Source: an optimization exercise on an open RTL-to-GDS flow (aim: small area and a short achievable clock period). Production flows keep margins and buffers that such runs may drop.
At most, simulation tests tie the RTL to the original design; equivalence was not proved.
Some runs may be left out. An edit can pass the tests and still lose a function that they never use.
Only the layout flow was run in run 3; the RTL was not checked for function there.

Fig. 1: run 1, gate-type map
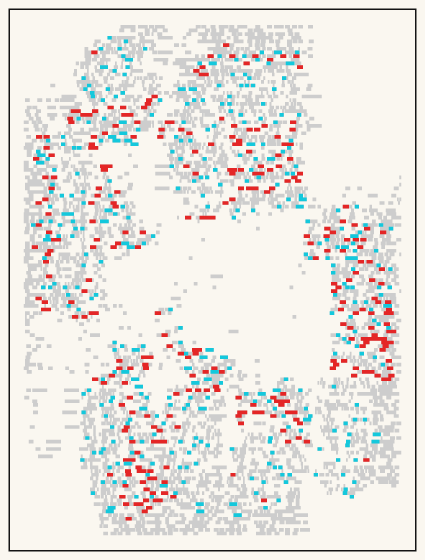
Fig. 2: run 1, the clock tree on the layout
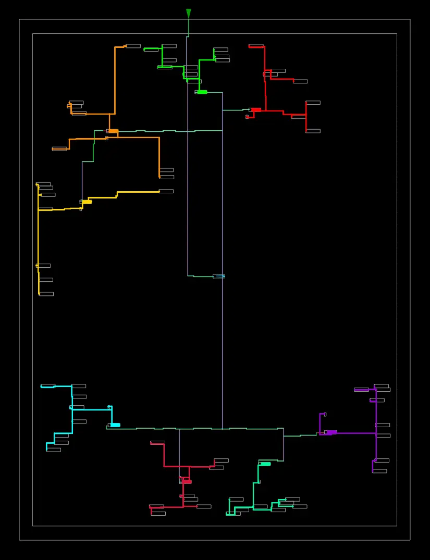
Fig. 3: run 1, M2 wires
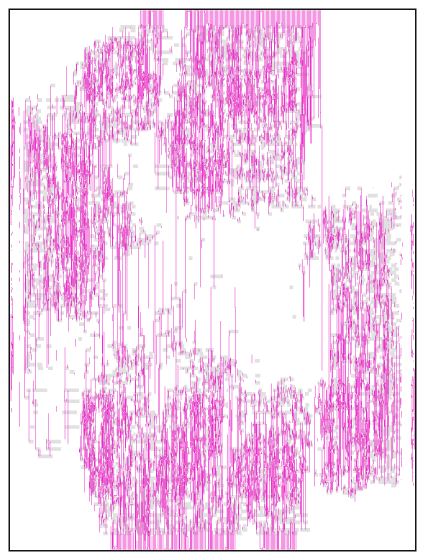
$ cat run.sh
#!/bin/bash
# synth_recipe.tcl (not shown) runs the flow's synth.tcl, then flattens the netlist and writes it again
# the make line also repeats each setting of config.mk as NAME=value (left out here)
make -C /OpenROAD-flow-scripts/flow DESIGN_CONFIG=/design/flow/config.mk WORK_HOME=/design/flow/orfs CLKGATE_MAP_FILE= SYNTH_SCRIPT=/design/flow/synth_recipe.tcl finish
$ cat constraint.sdc
create_clock -name core_clock -period 13.0 [get_ports {clk}]
set_input_delay 2.6000 -clock core_clock [delete_from_list [all_inputs] [get_ports {clk}]]
set_output_delay 2.6000 -clock core_clock [all_outputs]
set_load 0.01 [all_outputs]
$ cat config.mk
export PLATFORM = sky130hd
export DESIGN_NAME = sub_module16
export DESIGN_NICKNAME = sub_module16
export VERILOG_FILES = /design/flow/design.v
export SDC_FILE = /design/flow/constraint.sdc
export NUM_CORES = 4
export LEC_CHECK = 0
export CAP_MARGIN = 20
export CORE_AREA = 10 10 290 390
export DIE_AREA = 0 0 300 400
export PLACE_DENSITY = 0.55
export SLEW_MARGIN = 20
$ cat design.v
module first_A(
  input clk, rst,
  input [7:0] data,
  output reg signed [10:0] A
);
  always @(posedge clk) begin
    if (rst)
      A <= {data, 3'b000};
  end
endmodule
module regfile_32x3_dual (
  input wire clk,
  input wire rst,
  input wire en,
  input signed  [4:0] addr,
  output reg [2:0] dout1,
  output reg [2:0] dout2
);
  reg [2:0] mem1 [0:31];
  reg [2:0] mem2 [0:31];
  always @(posedge clk) begin
    if (rst) begin
      mem1[0] <= 3'b000; mem1[1] <= 3'b010; mem1[2] <= 3'b001; mem1[3] <= 3'b010;
      mem1[4] <= 3'b000; mem1[5] <= 3'b001; mem1[6] <= 3'b001; mem1[7] <= 3'b000;
      mem1[8] <= 3'b000; mem1[9] <= 3'b010; mem1[10] <= 3'b001; mem1[11] <= 3'b010;
      mem1[12] <= 3'b000; mem1[13] <= 3'b001; mem1[14] <= 3'b001; mem1[15] <= 3'b000;
      mem1[16] <= 3'b101; mem1[17] <= 3'b100; mem1[18] <= 3'b101; mem1[19] <= 3'b101;
      mem1[20] <= 3'b100; mem1[21] <= 3'b110; mem1[22] <= 3'b101; mem1[23] <= 3'b110;
      mem1[24] <= 3'b101; mem1[25] <= 3'b100; mem1[26] <= 3'b101; mem1[27] <= 3'b101;
      mem1[28] <= 3'b100; mem1[29] <= 3'b110; mem1[30] <= 3'b101; mem1[31] <= 3'b110;
      mem2[0] <= 3'b100; mem2[1] <= 3'b111; mem2[2] <= 3'b110; mem2[3] <= 3'b011;
      mem2[4] <= 3'b101; mem2[5] <= 3'b011; mem2[6] <= 3'b010; mem2[7] <= 3'b111;
      mem2[8] <= 3'b100; mem2[9] <= 3'b111; mem2[10] <= 3'b110; mem2[11] <= 3'b011;
      mem2[12] <= 3'b101; mem2[13] <= 3'b011; mem2[14] <= 3'b010; mem2[15] <= 3'b111;
      mem2[16] <= 3'b101; mem2[17] <= 3'b011; mem2[18] <= 3'b110; mem2[19] <= 3'b111;
      mem2[20] <= 3'b001; mem2[21] <= 3'b111; mem2[22] <= 3'b010; mem2[23] <= 3'b011;
      mem2[24] <= 3'b101; mem2[25] <= 3'b011; mem2[26] <= 3'b110; mem2[27] <= 3'b111;
      mem2[28] <= 3'b001; mem2[29] <= 3'b111; mem2[30] <= 3'b010; mem2[31] <= 3'b011;
    end
  end
  always @(*) begin
    if (en) begin
    dout1 = mem1[addr[4:0]];  
    dout2 = mem2[addr[4:0]];
    end else begin
      dout1 = 3'b000;
      dout2 = 3'b000;
    end
  end
endmodule
module mux8_1 (
  input [10:0] A,
  input [2:0] dout1,
  output reg [10:0] out
);
  always @(*) begin
    case (dout1)
      3'd0: out = A;
      3'd1: out = A >> 1;
      3'd2: out = A >> 2;
      3'd3: out = A >> 3;
      3'd4: out = ~A + 1;
      3'd5: out = (~A + 1) >> 1;
      3'd6: out = (~A + 1) >> 2;
      3'd7: out = (~A + 1) >> 3;
      default: out = 11'b0;
    endcase
  end
endmodule
module mux4_1 (
  input [10:0] A,
  input [1:0] sel,  
  output reg [11:0] mux_out
);
  always @(*) begin
    case (sel)
      2'b00: mux_out = 12'b0;
      2'b01: mux_out = {1'b0, A};  
      2'b10: mux_out = {1'b0, (~A + 11'b00000000001)};  
      2'b11: mux_out = 12'b0;
      default: mux_out = 12'b0;
    endcase
  end
endmodule
module top_module(
  input clk, rst, en,
  input signed [7:0] data,
  input signed [4:0] addr,
  output signed [10:0] out1,
  output signed [10:0] out2,
  output signed [11:0] sum_out,
  output signed [12:0] final_sum
);
  wire signed [10:0] A_wire;
  wire [2:0] dout1, dout2;
  wire signed [11:0] temp_output3;
  first_A u1 (
    .clk(clk),
    .rst(rst),
    .data(data),
    .A(A_wire)
  );
  regfile_32x3_dual u2 (
    .clk(clk),
    .rst(rst),
    .en(en),
    .addr(addr),
    .dout1(dout1),
    .dout2(dout2)
  );
  mux8_1 u3 (
    .A(A_wire),
    .dout1(dout1),
    .out(out1)
  );
  mux8_1 u4 (
    .A(A_wire),
    .dout1(dout2), 
    .out(out2)
  );
  mux4_1 u5 (
    .A(A_wire),
    .sel(addr[4:3]),
    .mux_out(temp_output3)
  );
  assign sum_out = out1 + out2;
  assign final_sum = sum_out + temp_output3;
endmodule
module sub_module(
  input clk, rst, en,
  input signed [7:0] data1,data2,
  input signed [4:0] addr1,addr2,
  output signed [10:0] out1,out1_2,
  output signed [10:0] out2,out2_2,
  output signed [11:0] sum_out1,sum_out2,
  output signed [12:0] final_sum1,final_sum2,
  output signed [13:0] partial_sum14
);
  top_module t1 (
    .clk(clk),
    .rst(rst),
    .en(en),
    .data(data1),
    .addr(addr1),
    .out1(out1),
    .out2(out2),
    .sum_out(sum_out1),
    .final_sum(final_sum1)
  );
   top_module t2 (
    .clk(clk),
    .rst(rst),
    .en(en),
     .data(data2),
     .addr(addr2),
     .out1(out1_2),
     .out2(out2_2),
     .sum_out(sum_out2),
     .final_sum(final_sum2)
  );
  assign partial_sum14 = final_sum1 + final_sum2;
endmodule
module sub_module15(
  input clk,rst,en,
  input signed [7:0] data1,data2,data3,data4,
  input signed [4:0] addr1,addr2,addr3,addr4,
  output signed [10:0] out1,out1_2,out1_3,out1_4,
  output signed [10:0] out2,out2_2,out2_3,out2_4,
  output signed [11:0] sum_out1,sum_out2,sum_out3,sum_out4,
  output signed [12:0] final_sum1,final_sum2,final_sum3,final_sum4,
  output signed [13:0] partial_sum14,partial_sum14_1,
  output signed [14:0] partial_sum15
);
  sub_module s1 (
    .clk(clk),
    .rst(rst),
    .en(en),
    .data1(data1),
    .data2(data2),
    .addr1(addr1),
    .addr2(addr2),
    .out1(out1),
    .out1_2(out1_2),
    .out2(out2),
    .out2_2(out2_2),
    .sum_out1(sum_out1),
    .sum_out2(sum_out2),
    .final_sum1(final_sum1),
    .final_sum2(final_sum2),
    .partial_sum14(partial_sum14)
  );
    sub_module s2 (
    .clk(clk),
    .rst(rst),
    .en(en),
    .data1(data3),
    .data2(data4),
    .addr1(addr3),
    .addr2(addr4),
    .out1(out1_3),
    .out1_2(out1_4),
      .out2(out2_3),
      .out2_2(out2_4),
      .sum_out1(sum_out3),
      .sum_out2(sum_out4),
      .final_sum1(final_sum3),
      .final_sum2(final_sum4),
      .partial_sum14(partial_sum14_1)
  );
  assign partial_sum15 = partial_sum14 + partial_sum14_1;
endmodule
module sub_module16(
  input clk,rst,en,
  input signed [7:0] data1,data2,data3,data4,data5,data6,data7,data8,
  input signed [4:0] addr1,addr2,addr3,addr4,addr5,addr6,addr7,addr8,
  output signed [10:0] out1,out1_2,out1_3,out1_4,out1_5,out1_6,out1_7,out1_8,
  output signed [10:0] out2,out2_2,out2_3,out2_4,out2_5,out2_6,out2_7,out2_8,
  output signed [11:0] sum_out1,sum_out2,sum_out3,sum_out4,sum_out5,sum_out6,sum_out7,sum_out8,
  output signed [12:0] final_sum1,final_sum2,final_sum3,final_sum4,final_sum5,final_sum6,final_sum7,final_sum8,
  output signed [13:0] partial_sum14,partial_sum14_1,partial_sum14_2,partial_sum14_3,
  output signed [14:0] partial_sum15,partial_sum15_1,
  output signed [15:0] partial_sum16
);
   sub_module15 sm1 (
    .clk(clk),
    .rst(rst),
    .en(en),
    .data1(data1),
    .data2(data2),
    .data3(data3),
    .data4(data4),
    .addr1(addr1),
    .addr2(addr2),
    .addr3(addr3),
    .addr4(addr4),
    .out1(out1),
    .out1_2(out1_2),
    .out1_3(out1_3),
    .out1_4(out1_4),
    .out2(out2),
    .out2_2(out2_2),
    .out2_3(out2_3),
    .out2_4(out2_4),
    .sum_out1(sum_out1),
    .sum_out2(sum_out2),
    .sum_out3(sum_out3),
    .sum_out4(sum_out4), 
    .final_sum1(final_sum1),
    .final_sum2(final_sum2),
    .final_sum3(final_sum3),
    .final_sum4(final_sum4),
    .partial_sum14(partial_sum14),
    .partial_sum14_1(partial_sum14_1),
    .partial_sum15(partial_sum15)
   );
  sub_module15 sm2 (
    .clk(clk),
    .rst(rst),
    .en(en),
    .data1(data5),
    .data2(data6),
    .data3(data7),
    .data4(data8),
    .addr1(addr5),
    .addr2(addr6),
    .addr3(addr7),
    .addr4(addr8),
    .out1(out1_5),
    .out1_2(out1_6),
    .out1_3(out1_7),
    .out1_4(out1_8),
    .out2(out2_5),
    .out2_2(out2_6),
    .out2_3(out2_7),
    .out2_4(out2_8),
    .sum_out1(sum_out5),
    .sum_out2(sum_out6),
    .sum_out3(sum_out7),
    .sum_out4(sum_out8), 
    .final_sum1(final_sum5),
    .final_sum2(final_sum6),
    .final_sum3(final_sum7),
    .final_sum4(final_sum8),
    .partial_sum14(partial_sum14_2),
    .partial_sum14_1(partial_sum14_3),
    .partial_sum15(partial_sum15_1)
   );
  assign partial_sum16 = partial_sum15 + partial_sum15_1;
endmodule
==> reports/metrics.yaml, run 1 <==
sta:
  fmax_mhz: 79.4
  max_slew.worst_pin.slew_ns: 1.01
  slew_viol_final: 0
  slew_headroom: 0.324
  period_needed_ns: 12.59
  hold_viol: 0
  fin_crit_sh: 0.968
  setup_viol: 0
layout:
  fillers: 11400
  mostFrequentLayoutCells: "buf_4, clkdlybuf4s50_1, nor2_1, ha_1, a21oi_1"
  syn_to_final_growth_pct: 61.4
  drive_above_1_share: 0.221
  fin_nets: 4567
  final_core_utilization: 0.330
placed_design:
  port_buffers: 576
  place_hpwl_mm: 107
  routabilityCongestion: 0.952
setup_path:
  endpoint_kind: "primary output"
  worstPathRequired_ns: 10.40
  crit_type: "primary input to primary output"
  crit_family: "compound AO/OA/AOI/OAI gates"
  path_buf_inv: 4
  crit_arrival_ns: 9.99
  crit_fanout: 6
  startpoint_type: "primary input"
  crit_path_max_incr_delay_ns: 0.54
  cp_common_cell: "ha_1"
  critPathSlowestCell: "clkdlybuf4s50_1"
routing:
  drc: 0
  post_drt_wl_per_cell_microns: 22.2
  first_pass_iters: 6
  ant_nets: 0
  vias_per_cell: 4.92
  drt_iter0_drc: 1947
floorplanning:
  die_w_microns: 300
  initial_core_util: 0.204
  die_y_microns: 400
  io_pins: 585
  num_rows: 139
  die-area_sq_um: 120000
  core_area_sq_um: 106000
yosys:
  avgSynthCellArea_sq_um: 7.08
  synth_cells: 3052
  syn_area_sq_um: 21600
  ys.warnings.count: 6
  synth_top_area_frac: 0.148
  synthTopCellsByArea: "ha_1, xnor2_1, edfxtp_1"
  synth_cell_types: 90
  synth_area_leader_cell: "ha_1"
  synth_seq_cells: 64
  synth-edff-count: 64
  synth_seq_area_share: 0.0889
  async_flop_share: 0
  dominantRegCellSynth: "edfxtp_1"
job:
  cap_violations: 0
grt:
  grt_pass1_wl_mm: 178
  grt_max_degree: 45
  grt_util_all_layers: 0.197
  grt_pass1_vias: 27600
  grt-ovfl-total: 0
  grt_antenna_before_repair: 4
clock_network:
  hold_buffers: 0
  clockBufferDepth: 2
  cts_tree: "done"
  clkTransAtPathRegs_ns: 0.07
worst_hold_path:
  hp-class: "primary input to flip-flop"
status:
  status: "timing/DRC/antenna clean"
Notes on Fig. 1 above:
Cyan marks XOR/XNOR gates, cells 357, where all over the die. Red marks adder and majority cells, cells 281.
fin cells: 5598
multi-input combinational area share: 0.544
commonest non-fill, non-tap cell in the layout: buf_4

Notes on Fig. 2 above:
H-Tree Level Count: 3
CTS Sinks: 64
total CTS buffers: 9
clk root buf: clkbuf_16

Notes on Fig. 3 above:
The layer carries 59.4 mm of wire. The longest straight run is 182 microns. The wires run mostly vertical.
final WL: 124 mm
GRT met2 Usage: 0.341
detailed-route via count: 27.5k

==> run 1: flip-flops by register name (all words and copies together), names as in the netlist <==
| signal | cells |
|---|---|
| sm2.s2.t1.u1.A | 8 |
| sm1.s1.t2.u1.A | 8 |
| sm1.s2.t1.u1.A | 8 |
| sm2.s2.t2.u1.A | 8 |
| sm1.s2.t2.u1.A | 8 |
| sm2.s1.t1.u1.A | 8 |
| sm2.s1.t2.u1.A | 8 |
| sm1.s1.t1.u1.A | 8 |
==> run 1: worst paths after layout <==
check                start                          end  slack [ns]  cells after the start
setup / recovery  addr4[4]            partial_sum16[15]        0.41                     37
hold / removal         rst  sm1.s1.t1.u1.A[3]$_DFFE_PP_        2.67                      1
==> run 1: per-stage QoR <==
stage	hold WS [ns]	TNS (ns)	cell area (sq um)	setup WS, ns	std cells
after floorplan	2.70	0	21700	0.421	3067
after global placement	3.14	-2.38	33700	-0.588	5563
final	2.67	0	34900	0.413	5598
after detailed placement	3.14	-2.58	33700	-0.648	5563
after CTS	2.65	0	34300	0.00141	5584
after global routing	2.68	-0.0305	34900	-0.0305	5596
==> run 1: layer usage <==
metal  global-route usage  up-vias  wire [microns]
met5                    0        -              27
met4                0.110        4            7310
met3               0.0472      250            8110
met2                0.341     1012           59400
met1                0.220    13000           49200
li1                     -    13300               -
==> run 1: logic make-up (layout without fill, tap and decap cells) <==
| kind of cell | after synthesis | count (layout) | share of synthesized area |
|---|---|---|---|
| simple gates | 962 | 962 | 0.208 |
| flops | 64 | 64 | 0.0889 |
| compound gates | 993 | 993 | 0.306 |
| xor+xnor | 357 | 357 | 0.145 |
| mux | 23 | 23 | 0.0108 |
| buf+inv | 371 | 1490 | 0.0704 |
| other cells | 1 | 18 | 0.000173 |
| fa+ha+maj | 281 | 281 | 0.170 |
==> run 1: area by class of cell <==
cell class,count,area (sq um),area share
Antenna cell,2,5.00,0.000144
Clock buffer,9,225,0.00646
Clock inverter,7,28.8,0.000825
Inverter,163,612,0.0175
Multi-Input combinational cell,2632,19000,0.544
Sequential cell,64,1920,0.0551
Tap cell,1410,1760,0.0506
Timing Repair Buffer,1311,11300,0.325
==> run 1: repair_timing <==
action	in CTS	in global routing
buffers inserted	5	12
pin swaps	10	23
setup endpoints to repair	6	8
resized for setup	63	122
cloned	0	0
==> run 1: synth_stat cells (44+ instances only) <==
library cell and n:
a21oi_1 276, nor2b_1 64, nor3_1 85, a21o_1 51, o22ai_1 48, xor2_1 77
nor2_1 378, edfxtp_1 64, a22o_1 44, o21bai_1 47, clkbuf_1 153, nand2_1 216
xnor2_1 278, ha_1 256, o21ai_0 193, nand3_1 50, inv_1 160
Fig. 4: run 1, pin placement
Pins as bars across the die edge, other pins in gray.
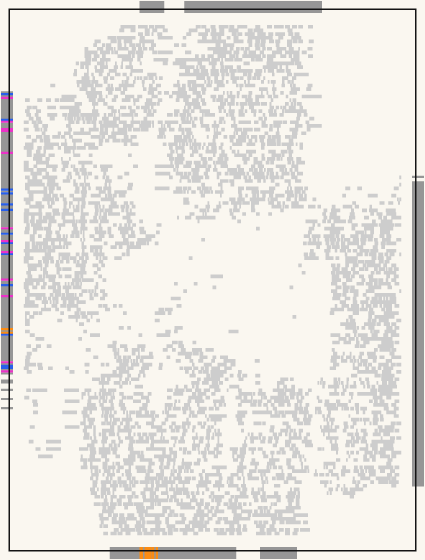

==> run 2: changes to the inputs <==
--- a/config.mk
+++ b/config.mk
@@ -10,2 +10,3 @@
 export DIE_AREA = 0 0 300 400
+export GPL_TIMING_DRIVEN = 0
 export PLACE_DENSITY = 0.55
Fig. 5: run 2, pin placement
Pins as bars across the die edge, other pins in gray.
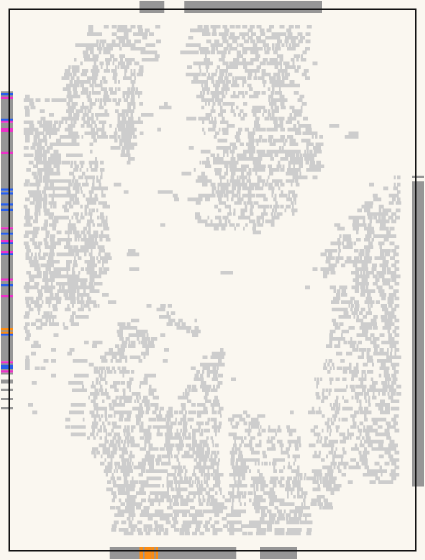
Orange marks out2_8, pins 11, direction output, edge 9 bottom, 2 left. Magenta marks sum_out6, pins 12, direction output, edge left. Blue marks final_sum6, pins 13, direction output, edge left.
All pins by edge: 167 right, 159 left, 130 bottom, 129 top.
port buffer count: 562
Die Width: 300 microns
Die H: 400 microns

==> run 2 against run 1 <==
Compared with the run above: still clean; worst setup slack got worse by 0.23 ns; maximum frequency decreased by 1.8%; critical path depth decreased by 7; via count decreased by 3.5%; worst hold slack worse by 0.090 ns; global-route usage rose by 0.86 points; sequential cell count unchanged; clock-buffer cell count unchanged.
==> reports/metrics.yaml, run 2 <==
setup_path:
  crit_type: "primary input to primary output"  # unchanged
  crit_path_max_incr_delay_ns: 0.70  # was 0.54 ns
  crit_family: "compound AO/OA/AOI/OAI gates"  # unchanged
  crit_arrival_ns: 10.22  # was 9.99 ns
  path_buf_inv: 6  # was 4
  crit_fanout: 10  # was 6
  endpoint_kind: "primary output"  # unchanged
  critPathSlowestCell: "o21ai_0"  # was clkdlybuf4s50_1
clock_network:
  clockBufferDepth: 2  # unchanged
  hold_buffers: 0  # unchanged
  clkSinkCount: 64  # unchanged
  cts_buffers: 9  # unchanged
  htree_levels: 3  # unchanged
  cts-root-buf: "clkbuf_16"  # unchanged
  cts_tree: "done"  # unchanged
routing:
  drt_iter0_drc: 2074  # was 1947
  ant_nets: 0  # unchanged
  first_pass_iters: 7  # was 6
  drc: 0  # unchanged
  post_drt_wl_per_cell_microns: 25.4  # was 22.2 microns
  routed_wl_mm: 130  # was 124 mm
  num_vias: 26600  # was 27.5k
  vias_per_cell: 5.18  # was 4.92
yosys:
  synth_seq_area_share: 0.0889  # unchanged
  synth_area_leader_cell: "ha_1"  # unchanged
  avgSynthCellArea_sq_um: 7.08  # unchanged
  synth_cells: 3052  # unchanged
  ys_top_cells_by_count: "nor2_1, xnor2_1, a21oi_1"  # unchanged
  syn_area_sq_um: 21600  # unchanged
  synth-edff-count: 64  # unchanged
  synth_cell_types: 90  # unchanged
  post-synth-top-count-cell: "nor2_1"  # unchanged
  dominantRegCellSynth: "edfxtp_1"  # unchanged
  synth_top_area_frac: 0.148  # unchanged
  ys.warnings.count: 6  # unchanged
  synthTopCellsByArea: "ha_1, xnor2_1, edfxtp_1"  # unchanged
placed_design:
  placed_cell_area_sq_um: 29200  # was 33700 sq um
  place_hpwl_mm: 109  # was 107 mm
  place_inst: 5043  # was 5563
  post-place-ws_ns: -4.56  # was -0.648 ns
grt:
  grt_max_degree: 41  # was 45
  grt_util_all_layers: 0.206  # was 0.197
  grt-ovfl-total: 0  # unchanged
  grt_pass1_vias: 26000  # was 27.6k
  grt_pass1_wl_mm: 183  # was 178 mm
status:
  status: "timing/DRC/antenna clean"  # unchanged
layout:
  drive_above_1_share: 0.145  # was 0.221
  fillers: 11600  # was 11.4k
  syn_to_final_growth_pct: 50.1  # was 61.4%
  mostFrequentLayoutCells: "clkdlybuf4s50_1, nor2_1, ha_1, a21oi_1, nand2_1"  # was buf_4, clkdlybuf4s50_1, nor2_1, ha_1, a21oi_1
  fin_nets: 4094  # was 4567
  final_area_sq_um: 32400  # was 34900 sq um
  final_common_cell: "clkdlybuf4s50_1"  # was buf_4
sta:
  max_slew.worst_pin.slew_ns: 1.05  # was 1.01 ns
  period_needed_ns: 12.82  # was 12.59 ns
  finalSetupTns_ns: 0  # unchanged
  hold_viol: 0  # unchanged
  slew_viol_final: 0  # unchanged
  slew_headroom: 0.302  # was 0.324
  fmax_mhz: 78.0  # was 79.4 MHz
  hold-worst-slack_ns: 2.58  # was 2.67 ns
  setup_viol: 0  # unchanged
floorplanning:
  num_rows: 139  # unchanged
  core_area_sq_um: 106000  # unchanged
  io_pins: 585  # unchanged
  die-area_sq_um: 120000  # unchanged
job:
  cap_violations: 0  # unchanged
worst_hold_path:
  hp-class: "primary input to flip-flop"  # unchanged
Fig. 6: run 2, the clock tree on the layout
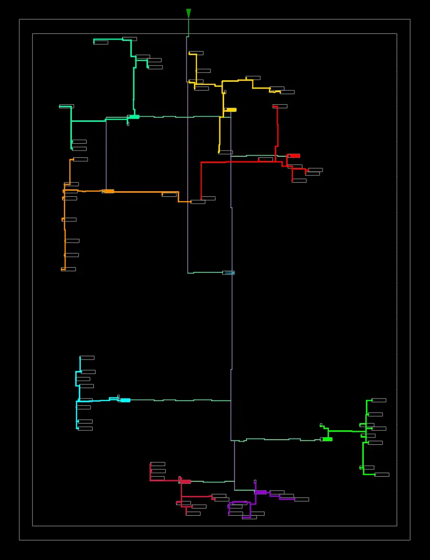
FF+latch count: 64

-- run 2: cell types whose count changed in the layout (fill, tap and decap cells not counted), sizes merged --
cell,previous run,this run
clkinvlp,0,1
clkbuf,11,146
inv,160,159
clkinv,10,9
diode,2,4
dlygate4sd2,2,3
buf,740,148
clkdlybuf4s50,559,543
dlymetal6s2s,8,6
bufinv,0,1
clkdlybuf4s15,0,1
-- run 2: what timing repair did --
action                     in CTS  in global routing
cloned                          0                  0
gates resized for setup       340                250
setup buffers                  49                 28
pin swaps                      29                 39
setup endpoints to repair      99                 12
-- run 2: area by class of cell --
| cell class | count | area (sq um) | share of cell area |
|---|---|---|---|
| plain buffers | 195 | 1290 | 0.0397 |
| repair buffers | 643 | 6300 | 0.194 |
| diodes | 4 | 10.0 | 0.000309 |
| clock inverters | 7 | 52.6 | 0.00162 |
| well taps | 1410 | 1760 | 0.0544 |
| multi-input cells | 2632 | 20300 | 0.625 |
| flip-flops and latches | 64 | 1920 | 0.0592 |
| clock buffers | 9 | 225 | 0.00694 |
| inverters | 163 | 616 | 0.0190 |
-- run 2: worst paths after layout --
kind,startpoint,endpoint,cells past startpoint
setup / recovery,addr1[4],partial_sum16[15],30
hold / removal,rst,sm1.s1.t2.u1.A[4]$_DFFE_PP_,1
-- run 2: per-layer routing --
layer	part of all wire	wire length [microns]	up-vias	track usage
li1	-	-	12400	-
met5	0.00037	48	-	0
met1	0.39	50900	12700	0.232
met4	0.065	8480	8	0.123
met2	0.47	61100	1230	0.347
met3	0.076	9880	283	0.0538
-- run 2: metrics by stage --
| stage | utilization |
|---|---|
| floorplan | - |
| global route | 0.307 |
| finish | 0.307 |
| detailed placement | 0.276 |
| global placement | 0.275 |
| CTS | 0.297 |
-- run 2: cell families after synthesis --
group,share of synthesized area
xor+xnor,0.145
buf+inv,0.0704
compound gates,0.306
fa+ha+maj,0.170
other cells,0.000173
mux,0.0108
flops,0.0889
simple gates,0.208
Fig. 7: run 2, M2 wires
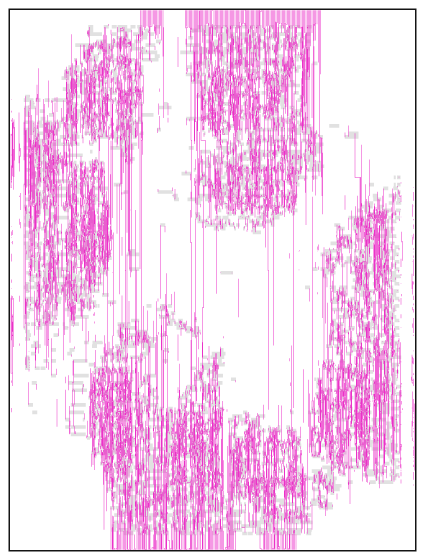

==> run 3: too many edits to list; what changed since run 2 <==
design.v: 289 -> 2321 lines; modules unchanged: 0
  sm_lane: new, 59 lines
  sub_module16: edited, 78 -> 2262 lines
  removed: first_A, regfile_32x3_dual, mux8_1, mux4_1, top_module, sub_module, sub_module15
==> module sm_lane as of run 3 <==
module sm_lane (
  input         clk,
  input         rst,
  input         en,
  input  [7:0]  data,
  input  [4:0]  addr,
  output [10:0] out1,
  output [10:0] out2,
  output [10:0] t
);
  reg [7:0] d;
  always @(posedge clk)
    if (rst) d <= data;
  wire [7:0] n  = -d;
  wire       nz = |d;
  reg [2:0] s1, s2;
  always @(*) begin
    s1 = 3'd0;
    s2 = 3'd0;
    if (en) begin
      case ({addr[4], addr[2:0]})
        4'd0:  begin s1 = 3'd0; s2 = 3'd4; end
        4'd1:  begin s1 = 3'd2; s2 = 3'd7; end
        4'd2:  begin s1 = 3'd1; s2 = 3'd6; end
        4'd3:  begin s1 = 3'd2; s2 = 3'd3; end
        4'd4:  begin s1 = 3'd0; s2 = 3'd5; end
        4'd5:  begin s1 = 3'd1; s2 = 3'd3; end
        4'd6:  begin s1 = 3'd1; s2 = 3'd2; end
        4'd7:  begin s1 = 3'd0; s2 = 3'd7; end
        4'd8:  begin s1 = 3'd5; s2 = 3'd5; end
        4'd9:  begin s1 = 3'd4; s2 = 3'd3; end
        4'd10: begin s1 = 3'd5; s2 = 3'd6; end
        4'd11: begin s1 = 3'd5; s2 = 3'd7; end
        4'd12: begin s1 = 3'd4; s2 = 3'd1; end
        4'd13: begin s1 = 3'd6; s2 = 3'd7; end
        4'd14: begin s1 = 3'd5; s2 = 3'd2; end
        default: begin s1 = 3'd6; s2 = 3'd3; end
      endcase
    end
  end
  function [10:0] shf(input [2:0] s, input [7:0] dv, input [7:0] nv, input z);
    reg [7:0] v;
    reg       f;
    begin
      v = s[2] ? nv : dv;
      f = s[2] & z;
      case (s[1:0])
        2'd0: shf = {v, 3'b000};
        2'd1: shf = {f, v, 2'b00};
        2'd2: shf = {f, f, v, 1'b0};
        default: shf = {f, f, f, v};
      endcase
    end
  endfunction
  assign out1 = shf(s1, d, n, nz);
  assign out2 = shf(s2, d, n, nz);
  assign t = (addr[4:3] == 2'b01) ? {d, 3'b000} :
             (addr[4:3] == 2'b10) ? {n, 3'b000} : 11'd0;
endmodule
--- a/config.mk
+++ b/config.mk
@@ -7,7 +7,7 @@
 export LEC_CHECK = 0
 export CAP_MARGIN = 20
-export CORE_AREA = 10 10 290 390
-export DIE_AREA = 0 0 300 400
+export CORE_MARGIN = 2
+export CORE_UTILIZATION = 50
 export GPL_TIMING_DRIVEN = 0
-export PLACE_DENSITY = 0.55
+export PLACE_DENSITY = 0.65
 export SLEW_MARGIN = 20
Fig. 8: run 3, M2 wires
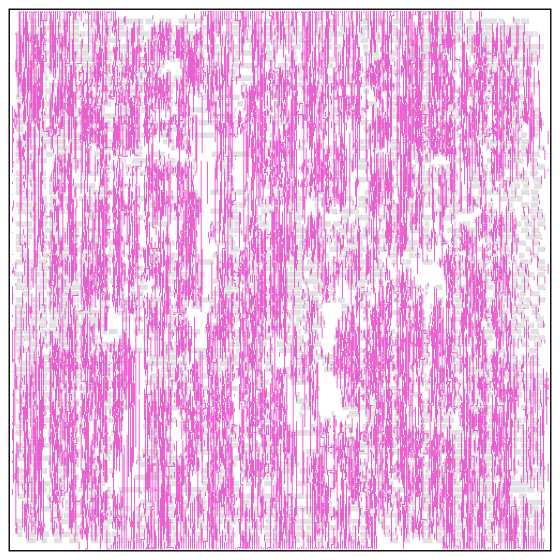
4052 nets have wire on it. The layer carries 51.6 mm of wire. The longest straight run is 79.9 microns. The layer holds 45% of the routed length.
final WL: 114 mm
GRT met2 Usage: 0.654
detailed-route via count: 28.6k

Fig. 9: run 3, the clock tree on the layout
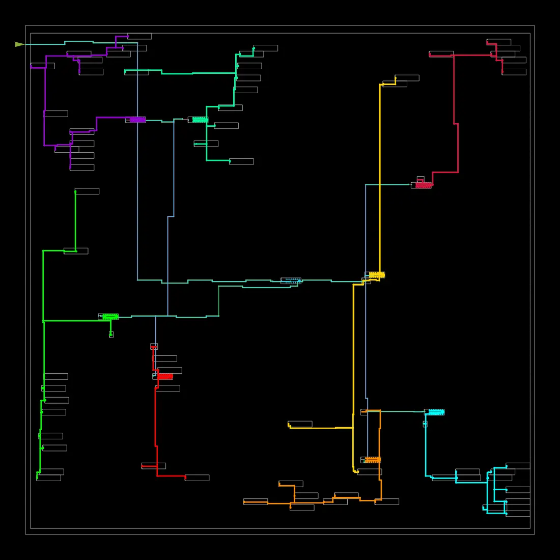

==> run 3 against run 2 <==
Compared with the run above: sequential share of layout area shrank 0.65 points; cell count is 8.7% lower; now fails the layout checks on setup timing; first-iteration DRC count is 28% higher; clock-buffer cell count stayed put; largest cell class unchanged; sequential cell count is the same; highest routed layer unchanged; final area up 12%; synthesized area rose by 20%; non-clock buffer count increased by 322.
==> reports/metrics.yaml, run 3 <==
status:
  status: "finished with violations"  # was timing/DRC/antenna clean
  check.faults: "setup timing"
setup_path:
  crit_path_max_incr_delay_ns: 0.58  # was 0.70 ns
  crit_arrival_ns: 10.52  # was 10.22 ns
  critPathSlowestCell: "fa_1"  # was o21ai_0
  crit_type: "primary input to primary output"  # unchanged
  cp_common_cell: "buf_4"
  path_buf_inv: 13  # was 6
  startpoint_type: "primary input"  # unchanged
yosys:
  synth-xor-area-share: 0.0994  # was 0.145
  synthTopCellsByArea: "ha_1, fa_1, buf_4"  # was ha_1, xnor2_1, edfxtp_1
  ys_top_cells_by_count: "buf_4, ha_1, inv_1"  # was nor2_1, xnor2_1, a21oi_1
  synth_seq_cells: 64  # unchanged
  synth_cell_types: 85  # was 90
  synth-edff-count: 64  # unchanged
  synth_top_family_by_area: "adder cells"  # was compound AO/OA/AOI/OAI gates
  synth_seq_area_share: 0.0739  # was 0.0889
  post-synth-top-count-cell: "buf_4"  # was nor2_1
  synth_fa_ha_area_frac: 0.255  # was 0.170
  synth_cells: 3275  # was 3052
  ys.warnings.count: 1  # was 6
  synth_top_area_frac: 0.135  # was 0.148
  syn_area_sq_um: 26000  # was 21600 sq um
sta:
  max_slew.worst_pin.slew_ns: 1.14  # was 1.05 ns
  fin_crit_sh: 1.01  # was 0.986
  fmax_mhz: 76.2  # was 78.0 MHz
  worst_slack_ns: -0.124  # was 0.179 ns
  period_needed_ns: 13.12  # was 12.82 ns
  finalSetupTns_ns: -0.316  # was 0 ns
  slew_viol_final: 0  # unchanged
  slew_headroom: 0.235  # was 0.302
  setup_viol: 4  # was 0
  hold_viol: 0  # unchanged
floorplanning:
  io_pins: 585  # unchanged
  die_w_microns: 232  # was 300 microns
  num_rows: 83  # was 139
  initial_core_util: 0.506  # was 0.204
  die-area_sq_um: 53800  # was 120000 sq um
grt:
  grt-ovfl-total: 0  # unchanged
  grt_antenna_before_repair: 6  # was 15
routing:
  vias_per_cell: 6.10  # was 5.18
  drt_iter0_drc: 2658  # was 2074
  drc: 0  # unchanged
  ant_nets: 0  # unchanged
  post_drt_wl_per_cell_microns: 24.3  # was 25.4 microns
  first_pass_iters: 6  # was 7
placed_design:
  place_hpwl_mm: 90.0  # was 109 mm
  routabilityCongestion: 1.01  # was 0.959
  placed_cell_area_sq_um: 32700  # was 29200 sq um
  port_buffers: 574  # was 562
clock_network:
  clkTransAtPathRegs_ns: 0.08  # was 0.07 ns
  cts_buffers: 9  # unchanged
  clockBufferDepth: 2  # unchanged
  clkSinkCount: 64  # unchanged
  cts-root-buf: "clkbuf_16"  # unchanged
layout:
  final_common_cell: "clkdlybuf4s50_1"  # unchanged
  drive_above_1_share: 0.237  # was 0.145
  final_area_sq_um: 36500  # was 32400 sq um
  mostFrequentLayoutCells: "clkdlybuf4s50_1, buf_4, inv_1, ha_1, nor2_1"  # was clkdlybuf4s50_1, nor2_1, ha_1, a21oi_1, nand2_1
worst_hold_path:
  hp-class: "primary input to flip-flop"  # unchanged
==> run 3: cell count changes after synthesis, moves of 37 or more <==
cell	before	now
a21oi_1	276	154
xnor2_1	278	169
o21ai_0	193	142
xor2_1	77	126
clkbuf_1	153	114
o21bai_1	47	7
inv_1	160	275
mux2i_1	20	78
nor2_1	378	243
fa_1	23	156
buf_4	32	302
mux2_2	3	40
==> run 3: final timing paths <==
path	start	to	slack, ns
worst max-delay path	en	partial_sum16[15]	-0.12
worst min-delay path	rst	l4.d[5]$_DFFE_PP_	2.66
==> run 3: layout make-up <==
class / count / area, sq um
multi-input combinational: 2482 / 22500
tap: 680 / 851
buffer: 447 / 3080
sequential: 64 / 1920
clock inverter: 7 / 77.6
fill: 3993 / 15000
timing repair buffer: 713 / 6740
antenna: 5 / 12.5
clock buffer: 9 / 225
inverter: 276 / 1040
==> run 3: through the flow <==
stage	instances	setup slack [ns]
2_1_floorplan	3275	0.000000888
3_5_place_dp	4531	-3.98
5_1_grt	4681	-0.375
3_3_place_gp	4529	-3.93
6_report	4683	-0.124
4_1_cts	4650	0.000357
==> run 3: per-layer routing <==
metal / up-vias / track usage / part of all wire
met5: - / 0 / 0.00025
met4: 4 / 0.288 / 0.083
met3: 439 / 0.0758 / 0.091
met2: 1776 / 0.654 / 0.45
met1: 13700 / 0.487 / 0.37
li1: 12700 / - / -
==> run 3: what timing repair did <==
| action | in CTS | in global routing |
|---|---|---|
| hold endpoints to repair | 0 | 0 |
| endpoints found under the setup margin | 70 | 15 |
| gates cloned | 1 | 0 |
| buffers inserted | 107 | 29 |
| pin swaps | 120 | 44 |
| resized for setup | 495 | 120 |
==> run 3: cells by family after synthesis <==
family          count (synthesis)
mux                           130
xor+xnor                      295
compound gates                779
buf+inv                       729
flops                          64
fa+ha+maj                     437
simple gates                  841
Fig. 10: run 3, signal wires on met3
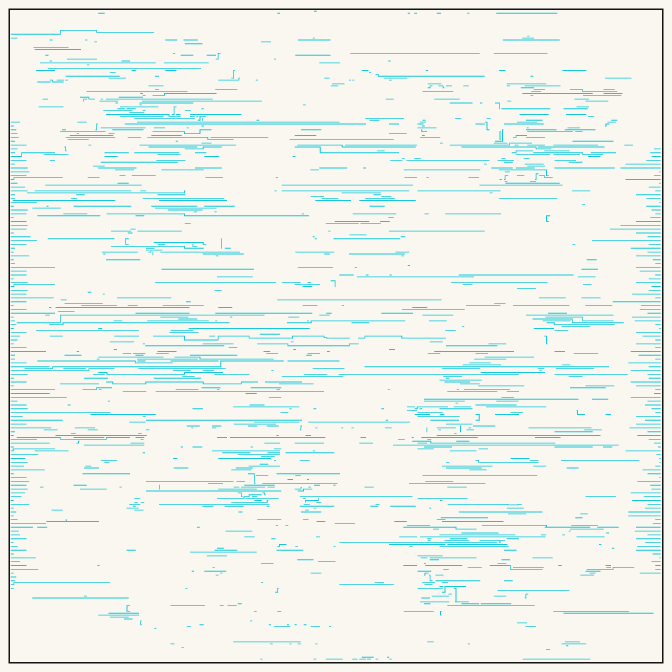

## Run 4: large edit since run 3, in outline
design.v: 2321 -> 2892 lines; modules unchanged: 0
  sm_lane: edited, 59 -> 60 lines
  sub_module16: edited, 2262 -> 2832 lines
==> module sm_lane as of run 4 <==
module sm_lane (
  input         clk,
  input         rst,
  input         en,
  input  [7:0]  data,
  input  [4:0]  addr,
  output [10:0] out1,
  output [10:0] out2,
  output [10:0] t
);
  reg [7:0] d;
  always @(posedge clk)
    if (rst) d <= data;
  wire [7:0] n  = -d;
  wire       nz = |d;
  wire [2:0] a = addr[2:0];
  wire       sn1 = en & addr[4];
  reg        sn2;
  reg  [1:0] k1, k2;
  always @(*) begin
    if (!en) begin
      sn2 = 1'b0; k1 = 2'd0; k2 = 2'd0;
    end else if (!addr[4]) begin
      case (a)
        3'd0: begin k1 = 2'd0; sn2 = 1'b1; k2 = 2'd0; end
        3'd1: begin k1 = 2'd2; sn2 = 1'b1; k2 = 2'd3; end
        3'd2: begin k1 = 2'd1; sn2 = 1'b1; k2 = 2'd2; end
        3'd3: begin k1 = 2'd2; sn2 = 1'b0; k2 = 2'd3; end
        3'd4: begin k1 = 2'd0; sn2 = 1'b1; k2 = 2'd1; end
        3'd5: begin k1 = 2'd1; sn2 = 1'b0; k2 = 2'd3; end
        3'd6: begin k1 = 2'd1; sn2 = 1'b0; k2 = 2'd2; end
        default: begin k1 = 2'd0; sn2 = 1'b1; k2 = 2'd3; end
      endcase
    end else begin
      case (a)
        3'd0: begin k1 = 2'd1; sn2 = 1'b1; k2 = 2'd1; end
        3'd1: begin k1 = 2'd0; sn2 = 1'b0; k2 = 2'd3; end
        3'd2: begin k1 = 2'd1; sn2 = 1'b1; k2 = 2'd2; end
        3'd3: begin k1 = 2'd1; sn2 = 1'b1; k2 = 2'd3; end
        3'd4: begin k1 = 2'd0; sn2 = 1'b0; k2 = 2'd1; end
        3'd5: begin k1 = 2'd2; sn2 = 1'b1; k2 = 2'd3; end
        3'd6: begin k1 = 2'd1; sn2 = 1'b0; k2 = 2'd2; end
        default: begin k1 = 2'd2; sn2 = 1'b0; k2 = 2'd3; end
      endcase
    end
  end
  wire [7:0] v1 = sn1 ? n : d;
  wire [7:0] v2 = sn2 ? n : d;
  wire       f1 = sn1 & nz;
  wire       f2 = sn2 & nz;
  assign out1 = ({11{k1 == 2'd0}} & {v1, 3'b000}) |
                ({11{k1 == 2'd1}} & {f1, v1, 2'b00}) |
                ({11{k1 == 2'd2}} & {f1, f1, v1, 1'b0});
  assign out2 = ({11{k2 == 2'd0}} & {v2, 3'b000}) |
                ({11{k2 == 2'd1}} & {f2, v2, 2'b00}) |
                ({11{k2 == 2'd2}} & {f2, f2, v2, 1'b0}) |
                ({11{k2 == 2'd3}} & {f2, f2, f2, v2});
  assign t = (addr[4:3] == 2'b01) ? {d, 3'b000} :
             (addr[4:3] == 2'b10) ? {n, 3'b000} : 11'd0;
endmodule
--- a/config.mk
+++ b/config.mk
@@ -11,3 +11,4 @@
 export GPL_TIMING_DRIVEN = 0
 export PLACE_DENSITY = 0.65
+export SETUP_SLACK_MARGIN = 2
 export SLEW_MARGIN = 20
Fig. 11: run 4, signal wires on met3
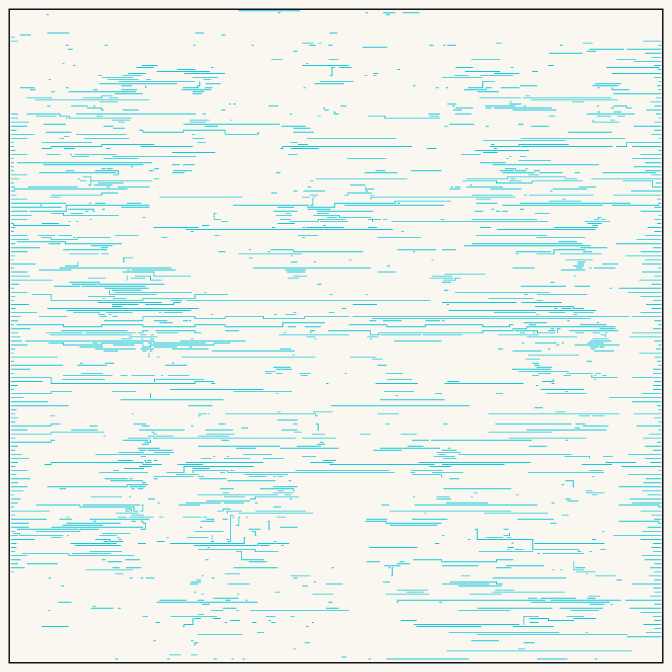
The layer holds 9.9% of the routed length. The longest straight run is 92.5 microns.
M3 GR Usage: 0.0922
detailed-route via count: 28.2k

Fig. 12: run 4, gate-type map
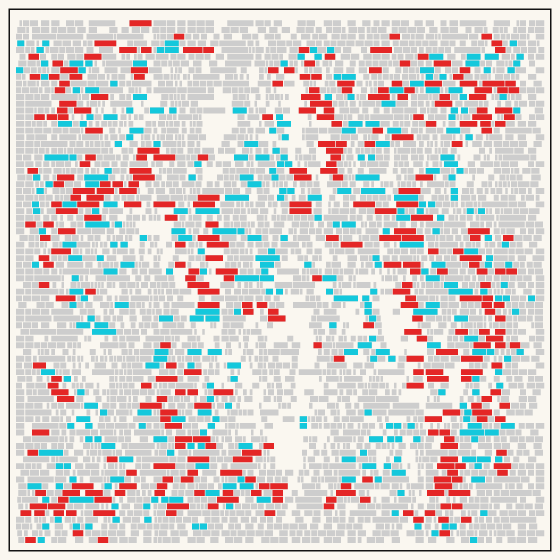
Cyan marks XOR/XNOR gates, cells 329, where all over the die. Red marks adder and majority cells, cells 319, where all over the die.
fin cells: 4488
multi-input combinational area share: 0.596

==> run 4 against run 3 <==
Compared with the run above: the run now finishes clean; final area hardly changed; cell count down 4.2%; critical path depth rose by 1; sequential cell count stayed put; worst hold slack worse by 0.0071 ns; routed wire length shrank 2.9%; via count decreased by 1.2%; non-clock buffer count rose by 136; maximum frequency increased by 6.2%; global-route usage increased by 2.2 points; critical path type unchanged; largest cell class unchanged.
==> reports/metrics.yaml, run 4 <==
yosys:
  synthMuxAreaShare: 0.00829  # was 0.0578
  syn_area_sq_um: 23100  # was 26000 sq um
  synth_compound_gate_area_share: 0.252  # was 0.207
  synth_fa_ha_area_frac: 0.198  # was 0.255
  post-synth-top-count-cell: "buf_4"  # unchanged
  ys.warnings.count: 1  # unchanged
  synth_seq_cells: 64  # unchanged
  dominantRegCellSynth: "edfxtp_1"  # unchanged
  synth_seq_area_share: 0.0832  # was 0.0739
  async_flop_share: 0  # unchanged
  synth_top_area_frac: 0.129  # was 0.135
  synth_cells: 3001  # was 3275
  synth_cell_types: 87  # was 85
  synthTopCellsByArea: "ha_1, buf_4, edfxtp_1"  # was ha_1, fa_1, buf_4
  synth-edff-count: 64  # unchanged
  synthSimpleGateAreaFrac: 0.182  # was 0.156
  synth_top_family_by_area: "compound AO/OA/AOI/OAI gates"  # was adder cells
  ys_top_cells_by_count: "buf_4, ha_1, nor2_1"  # was buf_4, ha_1, inv_1
  synth_area_leader_cell: "ha_1"  # unchanged
  avgSynthCellArea_sq_um: 7.69  # was 7.94 sq um
  synth-xor-area-share: 0.126  # was 0.0994
setup_path:
  critPathSlowestCell: "fa_1"  # unchanged
  crit_path_max_incr_delay_ns: 0.50  # was 0.58 ns
  crit_fanout: 7  # was 10
  startpoint_type: "primary input"  # unchanged
  worstPathRequired_ns: 10.40  # about the same
  endpoint_kind: "primary output"  # unchanged
  crit_type: "primary input to primary output"  # unchanged
  crit_arrival_ns: 9.76  # was 10.52 ns
  cp-startpoint: "addr8[0]"  # was en
layout:
  final_common_cell: "buf_4"  # was clkdlybuf4s50_1
  mostFrequentLayoutCells: "buf_4, clkdlybuf4s50_1, nand2_1, ha_1, nor2_1"  # was clkdlybuf4s50_1, buf_4, inv_1, ha_1, nor2_1
  final_area_sq_um: 36500  # about the same
  fin_nets: 4301  # was 4537
  final_core_utilization: 0.802  # was 0.709
  syn_to_final_growth_pct: 58.0  # was 40.2%
  drive_above_1_share: 0.341  # was 0.237
sta:
  worst_slack_ns: 0.636  # was -0.124 ns
  period_needed_ns: 12.36  # was 13.12 ns
  finalSetupTns_ns: 0  # was -0.316 ns
  max_slew.worst_pin.slew_ns: 1.08  # was 1.14 ns
  slew_headroom: 0.271  # was 0.235
  fin_crit_sh: 0.951  # was 1.01
  fmax_mhz: 80.9  # was 76.2 MHz
  rsz0062_at_grt: "yes"  # unchanged
  hold-worst-slack_ns: 2.66  # about the same
  setup_viol: 0  # was 4
  hold_viol: 0  # unchanged
  slew_viol_final: 0  # unchanged
routing:
  post_drt_wl_per_cell_microns: 24.6  # was 24.3 microns
  routed_wl_mm: 111  # was 114 mm
  ant_nets: 0  # unchanged
  drt_iter0_drc: 2832  # was 2658
  first_pass_iters: 6  # unchanged
  vias_per_cell: 6.29  # was 6.10
  drc: 0  # unchanged
grt:
  grt_use_met2: 0.715  # was 0.654
  grt_max_degree: 43  # was 41
  grt_antenna_before_repair: 5  # was 6
  grt-ovfl-total: 0  # unchanged
  grt_pass1_wl_mm: 158  # was 166 mm
  grt_util_all_layers: 0.428  # was 0.406
  top_usage_layer: "met2"  # unchanged
  grt_pass1_vias: 27600  # was 28.1k
  use_met1: 0.481  # was 0.487
status:
  status: "timing/DRC/antenna clean"  # was finished with violations
placed_design:
  post-place-ws_ns: -2.24  # was -3.98 ns
  port_buffers: 568  # was 574
  place_hpwl_mm: 81.7  # was 90.0 mm
  routabilityCongestion: 1.00  # was 1.01
  placed_cell_area_sq_um: 29900  # was 32700 sq um
clock_network:
  cts-root-buf: "clkbuf_16"  # unchanged
  clkSinkCount: 64  # unchanged
  clockBufferDepth: 2  # unchanged
  clkTransAtPathRegs_ns: 0.07  # was 0.08 ns
  cts_buffers: 9  # unchanged
  hold_buffers: 0  # unchanged
  cts_tree: "done"  # unchanged
  htree_levels: 3  # unchanged
floorplanning:
  io_pins: 585  # unchanged
  die-area_sq_um: 47900  # was 53800 sq um
  num_rows: 78  # was 83
  core_area_sq_um: 45500  # was 51400 sq um
  initial_core_util: 0.508  # was 0.506
  die_y_microns: 219  # was 232 microns
  die_w_microns: 219  # was 232 microns
worst_hold_path:
  min-delay-start: "rst"  # unchanged
  hp-class: "primary input to flip-flop"  # unchanged
job:
  cap_violations: 0  # unchanged
==> run 4: routing by layer <==
| metal | share of wire | vias to the layer above |
|---|---|---|
| li1 | - | 12200 |
| met1 | 0.35 | 13500 |
| met2 | 0.46 | 1928 |
| met3 | 0.099 | 634 |
| met4 | 0.090 | 2 |
| met5 | 0.00012 | - |
==> run 4: path summary, 6_finish.rpt <==
check | to | slack [ns] | cells after the start
worst min-delay path | l4.d[2]$_DFFE_PP_ | 2.66 | 1
worst max-delay path | partial_sum16[14] | 0.64 | 36
==> run 4: per-stage QoR <==
step | instances
detailed placement | 4177
finish | 4488
global route | 4485
CTS | 4418
floorplan | 3008
global placement | 4176
==> run 4: timing repair <==
item / 4_1_cts / 5_1_grt
resized for setup: 722 / 252
setup buffers: 225 / 64
pin swaps: 229 / 139
setup endpoints to repair: 137 / 36
==> run 4: logic make-up (layout without fill, tap and decap cells) <==
group           after synthesis  count (layout)
other cells                   1              14
simple gates                835             835
buf+inv                     597            1471
mux                          18              18
xor+xnor                    329             329
compound gates              838             838
flops                        64              64
fa+ha+maj                   319             319
==> run 4: area by class of cell <==
class                      count  area (sq um)
fill                        2876          8990
tap                          600           751
sequential                    64          1920
inverter                     159           601
buffer                       438          3240
clock inverter                 7          71.3
clock buffer                   9           225
antenna                        6          15.0
multi-input combinational   2347         21700
timing repair buffer         858          7920
==> run 4: critical path: cells and delay by family <==
| kind | cells | cell delay [ns] |
|---|---|---|
| AND/OR/NAND/NOR | 8 | 1.38 |
| XOR/XNOR | 4 | 0.70 |
| buffers and inverters | 6 | 0.75 |
| AO/OA/AOI/OAI | 13 | 2.77 |
| adder cells (fa/ha/maj) | 5 | 1.52 |
Fig. 13: run 4, M2 wires
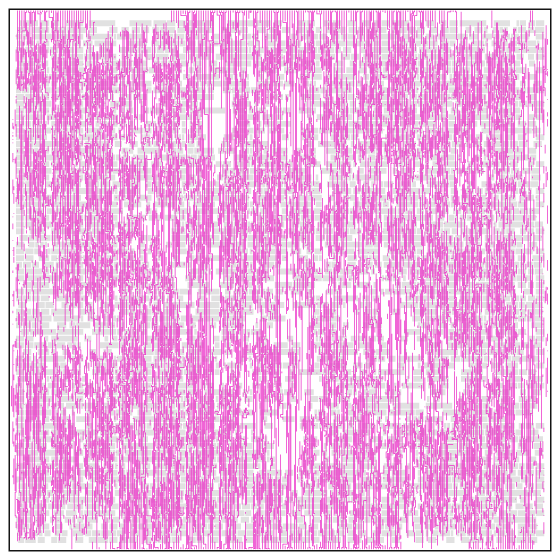

==> run 5: changes to the inputs <==
==> flow/run.sh (new file) <==
#!/bin/bash
# The standard ORFS layout (standard.sh, unchanged synthesis) with two changes
# before global placement:
#  - the buffers that synthesis left in the netlist are removed, as the
#    standard flow does only when timing-driven placement is on;
#  - every port gets a sky130_fd_sc_hd__buf_1 as its buffer rather than the
#    larger cell buffer_ports picks by default (the resizer may still upsize it).
# make's whole output goes to standard.log; ORFS keeps each step's log under orfs/logs.
set -euo pipefail
work=$(pwd)
export PRE_GLOBAL_PLACE_TCL="$work/flow/pre_global_place.tcl"
export BUFFER_PORTS_ARGS="-buffer_cell sky130_fd_sc_hd__buf_1"
bash standard.sh > "$work/standard.log" 2>&1
==> flow/pre_global_place.tcl (new file) <==
# Sourced by ORFS's global_place.tcl before it buffers the ports.
remove_buffers
==> standard.sh (new file) <==
#!/bin/bash
# synth_recipe.tcl (not shown) runs the flow's synth.tcl, then flattens the netlist and writes it again
# the make line also repeats each setting of config.mk as NAME=value (left out here)
make -C /OpenROAD-flow-scripts/flow DESIGN_CONFIG=/design/flow/config.mk WORK_HOME=/design/flow/orfs CLKGATE_MAP_FILE= SYNTH_SCRIPT=/design/flow/synth_recipe.tcl "${@:-finish}"
--- a/config.mk
+++ b/config.mk
@@ -12,3 +12,3 @@
 export PLACE_DENSITY = 0.65
-export SETUP_SLACK_MARGIN = 2
+export SETUP_SLACK_MARGIN = 3
 export SLEW_MARGIN = 20
removed: run.sh
Fig. 14: run 5, M2 wires
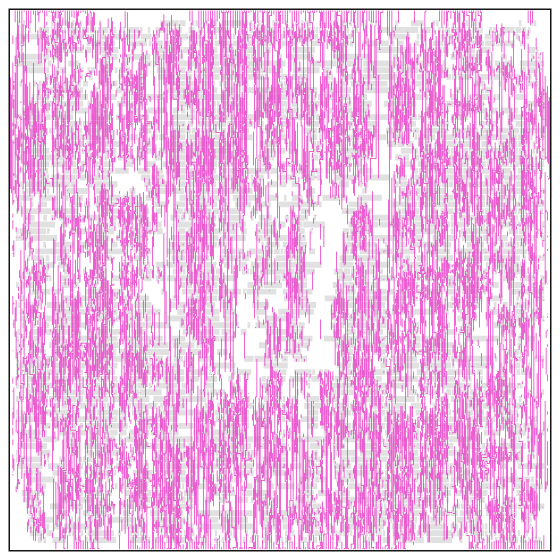
The longest straight run is 80.4 microns. The layer holds 48% of the routed length. The layer carries 45.3 mm of wire.
detailed-route via count: 25.3k
GRT met2 Usage: 0.611
final WL: 94.6 mm

==> run 5 against run 4 <==
Compared with the run above: core utilization fell by 10 points; routed wire length is 14% lower; sequential share of layout area rose by 0.76 points; worst hold slack worse by 0.29 ns; worst setup slack better by 0.49 ns.
==> reports/metrics.yaml, run 5 <==
layout:
  final_common_cell: "buf_1"  # was buf_4
  final_core_utilization: 0.701  # was 0.802
  fin_nets: 3909  # was 4301
  drive_above_1_share: 0.319  # was 0.341
  antenna_cells: 0  # was 6
  syn_to_final_growth_pct: 38.1  # was 58.0%
  mostFrequentLayoutCells: "buf_1, buf_4, nand2_1, nor2_1, ha_1"  # was buf_4, clkdlybuf4s50_1, nand2_1, ha_1, nor2_1
setup_path:
  crit_fanout: 7  # unchanged
  worstPathRequired_ns: 10.40  # about the same
  critPathSlowestCell: "fa_1"  # unchanged
  crit_arrival_ns: 9.27  # was 9.76 ns
  startpoint_type: "primary input"  # unchanged
  crit_path_max_incr_delay_ns: 0.59  # was 0.50 ns
  crit_type: "primary input to primary output"  # unchanged
  crit_family: "compound AO/OA/AOI/OAI gates"  # unchanged
  cp_common_cell: "ha_4"
  path_buf_inv: 5  # was 6
  endpoint_kind: "primary output"  # unchanged
yosys:
  synth_area_leader_cell: "ha_1"  # unchanged
  synthTopCellsByArea: "ha_1, buf_4, edfxtp_1"  # unchanged
  post-synth-top-count-cell: "buf_4"  # unchanged
  synth_seq_area_share: 0.0832  # unchanged
  synth_cell_types: 87  # unchanged
  synth_cells: 3001  # unchanged
  async_flop_share: 0  # unchanged
  syn_area_sq_um: 23100  # unchanged
  synth_seq_cells: 64  # unchanged
  avgSynthCellArea_sq_um: 7.69  # unchanged
  synth_top_area_frac: 0.129  # unchanged
  ys_top_cells_by_count: "buf_4, ha_1, nor2_1"  # unchanged
  dominantRegCellSynth: "edfxtp_1"  # unchanged
  ys.warnings.count: 1  # unchanged
  synth-edff-count: 64  # unchanged
grt:
  grt_antenna_before_repair: 0  # was 5
  use_met3: 0.0661  # was 0.0922
  grt_max_degree: 44  # was 43
  grt-ovfl-total: 0  # unchanged
  top_usage_layer: "met2"  # unchanged
  grt_pass1_vias: 23400  # was 27.6k
  use_met1: 0.440  # was 0.481
  grt_pass1_wl_mm: 134  # was 158 mm
  grt_util_all_layers: 0.360  # was 0.428
placed_design:
  port_buffers: 576  # was 568
  place_hpwl_mm: 70.2  # was 81.7 mm
  routabilityCongestion: 0.984  # was 1.00
job:
  cap_violations: 0  # unchanged
floorplanning:
  io_pins: 585  # unchanged
  die-area_sq_um: 47900  # unchanged
  core_area_sq_um: 45500  # unchanged
  initial_core_util: 0.508  # unchanged
  die_w_microns: 219  # unchanged
  die_y_microns: 219  # unchanged
  num_rows: 78  # unchanged
sta:
  fmax_mhz: 84.2  # was 80.9 MHz
  slew_viol_final: 0  # unchanged
  period_needed_ns: 11.87  # was 12.36 ns
  fin_crit_sh: 0.913  # was 0.951
  setup_viol: 0  # unchanged
  max_slew.worst_pin.slew_ns: 0.942  # was 1.08 ns
  hold-worst-slack_ns: 2.37  # was 2.66 ns
  hold_viol: 0  # unchanged
  slew_headroom: 0.366  # was 0.271
  rsz0062_at_grt: "yes"  # unchanged
routing:
  drc: 0  # unchanged
  vias_per_cell: 6.19  # was 6.29
  post_drt_wl_per_cell_microns: 23.1  # was 24.6 microns
  first_pass_iters: 6  # unchanged
  drt_iter0_drc: 1809  # was 2832
  ant_nets: 0  # unchanged
clock_network:
  cts_buffers: 9  # unchanged
  clkSinkCount: 64  # unchanged
  hold_buffers: 0  # unchanged
  cts-root-buf: "clkbuf_16"  # unchanged
  htree_levels: 3  # unchanged
  clkTransAtPathRegs_ns: 0.06  # was 0.07 ns
  cts_tree: "done"  # unchanged
  clockBufferDepth: 2  # unchanged
status:
  status: "timing/DRC/antenna clean"  # unchanged
worst_hold_path:
  hp-class: "primary input to flip-flop"  # unchanged
Fig. 15: run 5, the clock tree on the layout
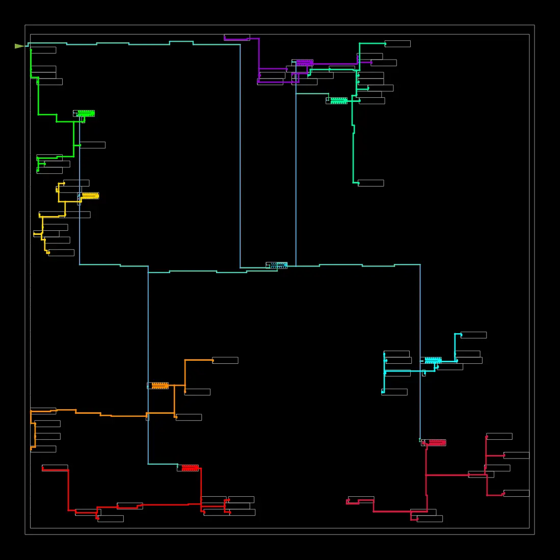

[run 5: kinds of logic (layout without fill, tap and decap cells)]
logic type / count (synthesis) / in the layout / share of synthesized area
buffers and inverters: 597 / 1078 / 0.150
AOI/OAI and AO/OA: 838 / 838 / 0.252
DFF: 64 / 64 / 0.0832
xor gates and xnor gates: 329 / 329 / 0.126
muxes: 18 / 18 / 0.00829
other: 1 / 8 / 0.000162
adders and majority gates: 319 / 319 / 0.198
and+or+nand+nor: 835 / 835 / 0.182
[run 5: final timing paths]
path                  startpoint                 to  cells after the start
worst max-delay path    addr6[4]  partial_sum16[14]                     34
worst min-delay path    data1[1]  l1.d[1]$_DFFE_PP_                      1
[run 5: timing repair]
action                     CTS  global route
gates resized for setup    549           473
pin swaps                  168           215
gates cloned                 4             4
setup endpoints to repair   81            51
setup buffers              185           130
[run 5: area by class of cell]
class                   instances  area [sq um]
clock buffers                  13           240
clock inverters                 2          7.51
fillers                      3609         13600
inverters                     159           607
multi-input cells            2347         22800
flip-flops and latches         64          1920
well taps                     600           751
repair buffers                904          5590
[run 5: per-layer routing]
layer  wire length, microns  share of wire
met4                   5180          0.055
met3                   7980          0.084
met1                  36200           0.38
met5                      0              0
met2                  45300           0.48
[run 5: metrics by stage]
stage	instance area (sq um)	cells	worst slack, ns	setup TNS, ns
floorplan	23800	3008	1.37	0
global placement	23700	3746	-6.20	-548.32
detailed placement	23900	3751	-0.883	-3.49
CTS	28500	3955	1.32	0
global route	31900	4089	0.887	0
finish	31900	4089	1.13	0
Fig. 16: run 5, gate-type map
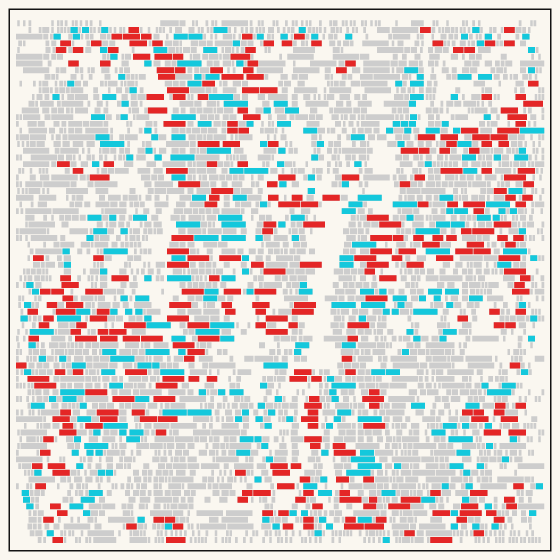

==> run 6: changes to the inputs <==
--- a/config.mk
+++ b/config.mk
@@ -12,3 +12,3 @@
 export PLACE_DENSITY = 0.65
-export SETUP_SLACK_MARGIN = 3
+export SETUP_SLACK_MARGIN = 1.5
 export SLEW_MARGIN = 20
Fig. 17: run 6, gate-type map
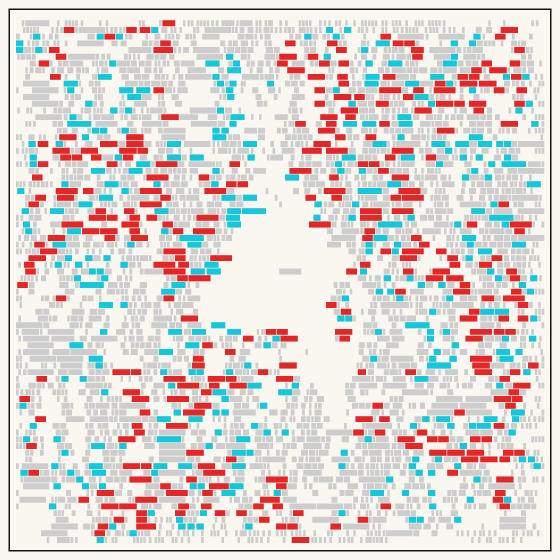
Cyan marks XOR/XNOR gates, cells 329, where all over the die. Red marks adder and majority cells, cells 319, where all over the die.
commonest non-fill, non-tap cell in the layout: buf_1
fin cells: 3936
multi-input combinational area share: 0.737

Fig. 18: run 6, M2 wires
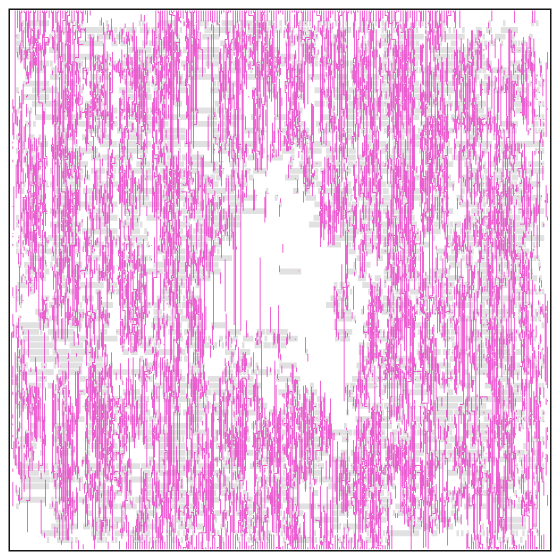
The longest straight run is 64.8 microns. The wires run mostly vertical. The layer holds 47% of the routed length. 3419 nets have wire on it.
final WL: 87.8 mm
GRT met2 Usage: 0.593

==> run 6 against run 5 <==
Compared with the run above: global-route usage fell by 1.1 points; via count fell by 5.0%; still clean; critical path type unchanged; highest routed layer unchanged; non-clock buffer count fell by 155; critical endpoint unchanged; largest cell class unchanged.
==> reports/metrics.yaml, run 6 <==
clock_network:
  cts_tree: "done"  # unchanged
  clockBufferDepth: 2  # unchanged
  htree_levels: 3  # unchanged
  cts-root-buf: "clkbuf_16"  # unchanged
  hold_buffers: 0  # unchanged
  clkSinkCount: 64  # unchanged
  cts_buffers: 9  # unchanged
  clkTransAtPathRegs_ns: 0.07  # was 0.06 ns
grt:
  grt_pass1_wl_mm: 130  # was 134 mm
  grt-ovfl-total: 0  # unchanged
  grt_util_all_layers: 0.349  # was 0.360
  grt_pass1_vias: 23000  # was 23.4k
  grt_max_degree: 46  # was 44
  grt_antenna_before_repair: 0  # unchanged
worst_hold_path:
  min-delay-start: "data2[4]"  # was data1[1]
  whs_endpoint: "l2.d[4]$_DFFE_PP_"  # was l1.d[1]$_DFFE_PP_
  hold_depth: 1  # unchanged
  hp-class: "primary input to flip-flop"  # unchanged
setup_path:
  worstPathRequired_ns: 10.40  # about the same
  endpoint_kind: "primary output"  # unchanged
  crit_path_max_incr_delay_ns: 0.52  # was 0.59 ns
  crit_type: "primary input to primary output"  # unchanged
  crit_fanout: 12  # was 7
  path_buf_inv: 4  # was 5
  crit_family: "compound AO/OA/AOI/OAI gates"  # unchanged
  crit_arrival_ns: 9.41  # was 9.27 ns
  critPathSlowestCell: "fa_1"  # unchanged
  startpoint_type: "primary input"  # unchanged
sta:
  period_needed_ns: 12.01  # was 11.87 ns
  finalSetupTns_ns: 0  # unchanged
  slew_viol_final: 0  # unchanged
  worst_slack_ns: 0.991  # was 1.13 ns
  setup_viol: 0  # unchanged
  hold_viol: 0  # unchanged
  fin_crit_sh: 0.924  # was 0.913
  max_slew.worst_pin.slew_ns: 1.09  # was 0.942 ns
  rsz0062_at_grt: "yes"  # unchanged
  slew_headroom: 0.266  # was 0.366
  fmax_mhz: 83.3  # was 84.2 MHz
floorplanning:
  io_pins: 585  # unchanged
  die-area_sq_um: 47900  # unchanged
  num_rows: 78  # unchanged
  core_area_sq_um: 45500  # unchanged
  initial_core_util: 0.508  # unchanged
  die_w_microns: 219  # unchanged
  die_y_microns: 219  # unchanged
job:
  cap_violations: 0  # unchanged
status:
  status: "timing/DRC/antenna clean"  # unchanged
layout:
  mostFrequentLayoutCells: "buf_1, nand2_1, nor2_1, ha_1, buf_4"  # was buf_1, buf_4, nand2_1, nor2_1, ha_1
  fin_nets: 3754  # was 3909
  fillers: 4036  # was 3609
  final_area_sq_um: 28000  # was 31900 sq um
  multi_input_area_sq_um: 20600  # was 22800 sq um
  drive_above_1_share: 0.209  # was 0.319
  ff_latch_area_sq_um: 1920  # unchanged
  syn_to_final_growth_pct: 21.3  # was 38.1%
yosys:
  post-synth-top-count-cell: "buf_4"  # unchanged
  synth_seq_cells: 64  # unchanged
  synth_top_area_frac: 0.129  # unchanged
  async_flop_share: 0  # unchanged
  synth_area_leader_cell: "ha_1"  # unchanged
  synth_cells: 3001  # unchanged
  syn_area_sq_um: 23100  # unchanged
  dominantRegCellSynth: "edfxtp_1"  # unchanged
  ys.warnings.count: 1  # unchanged
  synth_seq_area_share: 0.0832  # unchanged
  avgSynthCellArea_sq_um: 7.69  # unchanged
  synthTopCellsByArea: "ha_1, buf_4, edfxtp_1"  # unchanged
  synth-edff-count: 64  # unchanged
  ys_top_cells_by_count: "buf_4, ha_1, nor2_1"  # unchanged
  synth_cell_types: 87  # unchanged
placed_design:
  port_buffers: 576  # unchanged
  place_hpwl_mm: 69.5  # was 70.2 mm
  placed_cell_area_sq_um: 23500  # was 23900 sq um
  place_inst: 3751  # unchanged
  post-place-ws_ns: -0.707  # was -0.883 ns
  routabilityCongestion: 0.976  # was 0.984
routing:
  num_vias: 24100  # was 25.3k
  first_pass_iters: 8  # was 6
  post_drt_wl_per_cell_microns: 22.3  # was 23.1 microns
  drt_iter0_drc: 1972  # was 1809
  ant_nets: 0  # unchanged
  vias_per_cell: 6.11  # was 6.19
  drc: 0  # unchanged
-- run 6: cell counts after synthesis --
No cell type changed its count.
-- run 6: worst max path at each step --
stage                              to      from  cells past startpoint
floorplan           partial_sum16[14]  addr6[2]                     32
global placement    partial_sum16[14]        en                     25
detailed placement  partial_sum16[14]  addr4[4]                     31
CTS                 partial_sum16[14]  addr8[0]                     31
global route        partial_sum16[14]  addr6[0]                     31
finish              partial_sum16[14]  addr6[0]                     30
-- run 6: routing by layer --
layer / share of wire / GRT usage / wire length [microns]
met5: 0 / 0 / 0
met4: 0.064 / 0.190 / 5620
met3: 0.077 / 0.0633 / 6800
met2: 0.47 / 0.593 / 41400
met1: 0.39 / 0.417 / 34000
-- run 6: repair_timing --
item	CTS	global route
gates resized for setup	526	49
cloned	1	0
endpoints found under the hold margin	0	0
pin swaps	180	44
setup endpoints to repair	33	12
buffers inserted	153	14
-- run 6: final cells by class --
cell class	instances	share of cell area
multi-input cells	2347	0.737
well taps	600	0.0268
diodes	1	0.0000894
inverters	159	0.0214
repair buffers	749	0.135
clock buffers	9	0.00804
clock inverters	7	0.00290
flip-flops and latches	64	0.0686
-- run 6: cell families (layout without fill, tap and decap cells) --
kind of cell,after synthesis,after routing,share of synthesized area
AO/OA/AOI/OAI,838,838,0.252
AND/OR/NAND/NOR,835,835,0.182
XOR/XNOR,329,329,0.126
other,1,9,0.000162
adder cells (fa/ha/maj),319,319,0.198
multiplexers,18,18,0.00829
flip-flops,64,64,0.0832
buffers and inverters,597,924,0.150
-- run 6: through the flow --
stage / hold slack [ns] / util
2_1_floorplan: 2.70 / -
3_3_place_gp: 2.77 / 0.514
3_5_place_dp: 2.77 / 0.516
4_1_cts: 2.35 / 0.607
5_1_grt: 2.37 / 0.616
6_report: 2.37 / 0.616
Fig. 19: run 6, the clock tree on the layout
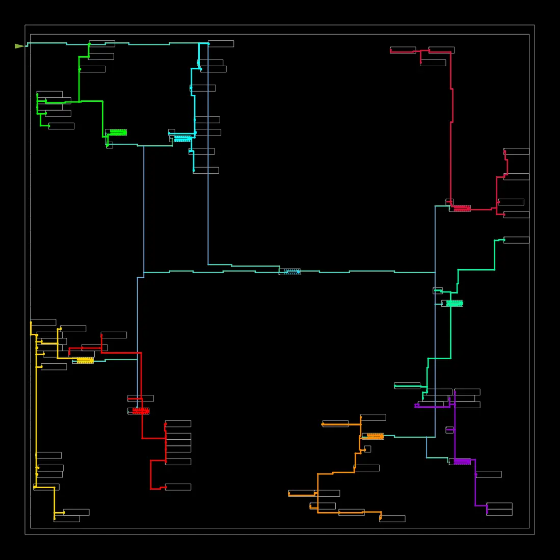

==> run 7: changes to the inputs <==
--- a/config.mk
+++ b/config.mk
@@ -12,3 +12,2 @@
 export PLACE_DENSITY = 0.65
-export SETUP_SLACK_MARGIN = 1.5
 export SLEW_MARGIN = 20
Fig. 20: run 7, the clock tree on the layout
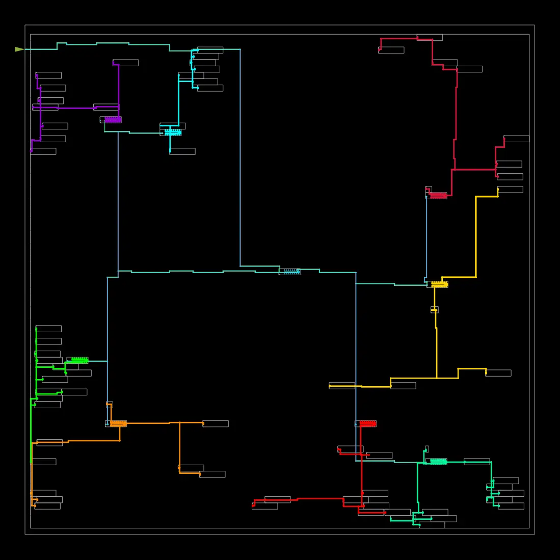

Fig. 21: run 7, pin placement
Pins as bars across the die edge, other pins in gray.
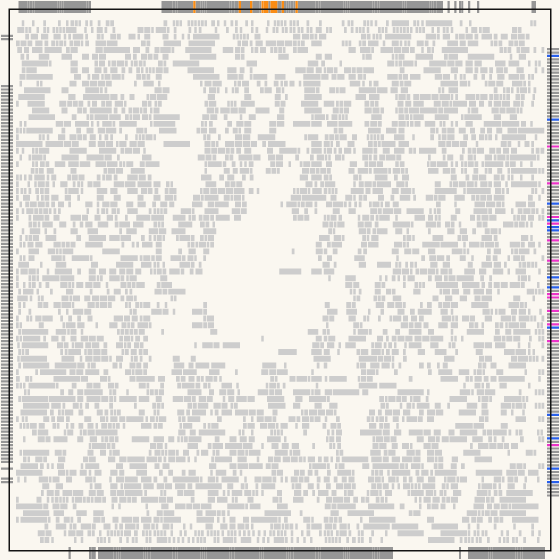
Orange marks out2_8, pins 11, direction output, edge top. Magenta marks sum_out6, pins 12, direction output, edge right. Blue marks final_sum6, pins 13, direction output, edge right.
port buffer count: 576
Die H: 219 microns
Die Width: 219 microns

==> run 7 against run 6 <==
Compared with the run above: still clean on timing, DRC and antenna; final area is 12% lower; worst hold slack hardly changed; synthesized area did not move; clock-buffer cell count did not move; first-iteration DRC count shrank 4.6%; global-route usage fell by 2.2 points; sequential cell count is the same; sequential share of layout area rose by 0.95 points; cell count down 3.5%; routed wire length shrank 6.3%.
==> reports/metrics.yaml, run 7 <==
setup_path:
  endpoint_kind: "primary output"  # unchanged
  crit_family: "compound AO/OA/AOI/OAI gates"  # unchanged
  crit_path_max_incr_delay_ns: 0.63  # was 0.52 ns
  startpoint_type: "primary input"  # unchanged
  crit_type: "primary input to primary output"  # unchanged
  cp_common_cell: "ha_1"
  path_buf_inv: 3  # was 4
  critPathSlowestCell: "xor2_1"  # was fa_1
  crit_fanout: 15  # was 12
  worstPathRequired_ns: 10.40  # about the same
yosys:
  async_flop_share: 0  # unchanged
  synth_seq_area_share: 0.0832  # unchanged
  synth_cells: 3001  # unchanged
  dominantRegCellSynth: "edfxtp_1"  # unchanged
  avgSynthCellArea_sq_um: 7.69  # unchanged
  syn_area_sq_um: 23100  # unchanged
  synth_seq_cells: 64  # unchanged
  synth_cell_types: 87  # unchanged
  synthTopCellsByArea: "ha_1, buf_4, edfxtp_1"  # unchanged
  ys.warnings.count: 1  # unchanged
  synth_area_leader_cell: "ha_1"  # unchanged
worst_hold_path:
  hp-class: "primary input to flip-flop"  # unchanged
  min-delay-start: "data7[1]"  # was data2[4]
  hold_depth: 1  # unchanged
sta:
  setup_viol: 0  # unchanged
  worst_slack_ns: 0.275  # was 0.991 ns
  slew_headroom: 0.223  # was 0.266
  hold_viol: 0  # unchanged
  hold-worst-slack_ns: 2.37  # about the same
  fmax_mhz: 78.6  # was 83.3 MHz
  period_needed_ns: 12.72  # was 12.01 ns
  max_slew.worst_pin.slew_ns: 1.15  # was 1.09 ns
  slew_viol_final: 0  # unchanged
  fin_crit_sh: 0.979  # was 0.924
grt:
  grt_pass1_wl_mm: 122  # was 130 mm
  grt_max_degree: 48  # was 46
  grt-ovfl-total: 0  # unchanged
  grt_util_all_layers: 0.327  # was 0.349
  grt_antenna_before_repair: 2  # was 0
clock_network:
  hold_buffers: 0  # unchanged
  clkTransAtPathRegs_ns: 0.07  # about the same
  htree_levels: 3  # unchanged
floorplanning:
  die-area_sq_um: 47900  # unchanged
  num_rows: 78  # unchanged
  io_pins: 585  # unchanged
placed_design:
  routabilityCongestion: 0.980  # was 0.976
  post-place-ws_ns: -0.953  # was -0.707 ns
  place_hpwl_mm: 68.8  # was 69.5 mm
layout:
  syn_to_final_growth_pct: 6.55  # was 21.3%
  final_common_cell: "buf_1"  # unchanged
  drive_above_1_share: 0.0817  # was 0.209
status:
  status: "timing/DRC/antenna clean"  # unchanged
routing:
  drt_iter0_drc: 1882  # was 1972
  first_pass_iters: 8  # unchanged
  post_drt_wl_per_cell_microns: 21.7  # was 22.3 microns
[run 7: cells by family (layout without fill, tap and decap cells)]
| logic type | after synthesis | after routing | synth area share |
|---|---|---|---|
| mux | 18 | 18 | 0.00829 |
| buf+inv | 597 | 785 | 0.150 |
| flops | 64 | 64 | 0.0832 |
| fa+ha+maj | 319 | 319 | 0.198 |
| other cells | 1 | 11 | 0.000162 |
| xor+xnor | 329 | 329 | 0.126 |
| compound gates | 838 | 838 | 0.252 |
| simple gates | 835 | 835 | 0.182 |
[run 7: final cells by class]
type	count	area, sq um
Fill cell	4506	20900
Multi-Input combinational cell	2347	18400
Timing Repair Buffer	610	2530
Sequential cell	64	1920
Tap cell	600	751
Inverter	159	601
Clock buffer	9	225
Clock inverter	7	118
Antenna cell	3	7.51
[run 7: how the worst max path moves through the flow]
| stage | startpoint | to | slack [ns] | cells past startpoint |
|---|---|---|---|---|
| detailed placement | en | partial_sum16[14] | -0.95 | 28 |
| finish | addr4[4] | partial_sum16[13] | 0.28 | 30 |
| global placement | en | partial_sum16[14] | -6.24 | 29 |
| global route | addr5[0] | partial_sum16[14] | -0.05 | 31 |
| floorplan | addr6[2] | partial_sum16[14] | 0.84 | 32 |
| CTS | addr5[0] | partial_sum16[14] | 0.01 | 27 |
[run 7: repair_timing]
action	CTS	global route
resized for setup	54	114
setup buffers	2	25
pin swaps	1	25
setup endpoints to repair	5	6
hold endpoints to repair	0	0
[run 7: layer usage]
layer | track usage | vias up | wire length [microns]
li1 | - | 10900 | -
met1 | 0.401 | 11100 | 33100
met2 | 0.543 | 1046 | 38200
met3 | 0.0520 | 227 | 5910
met4 | 0.186 | 0 | 5130
met5 | 0 | - | 0
[run 7: per-stage QoR]
step | util | TNS, ns | std cells | cell area [sq um]
final | 0.541 | 0 | 3799 | 24600
after global routing | 0.541 | -0.0682 | 3798 | 24600
after CTS | 0.526 | 0 | 3771 | 23900
after detailed placement | 0.512 | -2.79 | 3753 | 23300
after global placement | 0.509 | -508.51 | 3746 | 23200
after floorplan | - | 0 | 3008 | 23100
Fig. 22: run 7, signal wires on met3
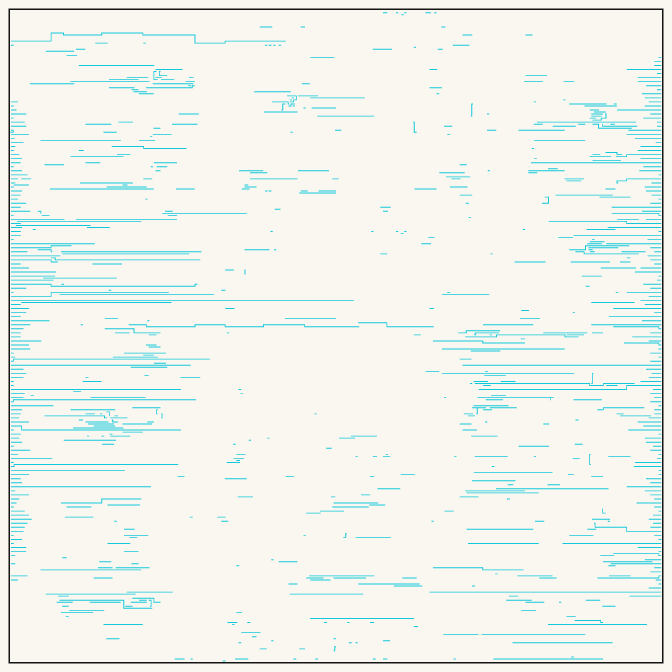

==> run 8: too many edits to list; what changed since run 7 <==
design.v: 2892 -> 2456 lines; modules unchanged: 1
  sub_module16: edited, 2832 -> 2396 lines
--- a/config.mk
+++ b/config.mk
@@ -8,6 +8,6 @@
 export CAP_MARGIN = 20
 export CORE_MARGIN = 2
-export CORE_UTILIZATION = 50
+export CORE_UTILIZATION = 70
 export GPL_TIMING_DRIVEN = 0
-export PLACE_DENSITY = 0.65
+export PLACE_DENSITY = 0.82
 export SLEW_MARGIN = 20
Fig. 23: run 8, signal wires on met3
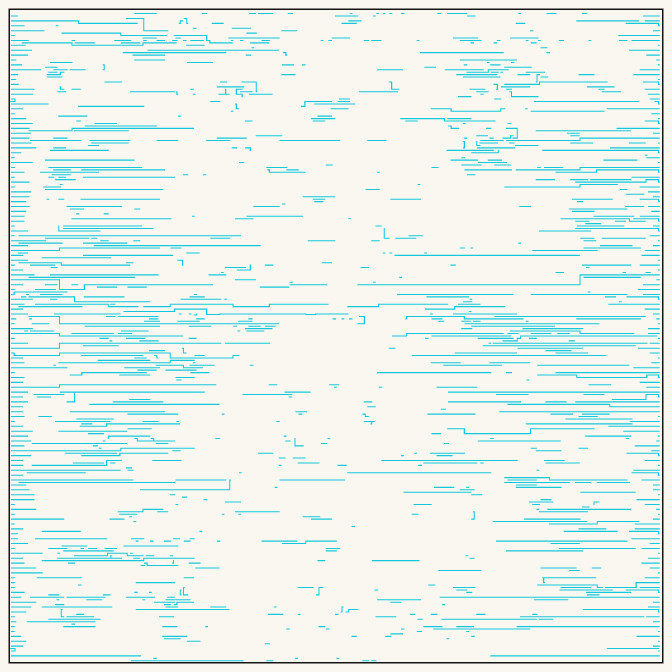
The layer holds 11% of the routed length. The wires run mostly horizontal.
final WL: 76.4 mm
M3 GR Usage: 0.101
detailed-route via count: 22.1k

==> run 8 against run 7 <==
Compared with the run above: critical endpoint is now partial_sum16[14]; largest cell class unchanged; global-route usage up 12 points; first-iteration DRC count up 16%.
==> reports/metrics.yaml, run 8 <==
setup_path:
  endpoint_kind: "primary output"  # unchanged
  cp_common_cell: "ha_1"  # unchanged
  critPathSlowestCell: "fa_1"  # was xor2_1
  crit_arrival_ns: 10.13  # was 10.12 ns
  path_buf_inv: 5  # was 3
  startpoint_type: "primary input"  # unchanged
job:
  cap_violations: 0  # unchanged
layout:
  fillers: 2500  # was 4506
  multi_input_area_sq_um: 16800  # was 18400 sq um
  antenna_cells: 0  # was 3
  drive_above_1_share: 0.0589  # was 0.0817
  final_common_cell: "buf_1"  # unchanged
  mostFrequentLayoutCells: "buf_1, inv_1, nor2_1, a21oi_1, ha_1"  # was buf_1, ha_1, nor2_1, nand2_1, xnor2_1
  fin_nets: 3431  # was 3615
  syn_to_final_growth_pct: 4.03  # was 6.55%
placed_design:
  placed_cell_area_sq_um: 22000  # was 23300 sq um
  post-place-ws_ns: -0.370  # was -0.953 ns
  routabilityCongestion: 1.04  # was 0.980
  port_buffers: 576  # unchanged
yosys:
  synth_seq_cells: 64  # unchanged
  avgSynthCellArea_sq_um: 7.83  # was 7.69 sq um
  async_flop_share: 0  # unchanged
  ys_top_cells_by_count: "buf_4, inv_1, nor2_1"  # was buf_4, ha_1, nor2_1
  synth_area_leader_cell: "fa_1"  # was ha_1
  synth-edff-count: 64  # unchanged
floorplanning:
  die_y_microns: 182  # was 219 microns
  core_area_sq_um: 31300  # was 45500 sq um
routing:
  vias_per_cell: 6.50  # was 6.12
  ant_nets: 0  # unchanged
  first_pass_iters: 6  # was 8
  drc: 0  # unchanged
  drt_iter0_drc: 2186  # was 1882
grt:
  grt_max_degree: 43  # was 48
  top_usage_layer: "met2"  # unchanged
  grt_antenna_before_repair: 0  # was 2
  use_met1: 0.517  # was 0.401
  grt_use_met2: 0.723  # was 0.543
clock_network:
  clockBufferDepth: 2  # unchanged
  htree_levels: 3  # unchanged
  cts-root-buf: "clkbuf_16"  # unchanged
sta:
  finalSetupTns_ns: 0  # unchanged
  setup_viol: 0  # unchanged
  fin_crit_sh: 0.980  # was 0.979
  max_slew.worst_pin.slew_ns: 0.828  # was 1.15 ns
worst_hold_path:
  whs_endpoint: "l5.d[5]$_DFFE_PP_"  # was l7.d[1]$_DFFE_PP_
  min-delay-start: "data5[5]"  # was data7[1]
status:
  status: "timing/DRC/antenna clean"  # unchanged
Fig. 24: run 8, gate-type map
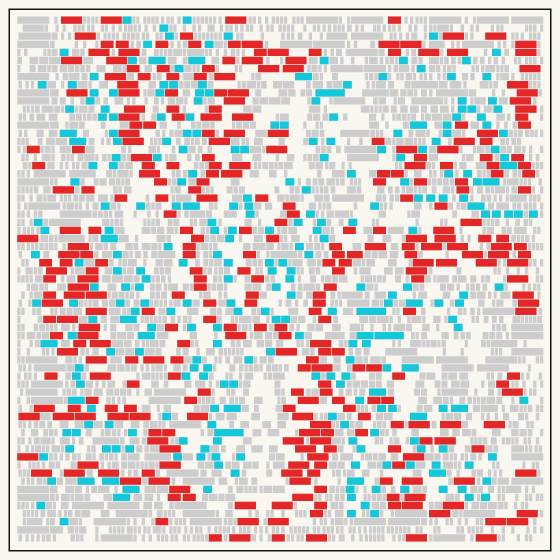
Red marks adder and majority cells, cells 326, where all over the die. Cyan marks XOR/XNOR gates, cells 283, where all over the die.
multi-input combinational area share: 0.734
fin cells: 3405

-- run 8: changes by cell type in the layout (fill, tap and decap cells not counted), moves of 20 or more --
cell,before,now
inv_1,158,258
fa_1,79,151
ha_1,233,173
nand2_1,211,154
o21ai_0,120,68
xnor2_1,173,135
o22ai_1,29,64
nor2_1,214,247
nor2b_1,69,39
nand3_1,64,37
o221a_2,2,29
o221ai_1,59,35
a21o_1,58,35
o31ai_1,4,24
-- run 8: what timing repair did --
item,in CTS,in global routing
endpoints found under the setup margin,4,6
pin swaps,0,1
hold buffers,0,0
endpoints found under the hold margin,0,0
setup buffers,0,11
gates resized for setup,15,83
-- run 8: kinds of logic after synthesis --
group,after synthesis,share of synthesized area
AOI/OAI and AO/OA,737,0.232
buffers and inverters,695,0.172
and+or+nand+nor,689,0.148
adders and majority gates,326,0.236
xor gates and xnor gates,283,0.114
DFF,64,0.0871
muxes,24,0.0109
other,1,0.000170
-- run 8: final cells by class --
cell class	instances	area share
clock buffers	9	0.00981
clock inverters	7	0.00480
inverters	265	0.0433
multi-input cells	2067	0.734
flip-flops and latches	64	0.0837
well taps	402	0.0219
repair buffers	591	0.103
-- run 8: worst max-delay path by stage --
stage	endpoint	slack [ns]	start	depth (start not counted)
detailed placement	partial_sum16[14]	-0.37	en	31
floorplan	partial_sum16[14]	1.12	en	30
global route	partial_sum16[14]	-0.07	en	32
global placement	partial_sum16[14]	-3.49	en	30
finish	partial_sum16[14]	0.27	en	32
CTS	partial_sum16[15]	0.02	addr8[4]	32
-- run 8: per-stage QoR --
stage               utilization  hold slack (ns)
finish                    0.733             2.38
global route              0.733             2.38
CTS                       0.717             2.37
detailed placement        0.704             2.77
global placement          0.701             2.77
floorplan                     -             2.70
-- run 8: metal layers --
metal | share of wire | vias to the layer above
met1 | 0.35 | 10400
met2 | 0.45 | 1492
met4 | 0.090 | 0
met5 | 0 | -
li1 | - | 9865
met3 | 0.11 | 390
Fig. 25: run 8, the clock tree on the layout
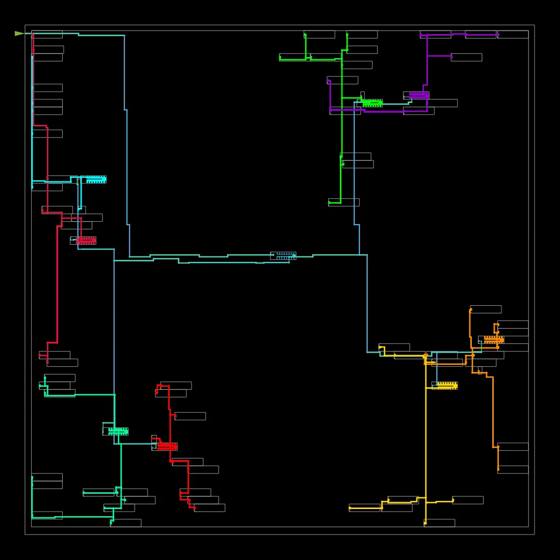

==> run 9: changes to the inputs <==
--- a/config.mk
+++ b/config.mk
@@ -7,7 +7,8 @@
 export LEC_CHECK = 0
+export ABC_AREA = 1
 export CAP_MARGIN = 20
 export CORE_MARGIN = 2
-export CORE_UTILIZATION = 70
+export CORE_UTILIZATION = 50
 export GPL_TIMING_DRIVEN = 0
-export PLACE_DENSITY = 0.82
+export PLACE_DENSITY = 0.62
 export SLEW_MARGIN = 20
Fig. 26: run 9, the clock tree on the layout
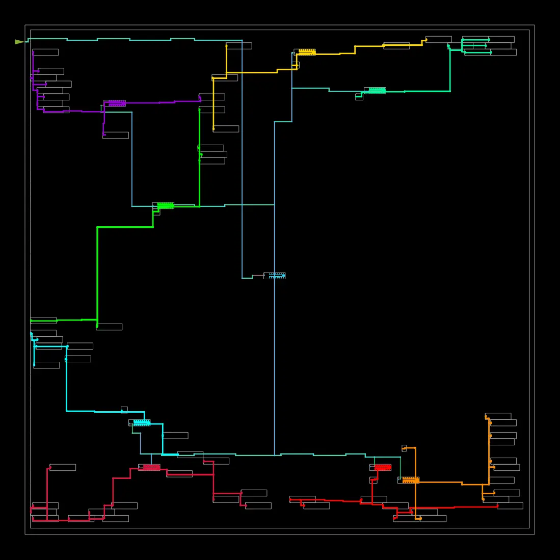

Fig. 27: run 9, signal wires on met3
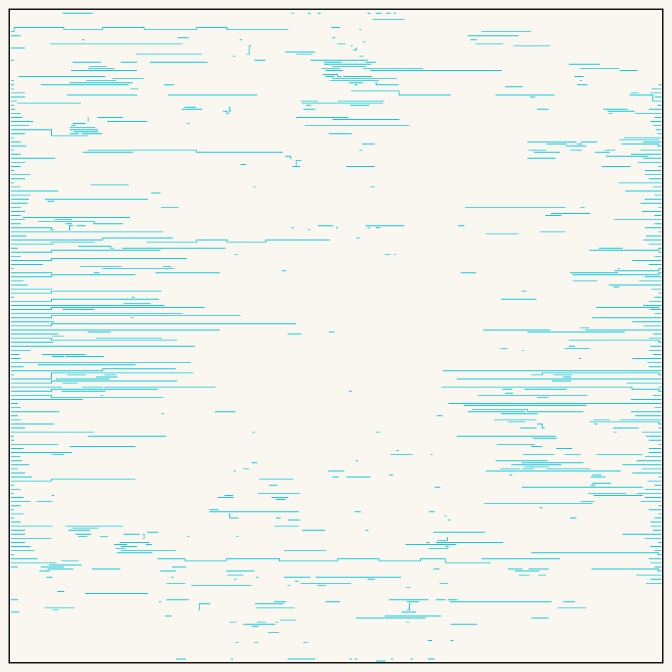
The layer carries 6590 microns of wire. The layer holds 8.5% of the routed length. The wires run mostly horizontal. 529 nets have wire on it. The longest straight run is 81.2 microns.
detailed-route via count: 22.9k
final WL: 77.7 mm
M3 GR Usage: 0.0737

==> run 9 against run 8 <==
Compared with the run above: highest routed layer unchanged; clock-buffer cell count did not move; core utilization is 21 points lower; sequential cell count stayed put; largest cell class unchanged.
==> reports/metrics.yaml, run 9 <==
setup_path:
  crit_type: "primary input to primary output"  # unchanged
  crit_path_max_incr_delay_ns: 0.50  # was 0.48 ns
  cp_common_cell: "nand2_1"  # was ha_1
  endpoint_kind: "primary output"  # unchanged
  cp.depth: 37  # was 32
  crit_arrival_ns: 9.89  # was 10.13 ns
  crit_family: "simple AND/OR/NAND/NOR gates"  # was compound AO/OA/AOI/OAI gates
  crit_fanout: 19  # was 42
  critPathSlowestCell: "fa_1"  # unchanged
  path_buf_inv: 5  # unchanged
  worstPathRequired_ns: 10.40  # about the same
  startpoint_type: "primary input"  # unchanged
yosys:
  ys_top_cells_by_count: "nand2_1, inv_1, buf_4"  # was buf_4, inv_1, nor2_1
  ys.warnings.count: 1  # unchanged
  synth_seq_area_share: 0.0847  # was 0.0871
  post-synth-top-count-cell: "nand2_1"  # was buf_4
  synth_area_leader_cell: "fa_1"  # unchanged
  avgSynthCellArea_sq_um: 6.53  # was 7.83 sq um
  synth-edff-count: 64  # unchanged
  synthTopCellsByArea: "fa_1, nand2_1, inv_1"  # was fa_1, buf_4, ha_1
  synth_cell_types: 53  # was 77
  synth_seq_cells: 64  # unchanged
  synth_top_area_frac: 0.133  # was 0.137
  synth_cells: 3471  # was 2819
  syn_area_sq_um: 22700  # was 22100 sq um
  async_flop_share: 0  # unchanged
  dominantRegCellSynth: "edfxtp_1"  # unchanged
sta:
  fin_crit_sh: 0.961  # was 0.980
  setup_viol: 0  # unchanged
  fmax_mhz: 80.1  # was 78.5 MHz
  period_needed_ns: 12.49  # was 12.73 ns
  hold-worst-slack_ns: 2.36  # was 2.38 ns
  slew_viol_final: 0  # unchanged
  max_slew.worst_pin.slew_ns: 0.692  # was 0.828 ns
  hold_viol: 0  # unchanged
  slew_headroom: 0.534  # was 0.446
clock_network:
  cts_tree: "done"  # unchanged
  clkSinkCount: 64  # unchanged
  htree_levels: 3  # unchanged
  cts-root-buf: "clkbuf_16"  # unchanged
  cts_buffers: 9  # unchanged
  clockBufferDepth: 2  # unchanged
  clkTransAtPathRegs_ns: 0.07  # about the same
  hold_buffers: 0  # unchanged
routing:
  drt_iter0_drc: 1969  # was 2186
  drc: 0  # unchanged
  post_drt_wl_per_cell_microns: 17.8  # was 22.4 microns
  ant_nets: 0  # unchanged
  vias_per_cell: 5.27  # was 6.50
  first_pass_iters: 7  # was 6
layout:
  mostFrequentLayoutCells: "nand2_1, inv_1, buf_1, nor2_1, a21oi_1"  # was buf_1, inv_1, nor2_1, a21oi_1, ha_1
  syn_to_final_growth_pct: 4.66  # was 4.03%
  final_area_sq_um: 23700  # was 23000 sq um
  drive_above_1_share: 0.0408  # was 0.0589
  fillers: 4784  # was 2500
  final_common_cell: "nand2_1"  # was buf_1
  fin_nets: 4181  # was 3431
grt:
  grt-ovfl-total: 0  # unchanged
  grt_pass1_vias: 20900  # was 20.8k
  grt_util_all_layers: 0.321  # was 0.445
  grt_max_degree: 31  # was 43
  grt_pass1_wl_mm: 117  # was 114 mm
  grt_antenna_before_repair: 0  # unchanged
placed_design:
  routabilityCongestion: 1.03  # was 1.04
  placed_cell_area_sq_um: 23300  # was 22000 sq um
  port_buffers: 576  # unchanged
  place_hpwl_mm: 67.9  # was 63.8 mm
floorplanning:
  initial_core_util: 0.503  # was 0.705
  num_rows: 78  # was 65
  die-area_sq_um: 47100  # was 33000 sq um
  die_y_microns: 217  # was 182 microns
  core_area_sq_um: 45100  # was 31300 sq um
  io_pins: 585  # unchanged
  die_w_microns: 217  # was 182 microns
job:
  cap_violations: 0  # unchanged
worst_hold_path:
  hp-class: "primary input to flip-flop"  # unchanged
  hold_depth: 1  # unchanged
status:
  status: "timing/DRC/antenna clean"  # unchanged
==> run 9: cell types whose count changed after synthesis, sizes merged, moves of 34 or more <==
cell	delta
xnor2	-98
nor2	+53
or3	-39
a22o	-39
o21ai	+145
o21a	-38
nand4	+34
nor2b	-39
nand2	+617
o22a	-42
inv	+382
clkbuf	-86
nand3	+98
==> run 9: layer usage <==
| layer | up-vias | wire length [microns] | track usage |
|---|---|---|---|
| met4 | 0 | 3670 | 0.145 |
| met5 | - | 0 | 0 |
| met3 | 171 | 6590 | 0.0737 |
| li1 | 11400 | - | - |
| met2 | 939 | 35300 | 0.521 |
| met1 | 10500 | 32100 | 0.407 |
==> run 9: cell type report <==
type	count	area, sq um	area share
Clock inverter	7	77.6	0.00327
Clock buffer	9	225	0.00949
Tap cell	600	751	0.0316
Antenna cell	1	2.50	0.000105
Timing Repair Buffer	586	2300	0.0971
Multi-Input combinational cell	2438	16000	0.674
Inverter	649	2440	0.103
Sequential cell	64	1920	0.0810
==> run 9: metrics by stage <==
stage / TNS (ns) / utilization / setup slack (ns) / cells
after CTS: 0 / 0.523 / 0.153 / 4346
after global placement: -30.39 / 0.514 / -2.05 / 4327
final: 0 / 0.526 / 0.511 / 4354
after detailed placement: -0.118 / 0.516 / -0.111 / 4330
after floorplan: 0 / - / 2.04 / 3478
after global routing: -0.0177 / 0.526 / -0.0177 / 4353
==> run 9: path summary, 6_finish.rpt <==
check | from | slack [ns] | to
setup / recovery | en | 0.51 | partial_sum16[15]
hold / removal | data6[3] | 2.36 | l6.d[3]$_DFFE_PP_
==> run 9: timing repair <==
action,4_1_cts,5_1_grt
gates cloned,0,0
setup endpoints to repair,2,6
pin swaps,0,6
setup buffers,0,7
gates resized for setup,2,41
==> run 9: kinds of logic after synthesis <==
kind of cell	count (synthesis)	share of synthesized area
simple gates	1322	0.246
xor+xnor	179	0.0691
buf+inv	976	0.215
other cells	1	0.000165
compound gates	603	0.155
fa+ha+maj	326	0.230
flops	64	0.0847
Fig. 28: run 9, M2 wires
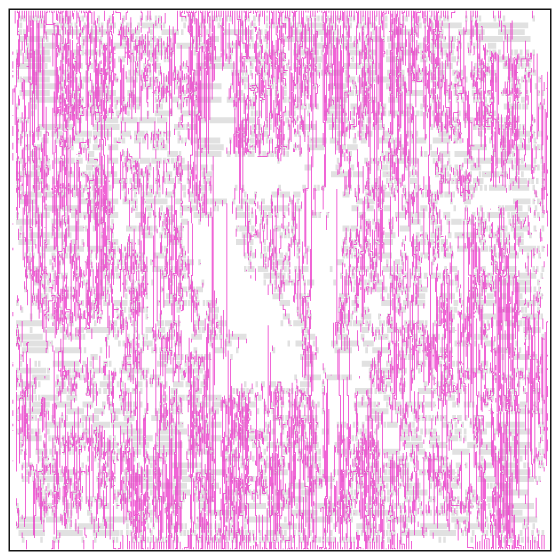

==> run 10: changes to the inputs <==
--- a/config.mk
+++ b/config.mk
@@ -7,3 +7,2 @@
 export LEC_CHECK = 0
-export ABC_AREA = 1
 export CAP_MARGIN = 20
Fig. 29: run 10, M2 wires
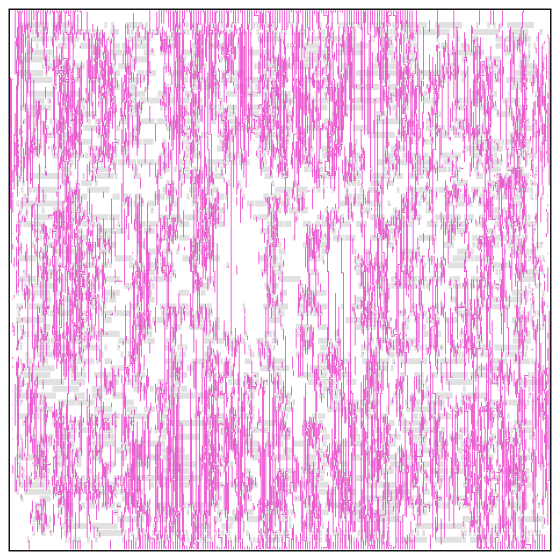
The wires run mostly vertical. The layer holds 46% of the routed length. 3052 nets have wire on it. The longest straight run is 72.9 microns.
GRT met2 Usage: 0.537
detailed-route via count: 21.0k
final WL: 78.2 mm

==> run 10 against run 9 <==
Compared with the run above: worst setup slack worse by 0.086 ns; worst hold slack better by 0.018 ns; global-route usage rose by 0.75 points; core utilization increased by 0.38 points; maximum frequency decreased by 0.68%; sequential share of layout area increased by 0.26 points; sequential cell count did not move; die area shrank 2.7%; first-iteration DRC count shrank 29%.
==> reports/metrics.yaml, run 10 <==
floorplanning:
  die_y_microns: 214  # was 217 microns
  die_w_microns: 214  # was 217 microns
  io_pins: 585  # unchanged
  initial_core_util: 0.509  # was 0.503
  core_area_sq_um: 43400  # was 45100 sq um
placed_design:
  placed_cell_area_sq_um: 22300  # was 23300 sq um
  routabilityCongestion: 0.969  # was 1.03
  place_hpwl_mm: 67.0  # was 67.9 mm
  port_buffers: 576  # unchanged
yosys:
  async_flop_share: 0  # unchanged
  ys.warnings.count: 1  # unchanged
  synth_seq_area_share: 0.0871  # was 0.0847
  synth_cell_types: 77  # was 53
  post-synth-top-count-cell: "buf_4"  # was nand2_1
  synthSimpleGateAreaFrac: 0.148  # was 0.246
  synth-edff-count: 64  # unchanged
  synth-xor-area-share: 0.114  # was 0.0691
  synthMuxAreaShare: 0.0109  # was 0
  synth_seq_cells: 64  # unchanged
  synth_cells: 2819  # was 3471
  ys_top_cells_by_count: "buf_4, inv_1, nor2_1"  # was nand2_1, inv_1, buf_4
  synth_area_leader_cell: "fa_1"  # unchanged
  synth_compound_gate_area_share: 0.232  # was 0.155
  dominantRegCellSynth: "edfxtp_1"  # unchanged
routing:
  first_pass_iters: 5  # was 7
  wl_met3_mm: 6.26  # was 6.59 mm
  post_drt_wl_per_cell_microns: 21.8  # was 17.8 microns
  vias_per_cell: 5.87  # was 5.27
  met1_length_mm: 31.3  # was 32.1 mm
  drc: 0  # unchanged
  top_layer: "met5"  # was met4
  wl_met2_mm: 36.1  # was 35.3 mm
  drt_iter0_drc: 1402  # was 1969
layout:
  fin_nets: 3427  # was 4181
  fillers: 4338  # was 4784
  final_common_cell: "buf_1"  # was nand2_1
  drive_above_1_share: 0.0547  # was 0.0408
  syn_to_final_growth_pct: 4.21  # was 4.66%
  mostFrequentLayoutCells: "buf_1, inv_1, nor2_1, a21oi_1, ha_1"  # was nand2_1, inv_1, buf_1, nor2_1, a21oi_1
  final_area_sq_um: 23000  # was 23700 sq um
grt:
  grt_util_all_layers: 0.329  # was 0.321
  grt_antenna_before_repair: 1  # was 0
  grt_pass1_vias: 20400  # was 20.9k
  grt-ovfl-total: 0  # unchanged
  grt_max_degree: 40  # was 31
  grt_pass1_wl_mm: 118  # was 117 mm
clock_network:
  hold_buffers: 0  # unchanged
  cts_tree: "done"  # unchanged
  clkSinkCount: 64  # unchanged
  cts-root-buf: "clkbuf_16"  # unchanged
  clockBufferDepth: 2  # unchanged
  clkTransAtPathRegs_ns: 0.07  # about the same
sta:
  finalSetupTns_ns: 0  # unchanged
  hold_viol: 0  # unchanged
  max_slew.worst_pin.slew_ns: 0.841  # was 0.692 ns
  hold-worst-slack_ns: 2.38  # was 2.36 ns
  slew_viol_final: 0  # unchanged
setup_path:
  crit_path_max_incr_delay_ns: 0.51  # was 0.50 ns
  endpoint_kind: "primary output"  # unchanged
  path_buf_inv: 3  # was 5
  critPathSlowestCell: "fa_1"  # unchanged
  startpoint_type: "primary input"  # unchanged
  crit_type: "primary input to primary output"  # unchanged
  worstPathRequired_ns: 10.40  # about the same
  crit_arrival_ns: 9.98  # was 9.89 ns
job:
  cap_violations: 0  # unchanged
worst_hold_path:
  min-delay-start: "data6[4]"  # was data6[3]
status:
  status: "timing/DRC/antenna clean"  # unchanged
Fig. 30: run 10, gate-type map
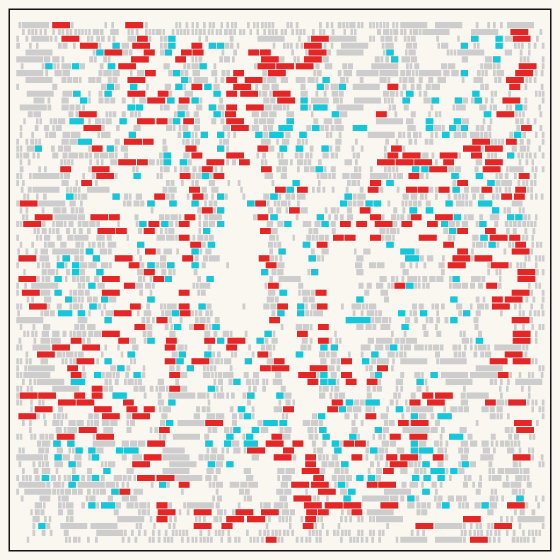
Cyan marks XOR/XNOR gates, cells 283, where all over the die. Red marks adder and majority cells, cells 326, where all over the die.
multi-input combinational area share: 0.727
fin cells: 3584

==> run 10: layout make-up <==
type / instances / area [sq um] / share of cell area
timing repair buffer: 586 / 2310 / 0.101
sequential: 64 / 1920 / 0.0836
clock inverter: 7 / 86.3 / 0.00375
inverter: 265 / 995 / 0.0433
multi-input combinational: 2068 / 16700 / 0.727
tap: 585 / 732 / 0.0318
clock buffer: 9 / 225 / 0.00980
==> run 10: path summary, 6_finish.rpt <==
kind / endpoint / cells after the start / slack [ns]
worst max-delay path: partial_sum16[14] / 33 / 0.42
worst min-delay path: l6.d[4]$_DFFE_PP_ / 1 / 2.38
==> run 10: cell families (layout without fill, tap and decap cells) <==
kind of cell | after synthesis | after routing
AND/OR/NAND/NOR | 689 | 689
buffers and inverters | 695 | 867
adder cells (fa/ha/maj) | 326 | 326
XOR/XNOR | 283 | 283
flip-flops | 64 | 64
multiplexers | 24 | 24
other | 1 | 8
AO/OA/AOI/OAI | 737 | 738
==> run 10: layer usage <==
layer | GRT usage | vias to the layer above
met4 | 0.177 | 2
met3 | 0.0767 | 184
li1 | - | 9820
met2 | 0.537 | 904
met1 | 0.402 | 10100
met5 | 0 | -
==> run 10: timing repair <==
action	4_1_cts	5_1_grt
cloned	0	1
gates resized for setup	9	73
pin swaps	0	3
endpoints found under the setup margin	4	5
buffers inserted	0	6
==> run 10: through the flow <==
step,setup slack [ns],std cells
after detailed placement,-0.254,3561
final,0.425,3584
after floorplan,1.12,2826
after global routing,-0.0532,3584
after global placement,-4.15,3557
after CTS,0.0513,3577
Fig. 31: run 10, the clock tree on the layout
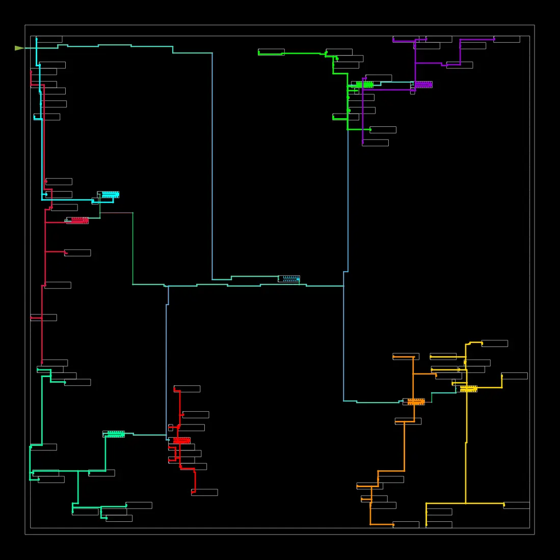

==> run 11: changes to the inputs <==
--- a/config.mk
+++ b/config.mk
@@ -10,2 +10,3 @@
 export CORE_UTILIZATION = 50
+export CTS_BUF_LIST = sky130_fd_sc_hd__clkbuf_4 sky130_fd_sc_hd__clkbuf_8
 export GPL_TIMING_DRIVEN = 0
Fig. 32: run 11, the clock tree on the layout
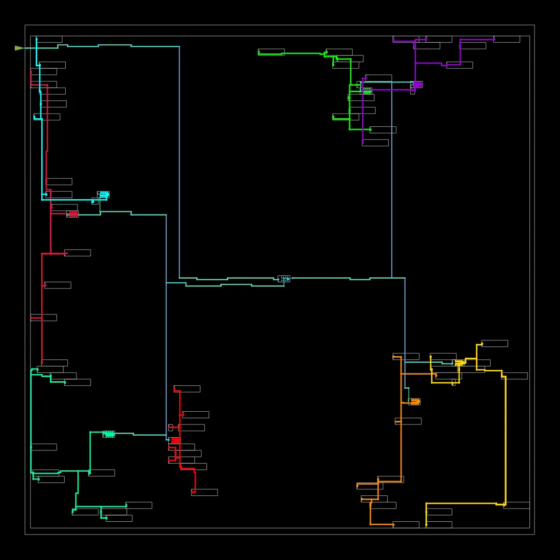
clk root buf: clkbuf_8

Fig. 33: run 11, signal wires on met3
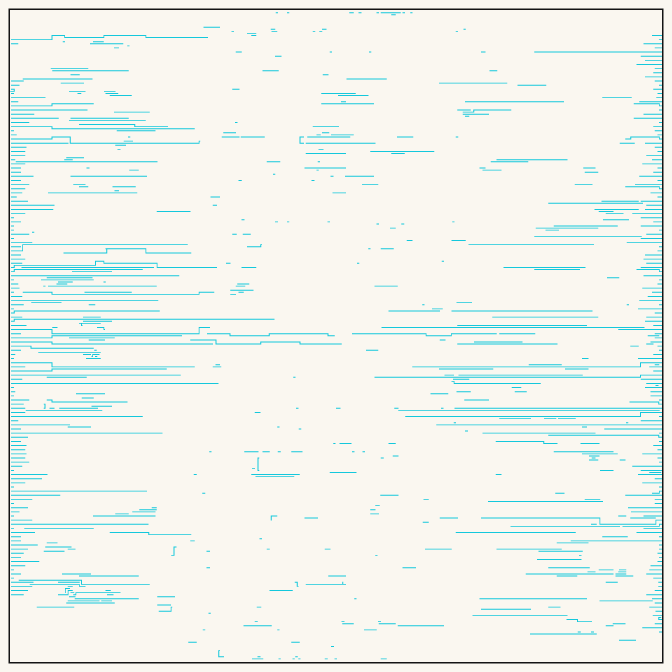
535 nets have wire on it. The layer holds 7.9% of the routed length. The layer carries 6180 microns of wire.
detailed-route via count: 21.0k
final WL: 78.1 mm
M3 GR Usage: 0.0746

==> run 11 against run 10 <==
Compared with the run above: final area is 0.44% lower; global-route usage is essentially flat; routed wire length is 0.13% lower; critical path depth unchanged; core utilization shrank 0.23 points; maximum frequency shrank 0.89%; via count about the same; sequential cell count is the same; clock-buffer cell count unchanged; worst hold slack lost 0.059 ns; largest cell class unchanged.
==> reports/metrics.yaml, run 11 <==
status:
  status: "timing/DRC/antenna clean"  # unchanged
yosys:
  syn_area_sq_um: 22100  # unchanged
  synth_cells: 2819  # unchanged
  synth_seq_cells: 64  # unchanged
  ys_top_cells_by_count: "buf_4, inv_1, nor2_1"  # unchanged
  synth-edff-count: 64  # unchanged
  avgSynthCellArea_sq_um: 7.83  # unchanged
  synth_seq_area_share: 0.0871  # unchanged
  async_flop_share: 0  # unchanged
  synth_cell_types: 77  # unchanged
  ys.warnings.count: 1  # unchanged
sta:
  slew_headroom: 0.412  # was 0.435
  setup_viol: 0  # unchanged
  fmax_mhz: 78.8  # was 79.5 MHz
  slew_viol_final: 0  # unchanged
  hold-worst-slack_ns: 2.32  # was 2.38 ns
worst_hold_path:
  hp-class: "primary input to flip-flop"  # unchanged
  hold_depth: 1  # unchanged
grt:
  grt_pass1_vias: 20400  # about the same
  grt-ovfl-total: 0  # unchanged
  grt_util_all_layers: 0.329  # about the same
layout:
  final_common_cell: "buf_1"  # unchanged
  antenna_cells: 0  # unchanged
  final_area_sq_um: 22900  # was 23000 sq um
  stdcell_count: 3584  # unchanged
  fin_nets: 3427  # unchanged
  mostFrequentLayoutCells: "buf_1, inv_1, nor2_1, a21oi_1, ha_1"  # unchanged
  fillers: 4348  # was 4338
  drive_above_1_share: 0.0547  # unchanged
setup_path:
  path_buf_inv: 4  # was 3
  crit_arrival_ns: 10.09  # was 9.98 ns
  crit_type: "primary input to primary output"  # unchanged
  crit_fanout: 39  # was 9
  worstPathRequired_ns: 10.40  # about the same
  endpoint_kind: "primary output"  # unchanged
  critPathSlowestCell: "fa_1"  # unchanged
placed_design:
  place_inst: 3561  # unchanged
  port_buffers: 576  # unchanged
  routabilityCongestion: 0.969  # unchanged
  place_hpwl_mm: 67.0  # unchanged
  placed_cell_area_sq_um: 22300  # unchanged
clock_network:
  htree_levels: 3  # unchanged
  hold_buffers: 0  # unchanged
  clkSinkCount: 64  # unchanged
  clockBufferDepth: 2  # unchanged
  cts_tree: "done"  # unchanged
floorplanning:
  die_w_microns: 214  # unchanged
  initial_core_util: 0.509  # unchanged
  io_pins: 585  # unchanged
  die-area_sq_um: 45800  # unchanged
  die_y_microns: 214  # unchanged
  num_rows: 76  # unchanged
routing:
  drc: 0  # unchanged
  first_pass_iters: 8  # was 5
  ant_nets: 0  # unchanged
  post_drt_wl_per_cell_microns: 21.8  # about the same
job:
  cap_violations: 0  # unchanged
run 11: timing repair:
action	4_1_cts	5_1_grt
setup buffers	0	6
resized for setup	8	75
setup endpoints to repair	4	6
pin swaps	0	3
endpoints found under the hold margin	0	0
cloned	0	1
run 11: final cells by class:
cell class	count	area, sq um	area share
tap	585	732	0.0320
multi-input combinational	2068	16700	0.730
clock buffer	9	124	0.00541
clock inverter	7	86.3	0.00377
inverter	265	995	0.0435
timing repair buffer	586	2310	0.101
sequential	64	1920	0.0840
run 11: cells by family after synthesis:
family,count (synthesis),share of synthesized area
other,1,0.000170
adders and majority gates,326,0.236
AOI/OAI and AO/OA,737,0.232
xor gates and xnor gates,283,0.114
DFF,64,0.0871
and+or+nand+nor,689,0.148
buffers and inverters,695,0.172
muxes,24,0.0109
run 11: worst paths after layout:
| check | startpoint | to | slack, ns |
|---|---|---|---|
| setup / recovery | en | partial_sum16[14] | 0.31 |
| hold / removal | data6[4] | l6.d[4]$_DFFE_PP_ | 2.32 |
run 11: metal layers:
layer / vias to the layer above / GRT usage / share of wire
met5: - / 0 / 0.00015
met4: 2 / 0.178 / 0.059
met3: 188 / 0.0746 / 0.079
met2: 914 / 0.537 / 0.46
met1: 10100 / 0.403 / 0.40
li1: 9822 / - / -
run 11: metrics by stage:
| stage | utilization | setup TNS [ns] | setup slack (ns) |
|---|---|---|---|
| 2_1_floorplan | - | 0 | 1.12 |
| 3_3_place_gp | 0.512 | -228.89 | -4.15 |
| 6_report | 0.528 | 0 | 0.313 |
| 5_1_grt | 0.528 | -0.0532 | -0.0532 |
| 4_1_cts | 0.519 | 0 | 0.0129 |
| 3_5_place_dp | 0.514 | -0.559 | -0.254 |

==> notes/layouts.md <==
Pictures saved along the way, in no particular order.

Gate-type map.
picture 1
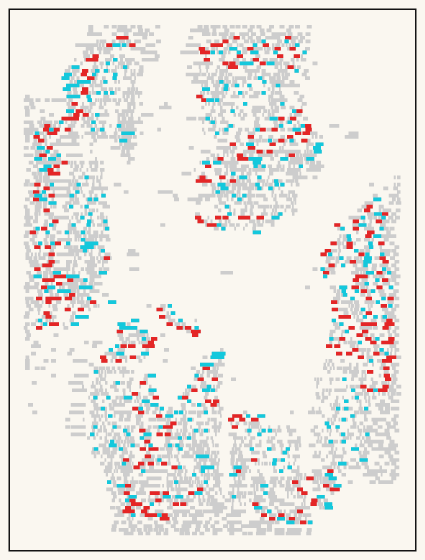
picture 2
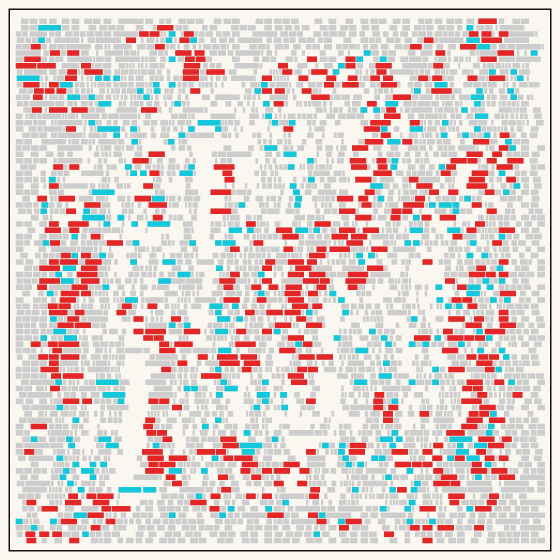
picture 3
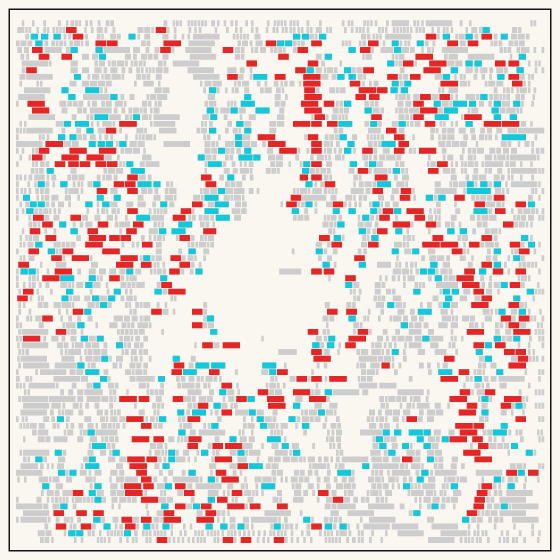
picture 4
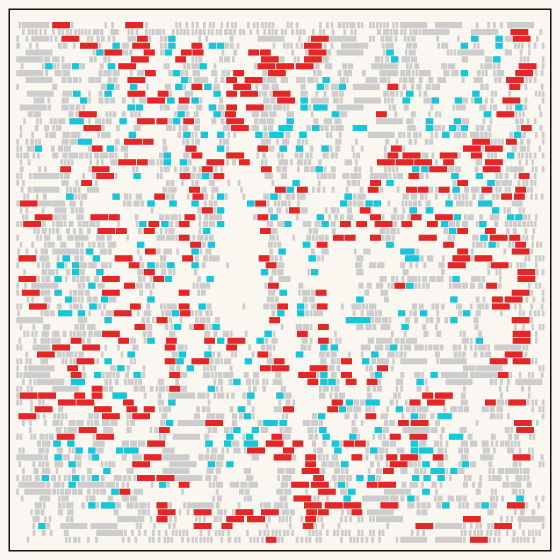
picture 5
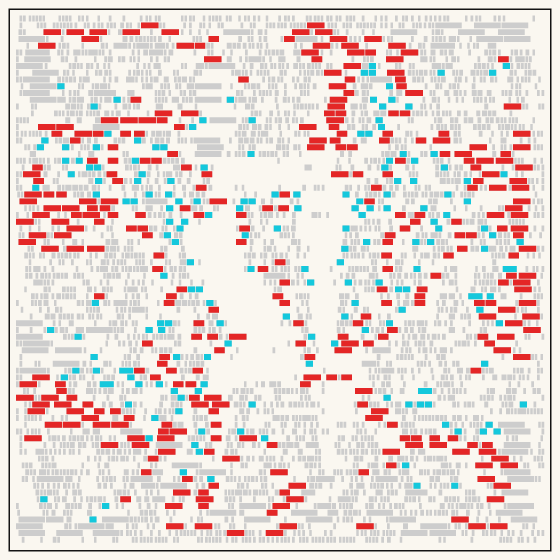
Picture 5 is run 9.
Picture 2 is run 3.
Picture 3 is run 7.
Picture 1 is run 2.
Picture 4 is run 11.

Key to picture 5:
Cyan marks XOR/XNOR gates, cells 179. Red marks adder and majority cells, cells 326, where all over the die.


==> layout pictures side by side <==
Signal wires on met3.
panel A
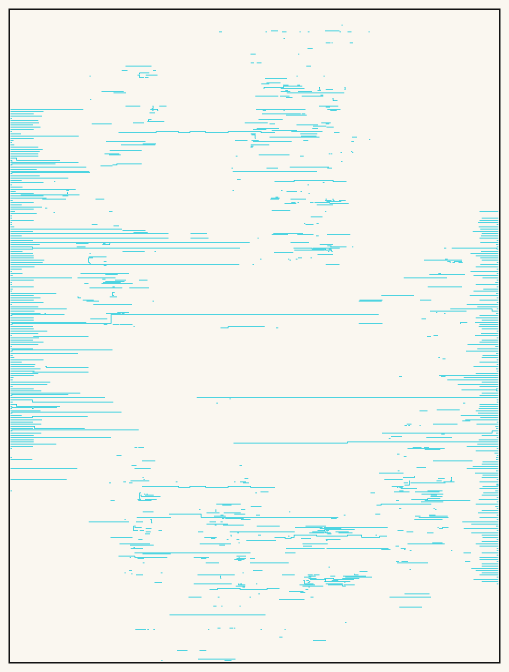
panel B
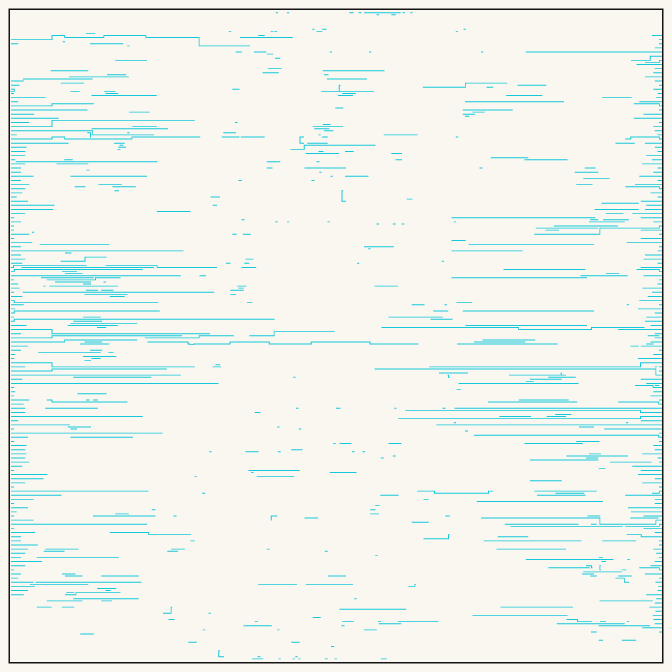
panel C
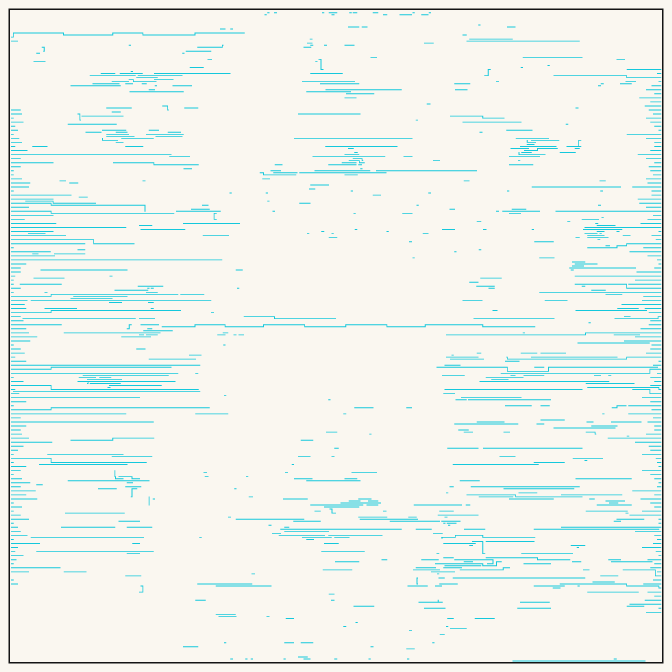
For run 2, see panel A.
For run 10, see panel B.
For run 6, see panel C.

Key to panel B:
523 nets have wire on it. The wires run mostly horizontal. The longest straight run is 92.2 microns. The layer carries 6260 microns of wire.

-- port drivers added, routing unchanged --
The results above use ideal ports. As a check the final layouts listed here were re-extracted and re-timed, cells and wires unchanged.
Step 1, drivers: a clkbuf_16 drives clk and a buf_2 each remaining input, both assumed.
Step 2 also shifts input and output timing later by t, the mid clock arrival at the registers, as if the neighbouring blocks saw the same clock.
a / b / c = no drivers / after step 1 / after step 2; a / b = the first two.
run	shift t [ns]	setup WS [ns]	latest minus earliest clock arrival (ns)	worst register clock-pin slew, ns	pins driven straight from the clock port
run 1	0.485	0.413 / 0.385 / 0.385	0.014 / 0.014	0.07 / 0.07	1
run 2	0.475	0.179 / 0.066 / 0.066	0.015 / 0.015	0.07 / 0.07	1
run 3	0.462	-0.124 / -0.188 / -0.188	0.022 / 0.022	0.09 / 0.09	1
run 4	0.456	0.636 / 0.566 / 0.566	0.014 / 0.014	0.07 / 0.07	1
run 5	0.454	1.129 / 1.016 / 1.016	0.013 / 0.012	0.06 / 0.06	1
run 6	0.443	0.991 / 0.900 / 0.900	0.011 / 0.011	0.07 / 0.07	1
run 7	0.446	0.275 / 0.253 / 0.253	0.018 / 0.017	0.07 / 0.07	1
run 8	0.433	0.266 / 0.208 / 0.208	0.012 / 0.011	0.07 / 0.07	1
run 9	0.453	0.511 / 0.455 / 0.455	0.012 / 0.012	0.07 / 0.07	1
run 10	0.438	0.425 / 0.378 / 0.378	0.015 / 0.014	0.07 / 0.07	1
run 11	0.486	0.313 / 0.285 / 0.285	0.022 / 0.022	0.10 / 0.10	1
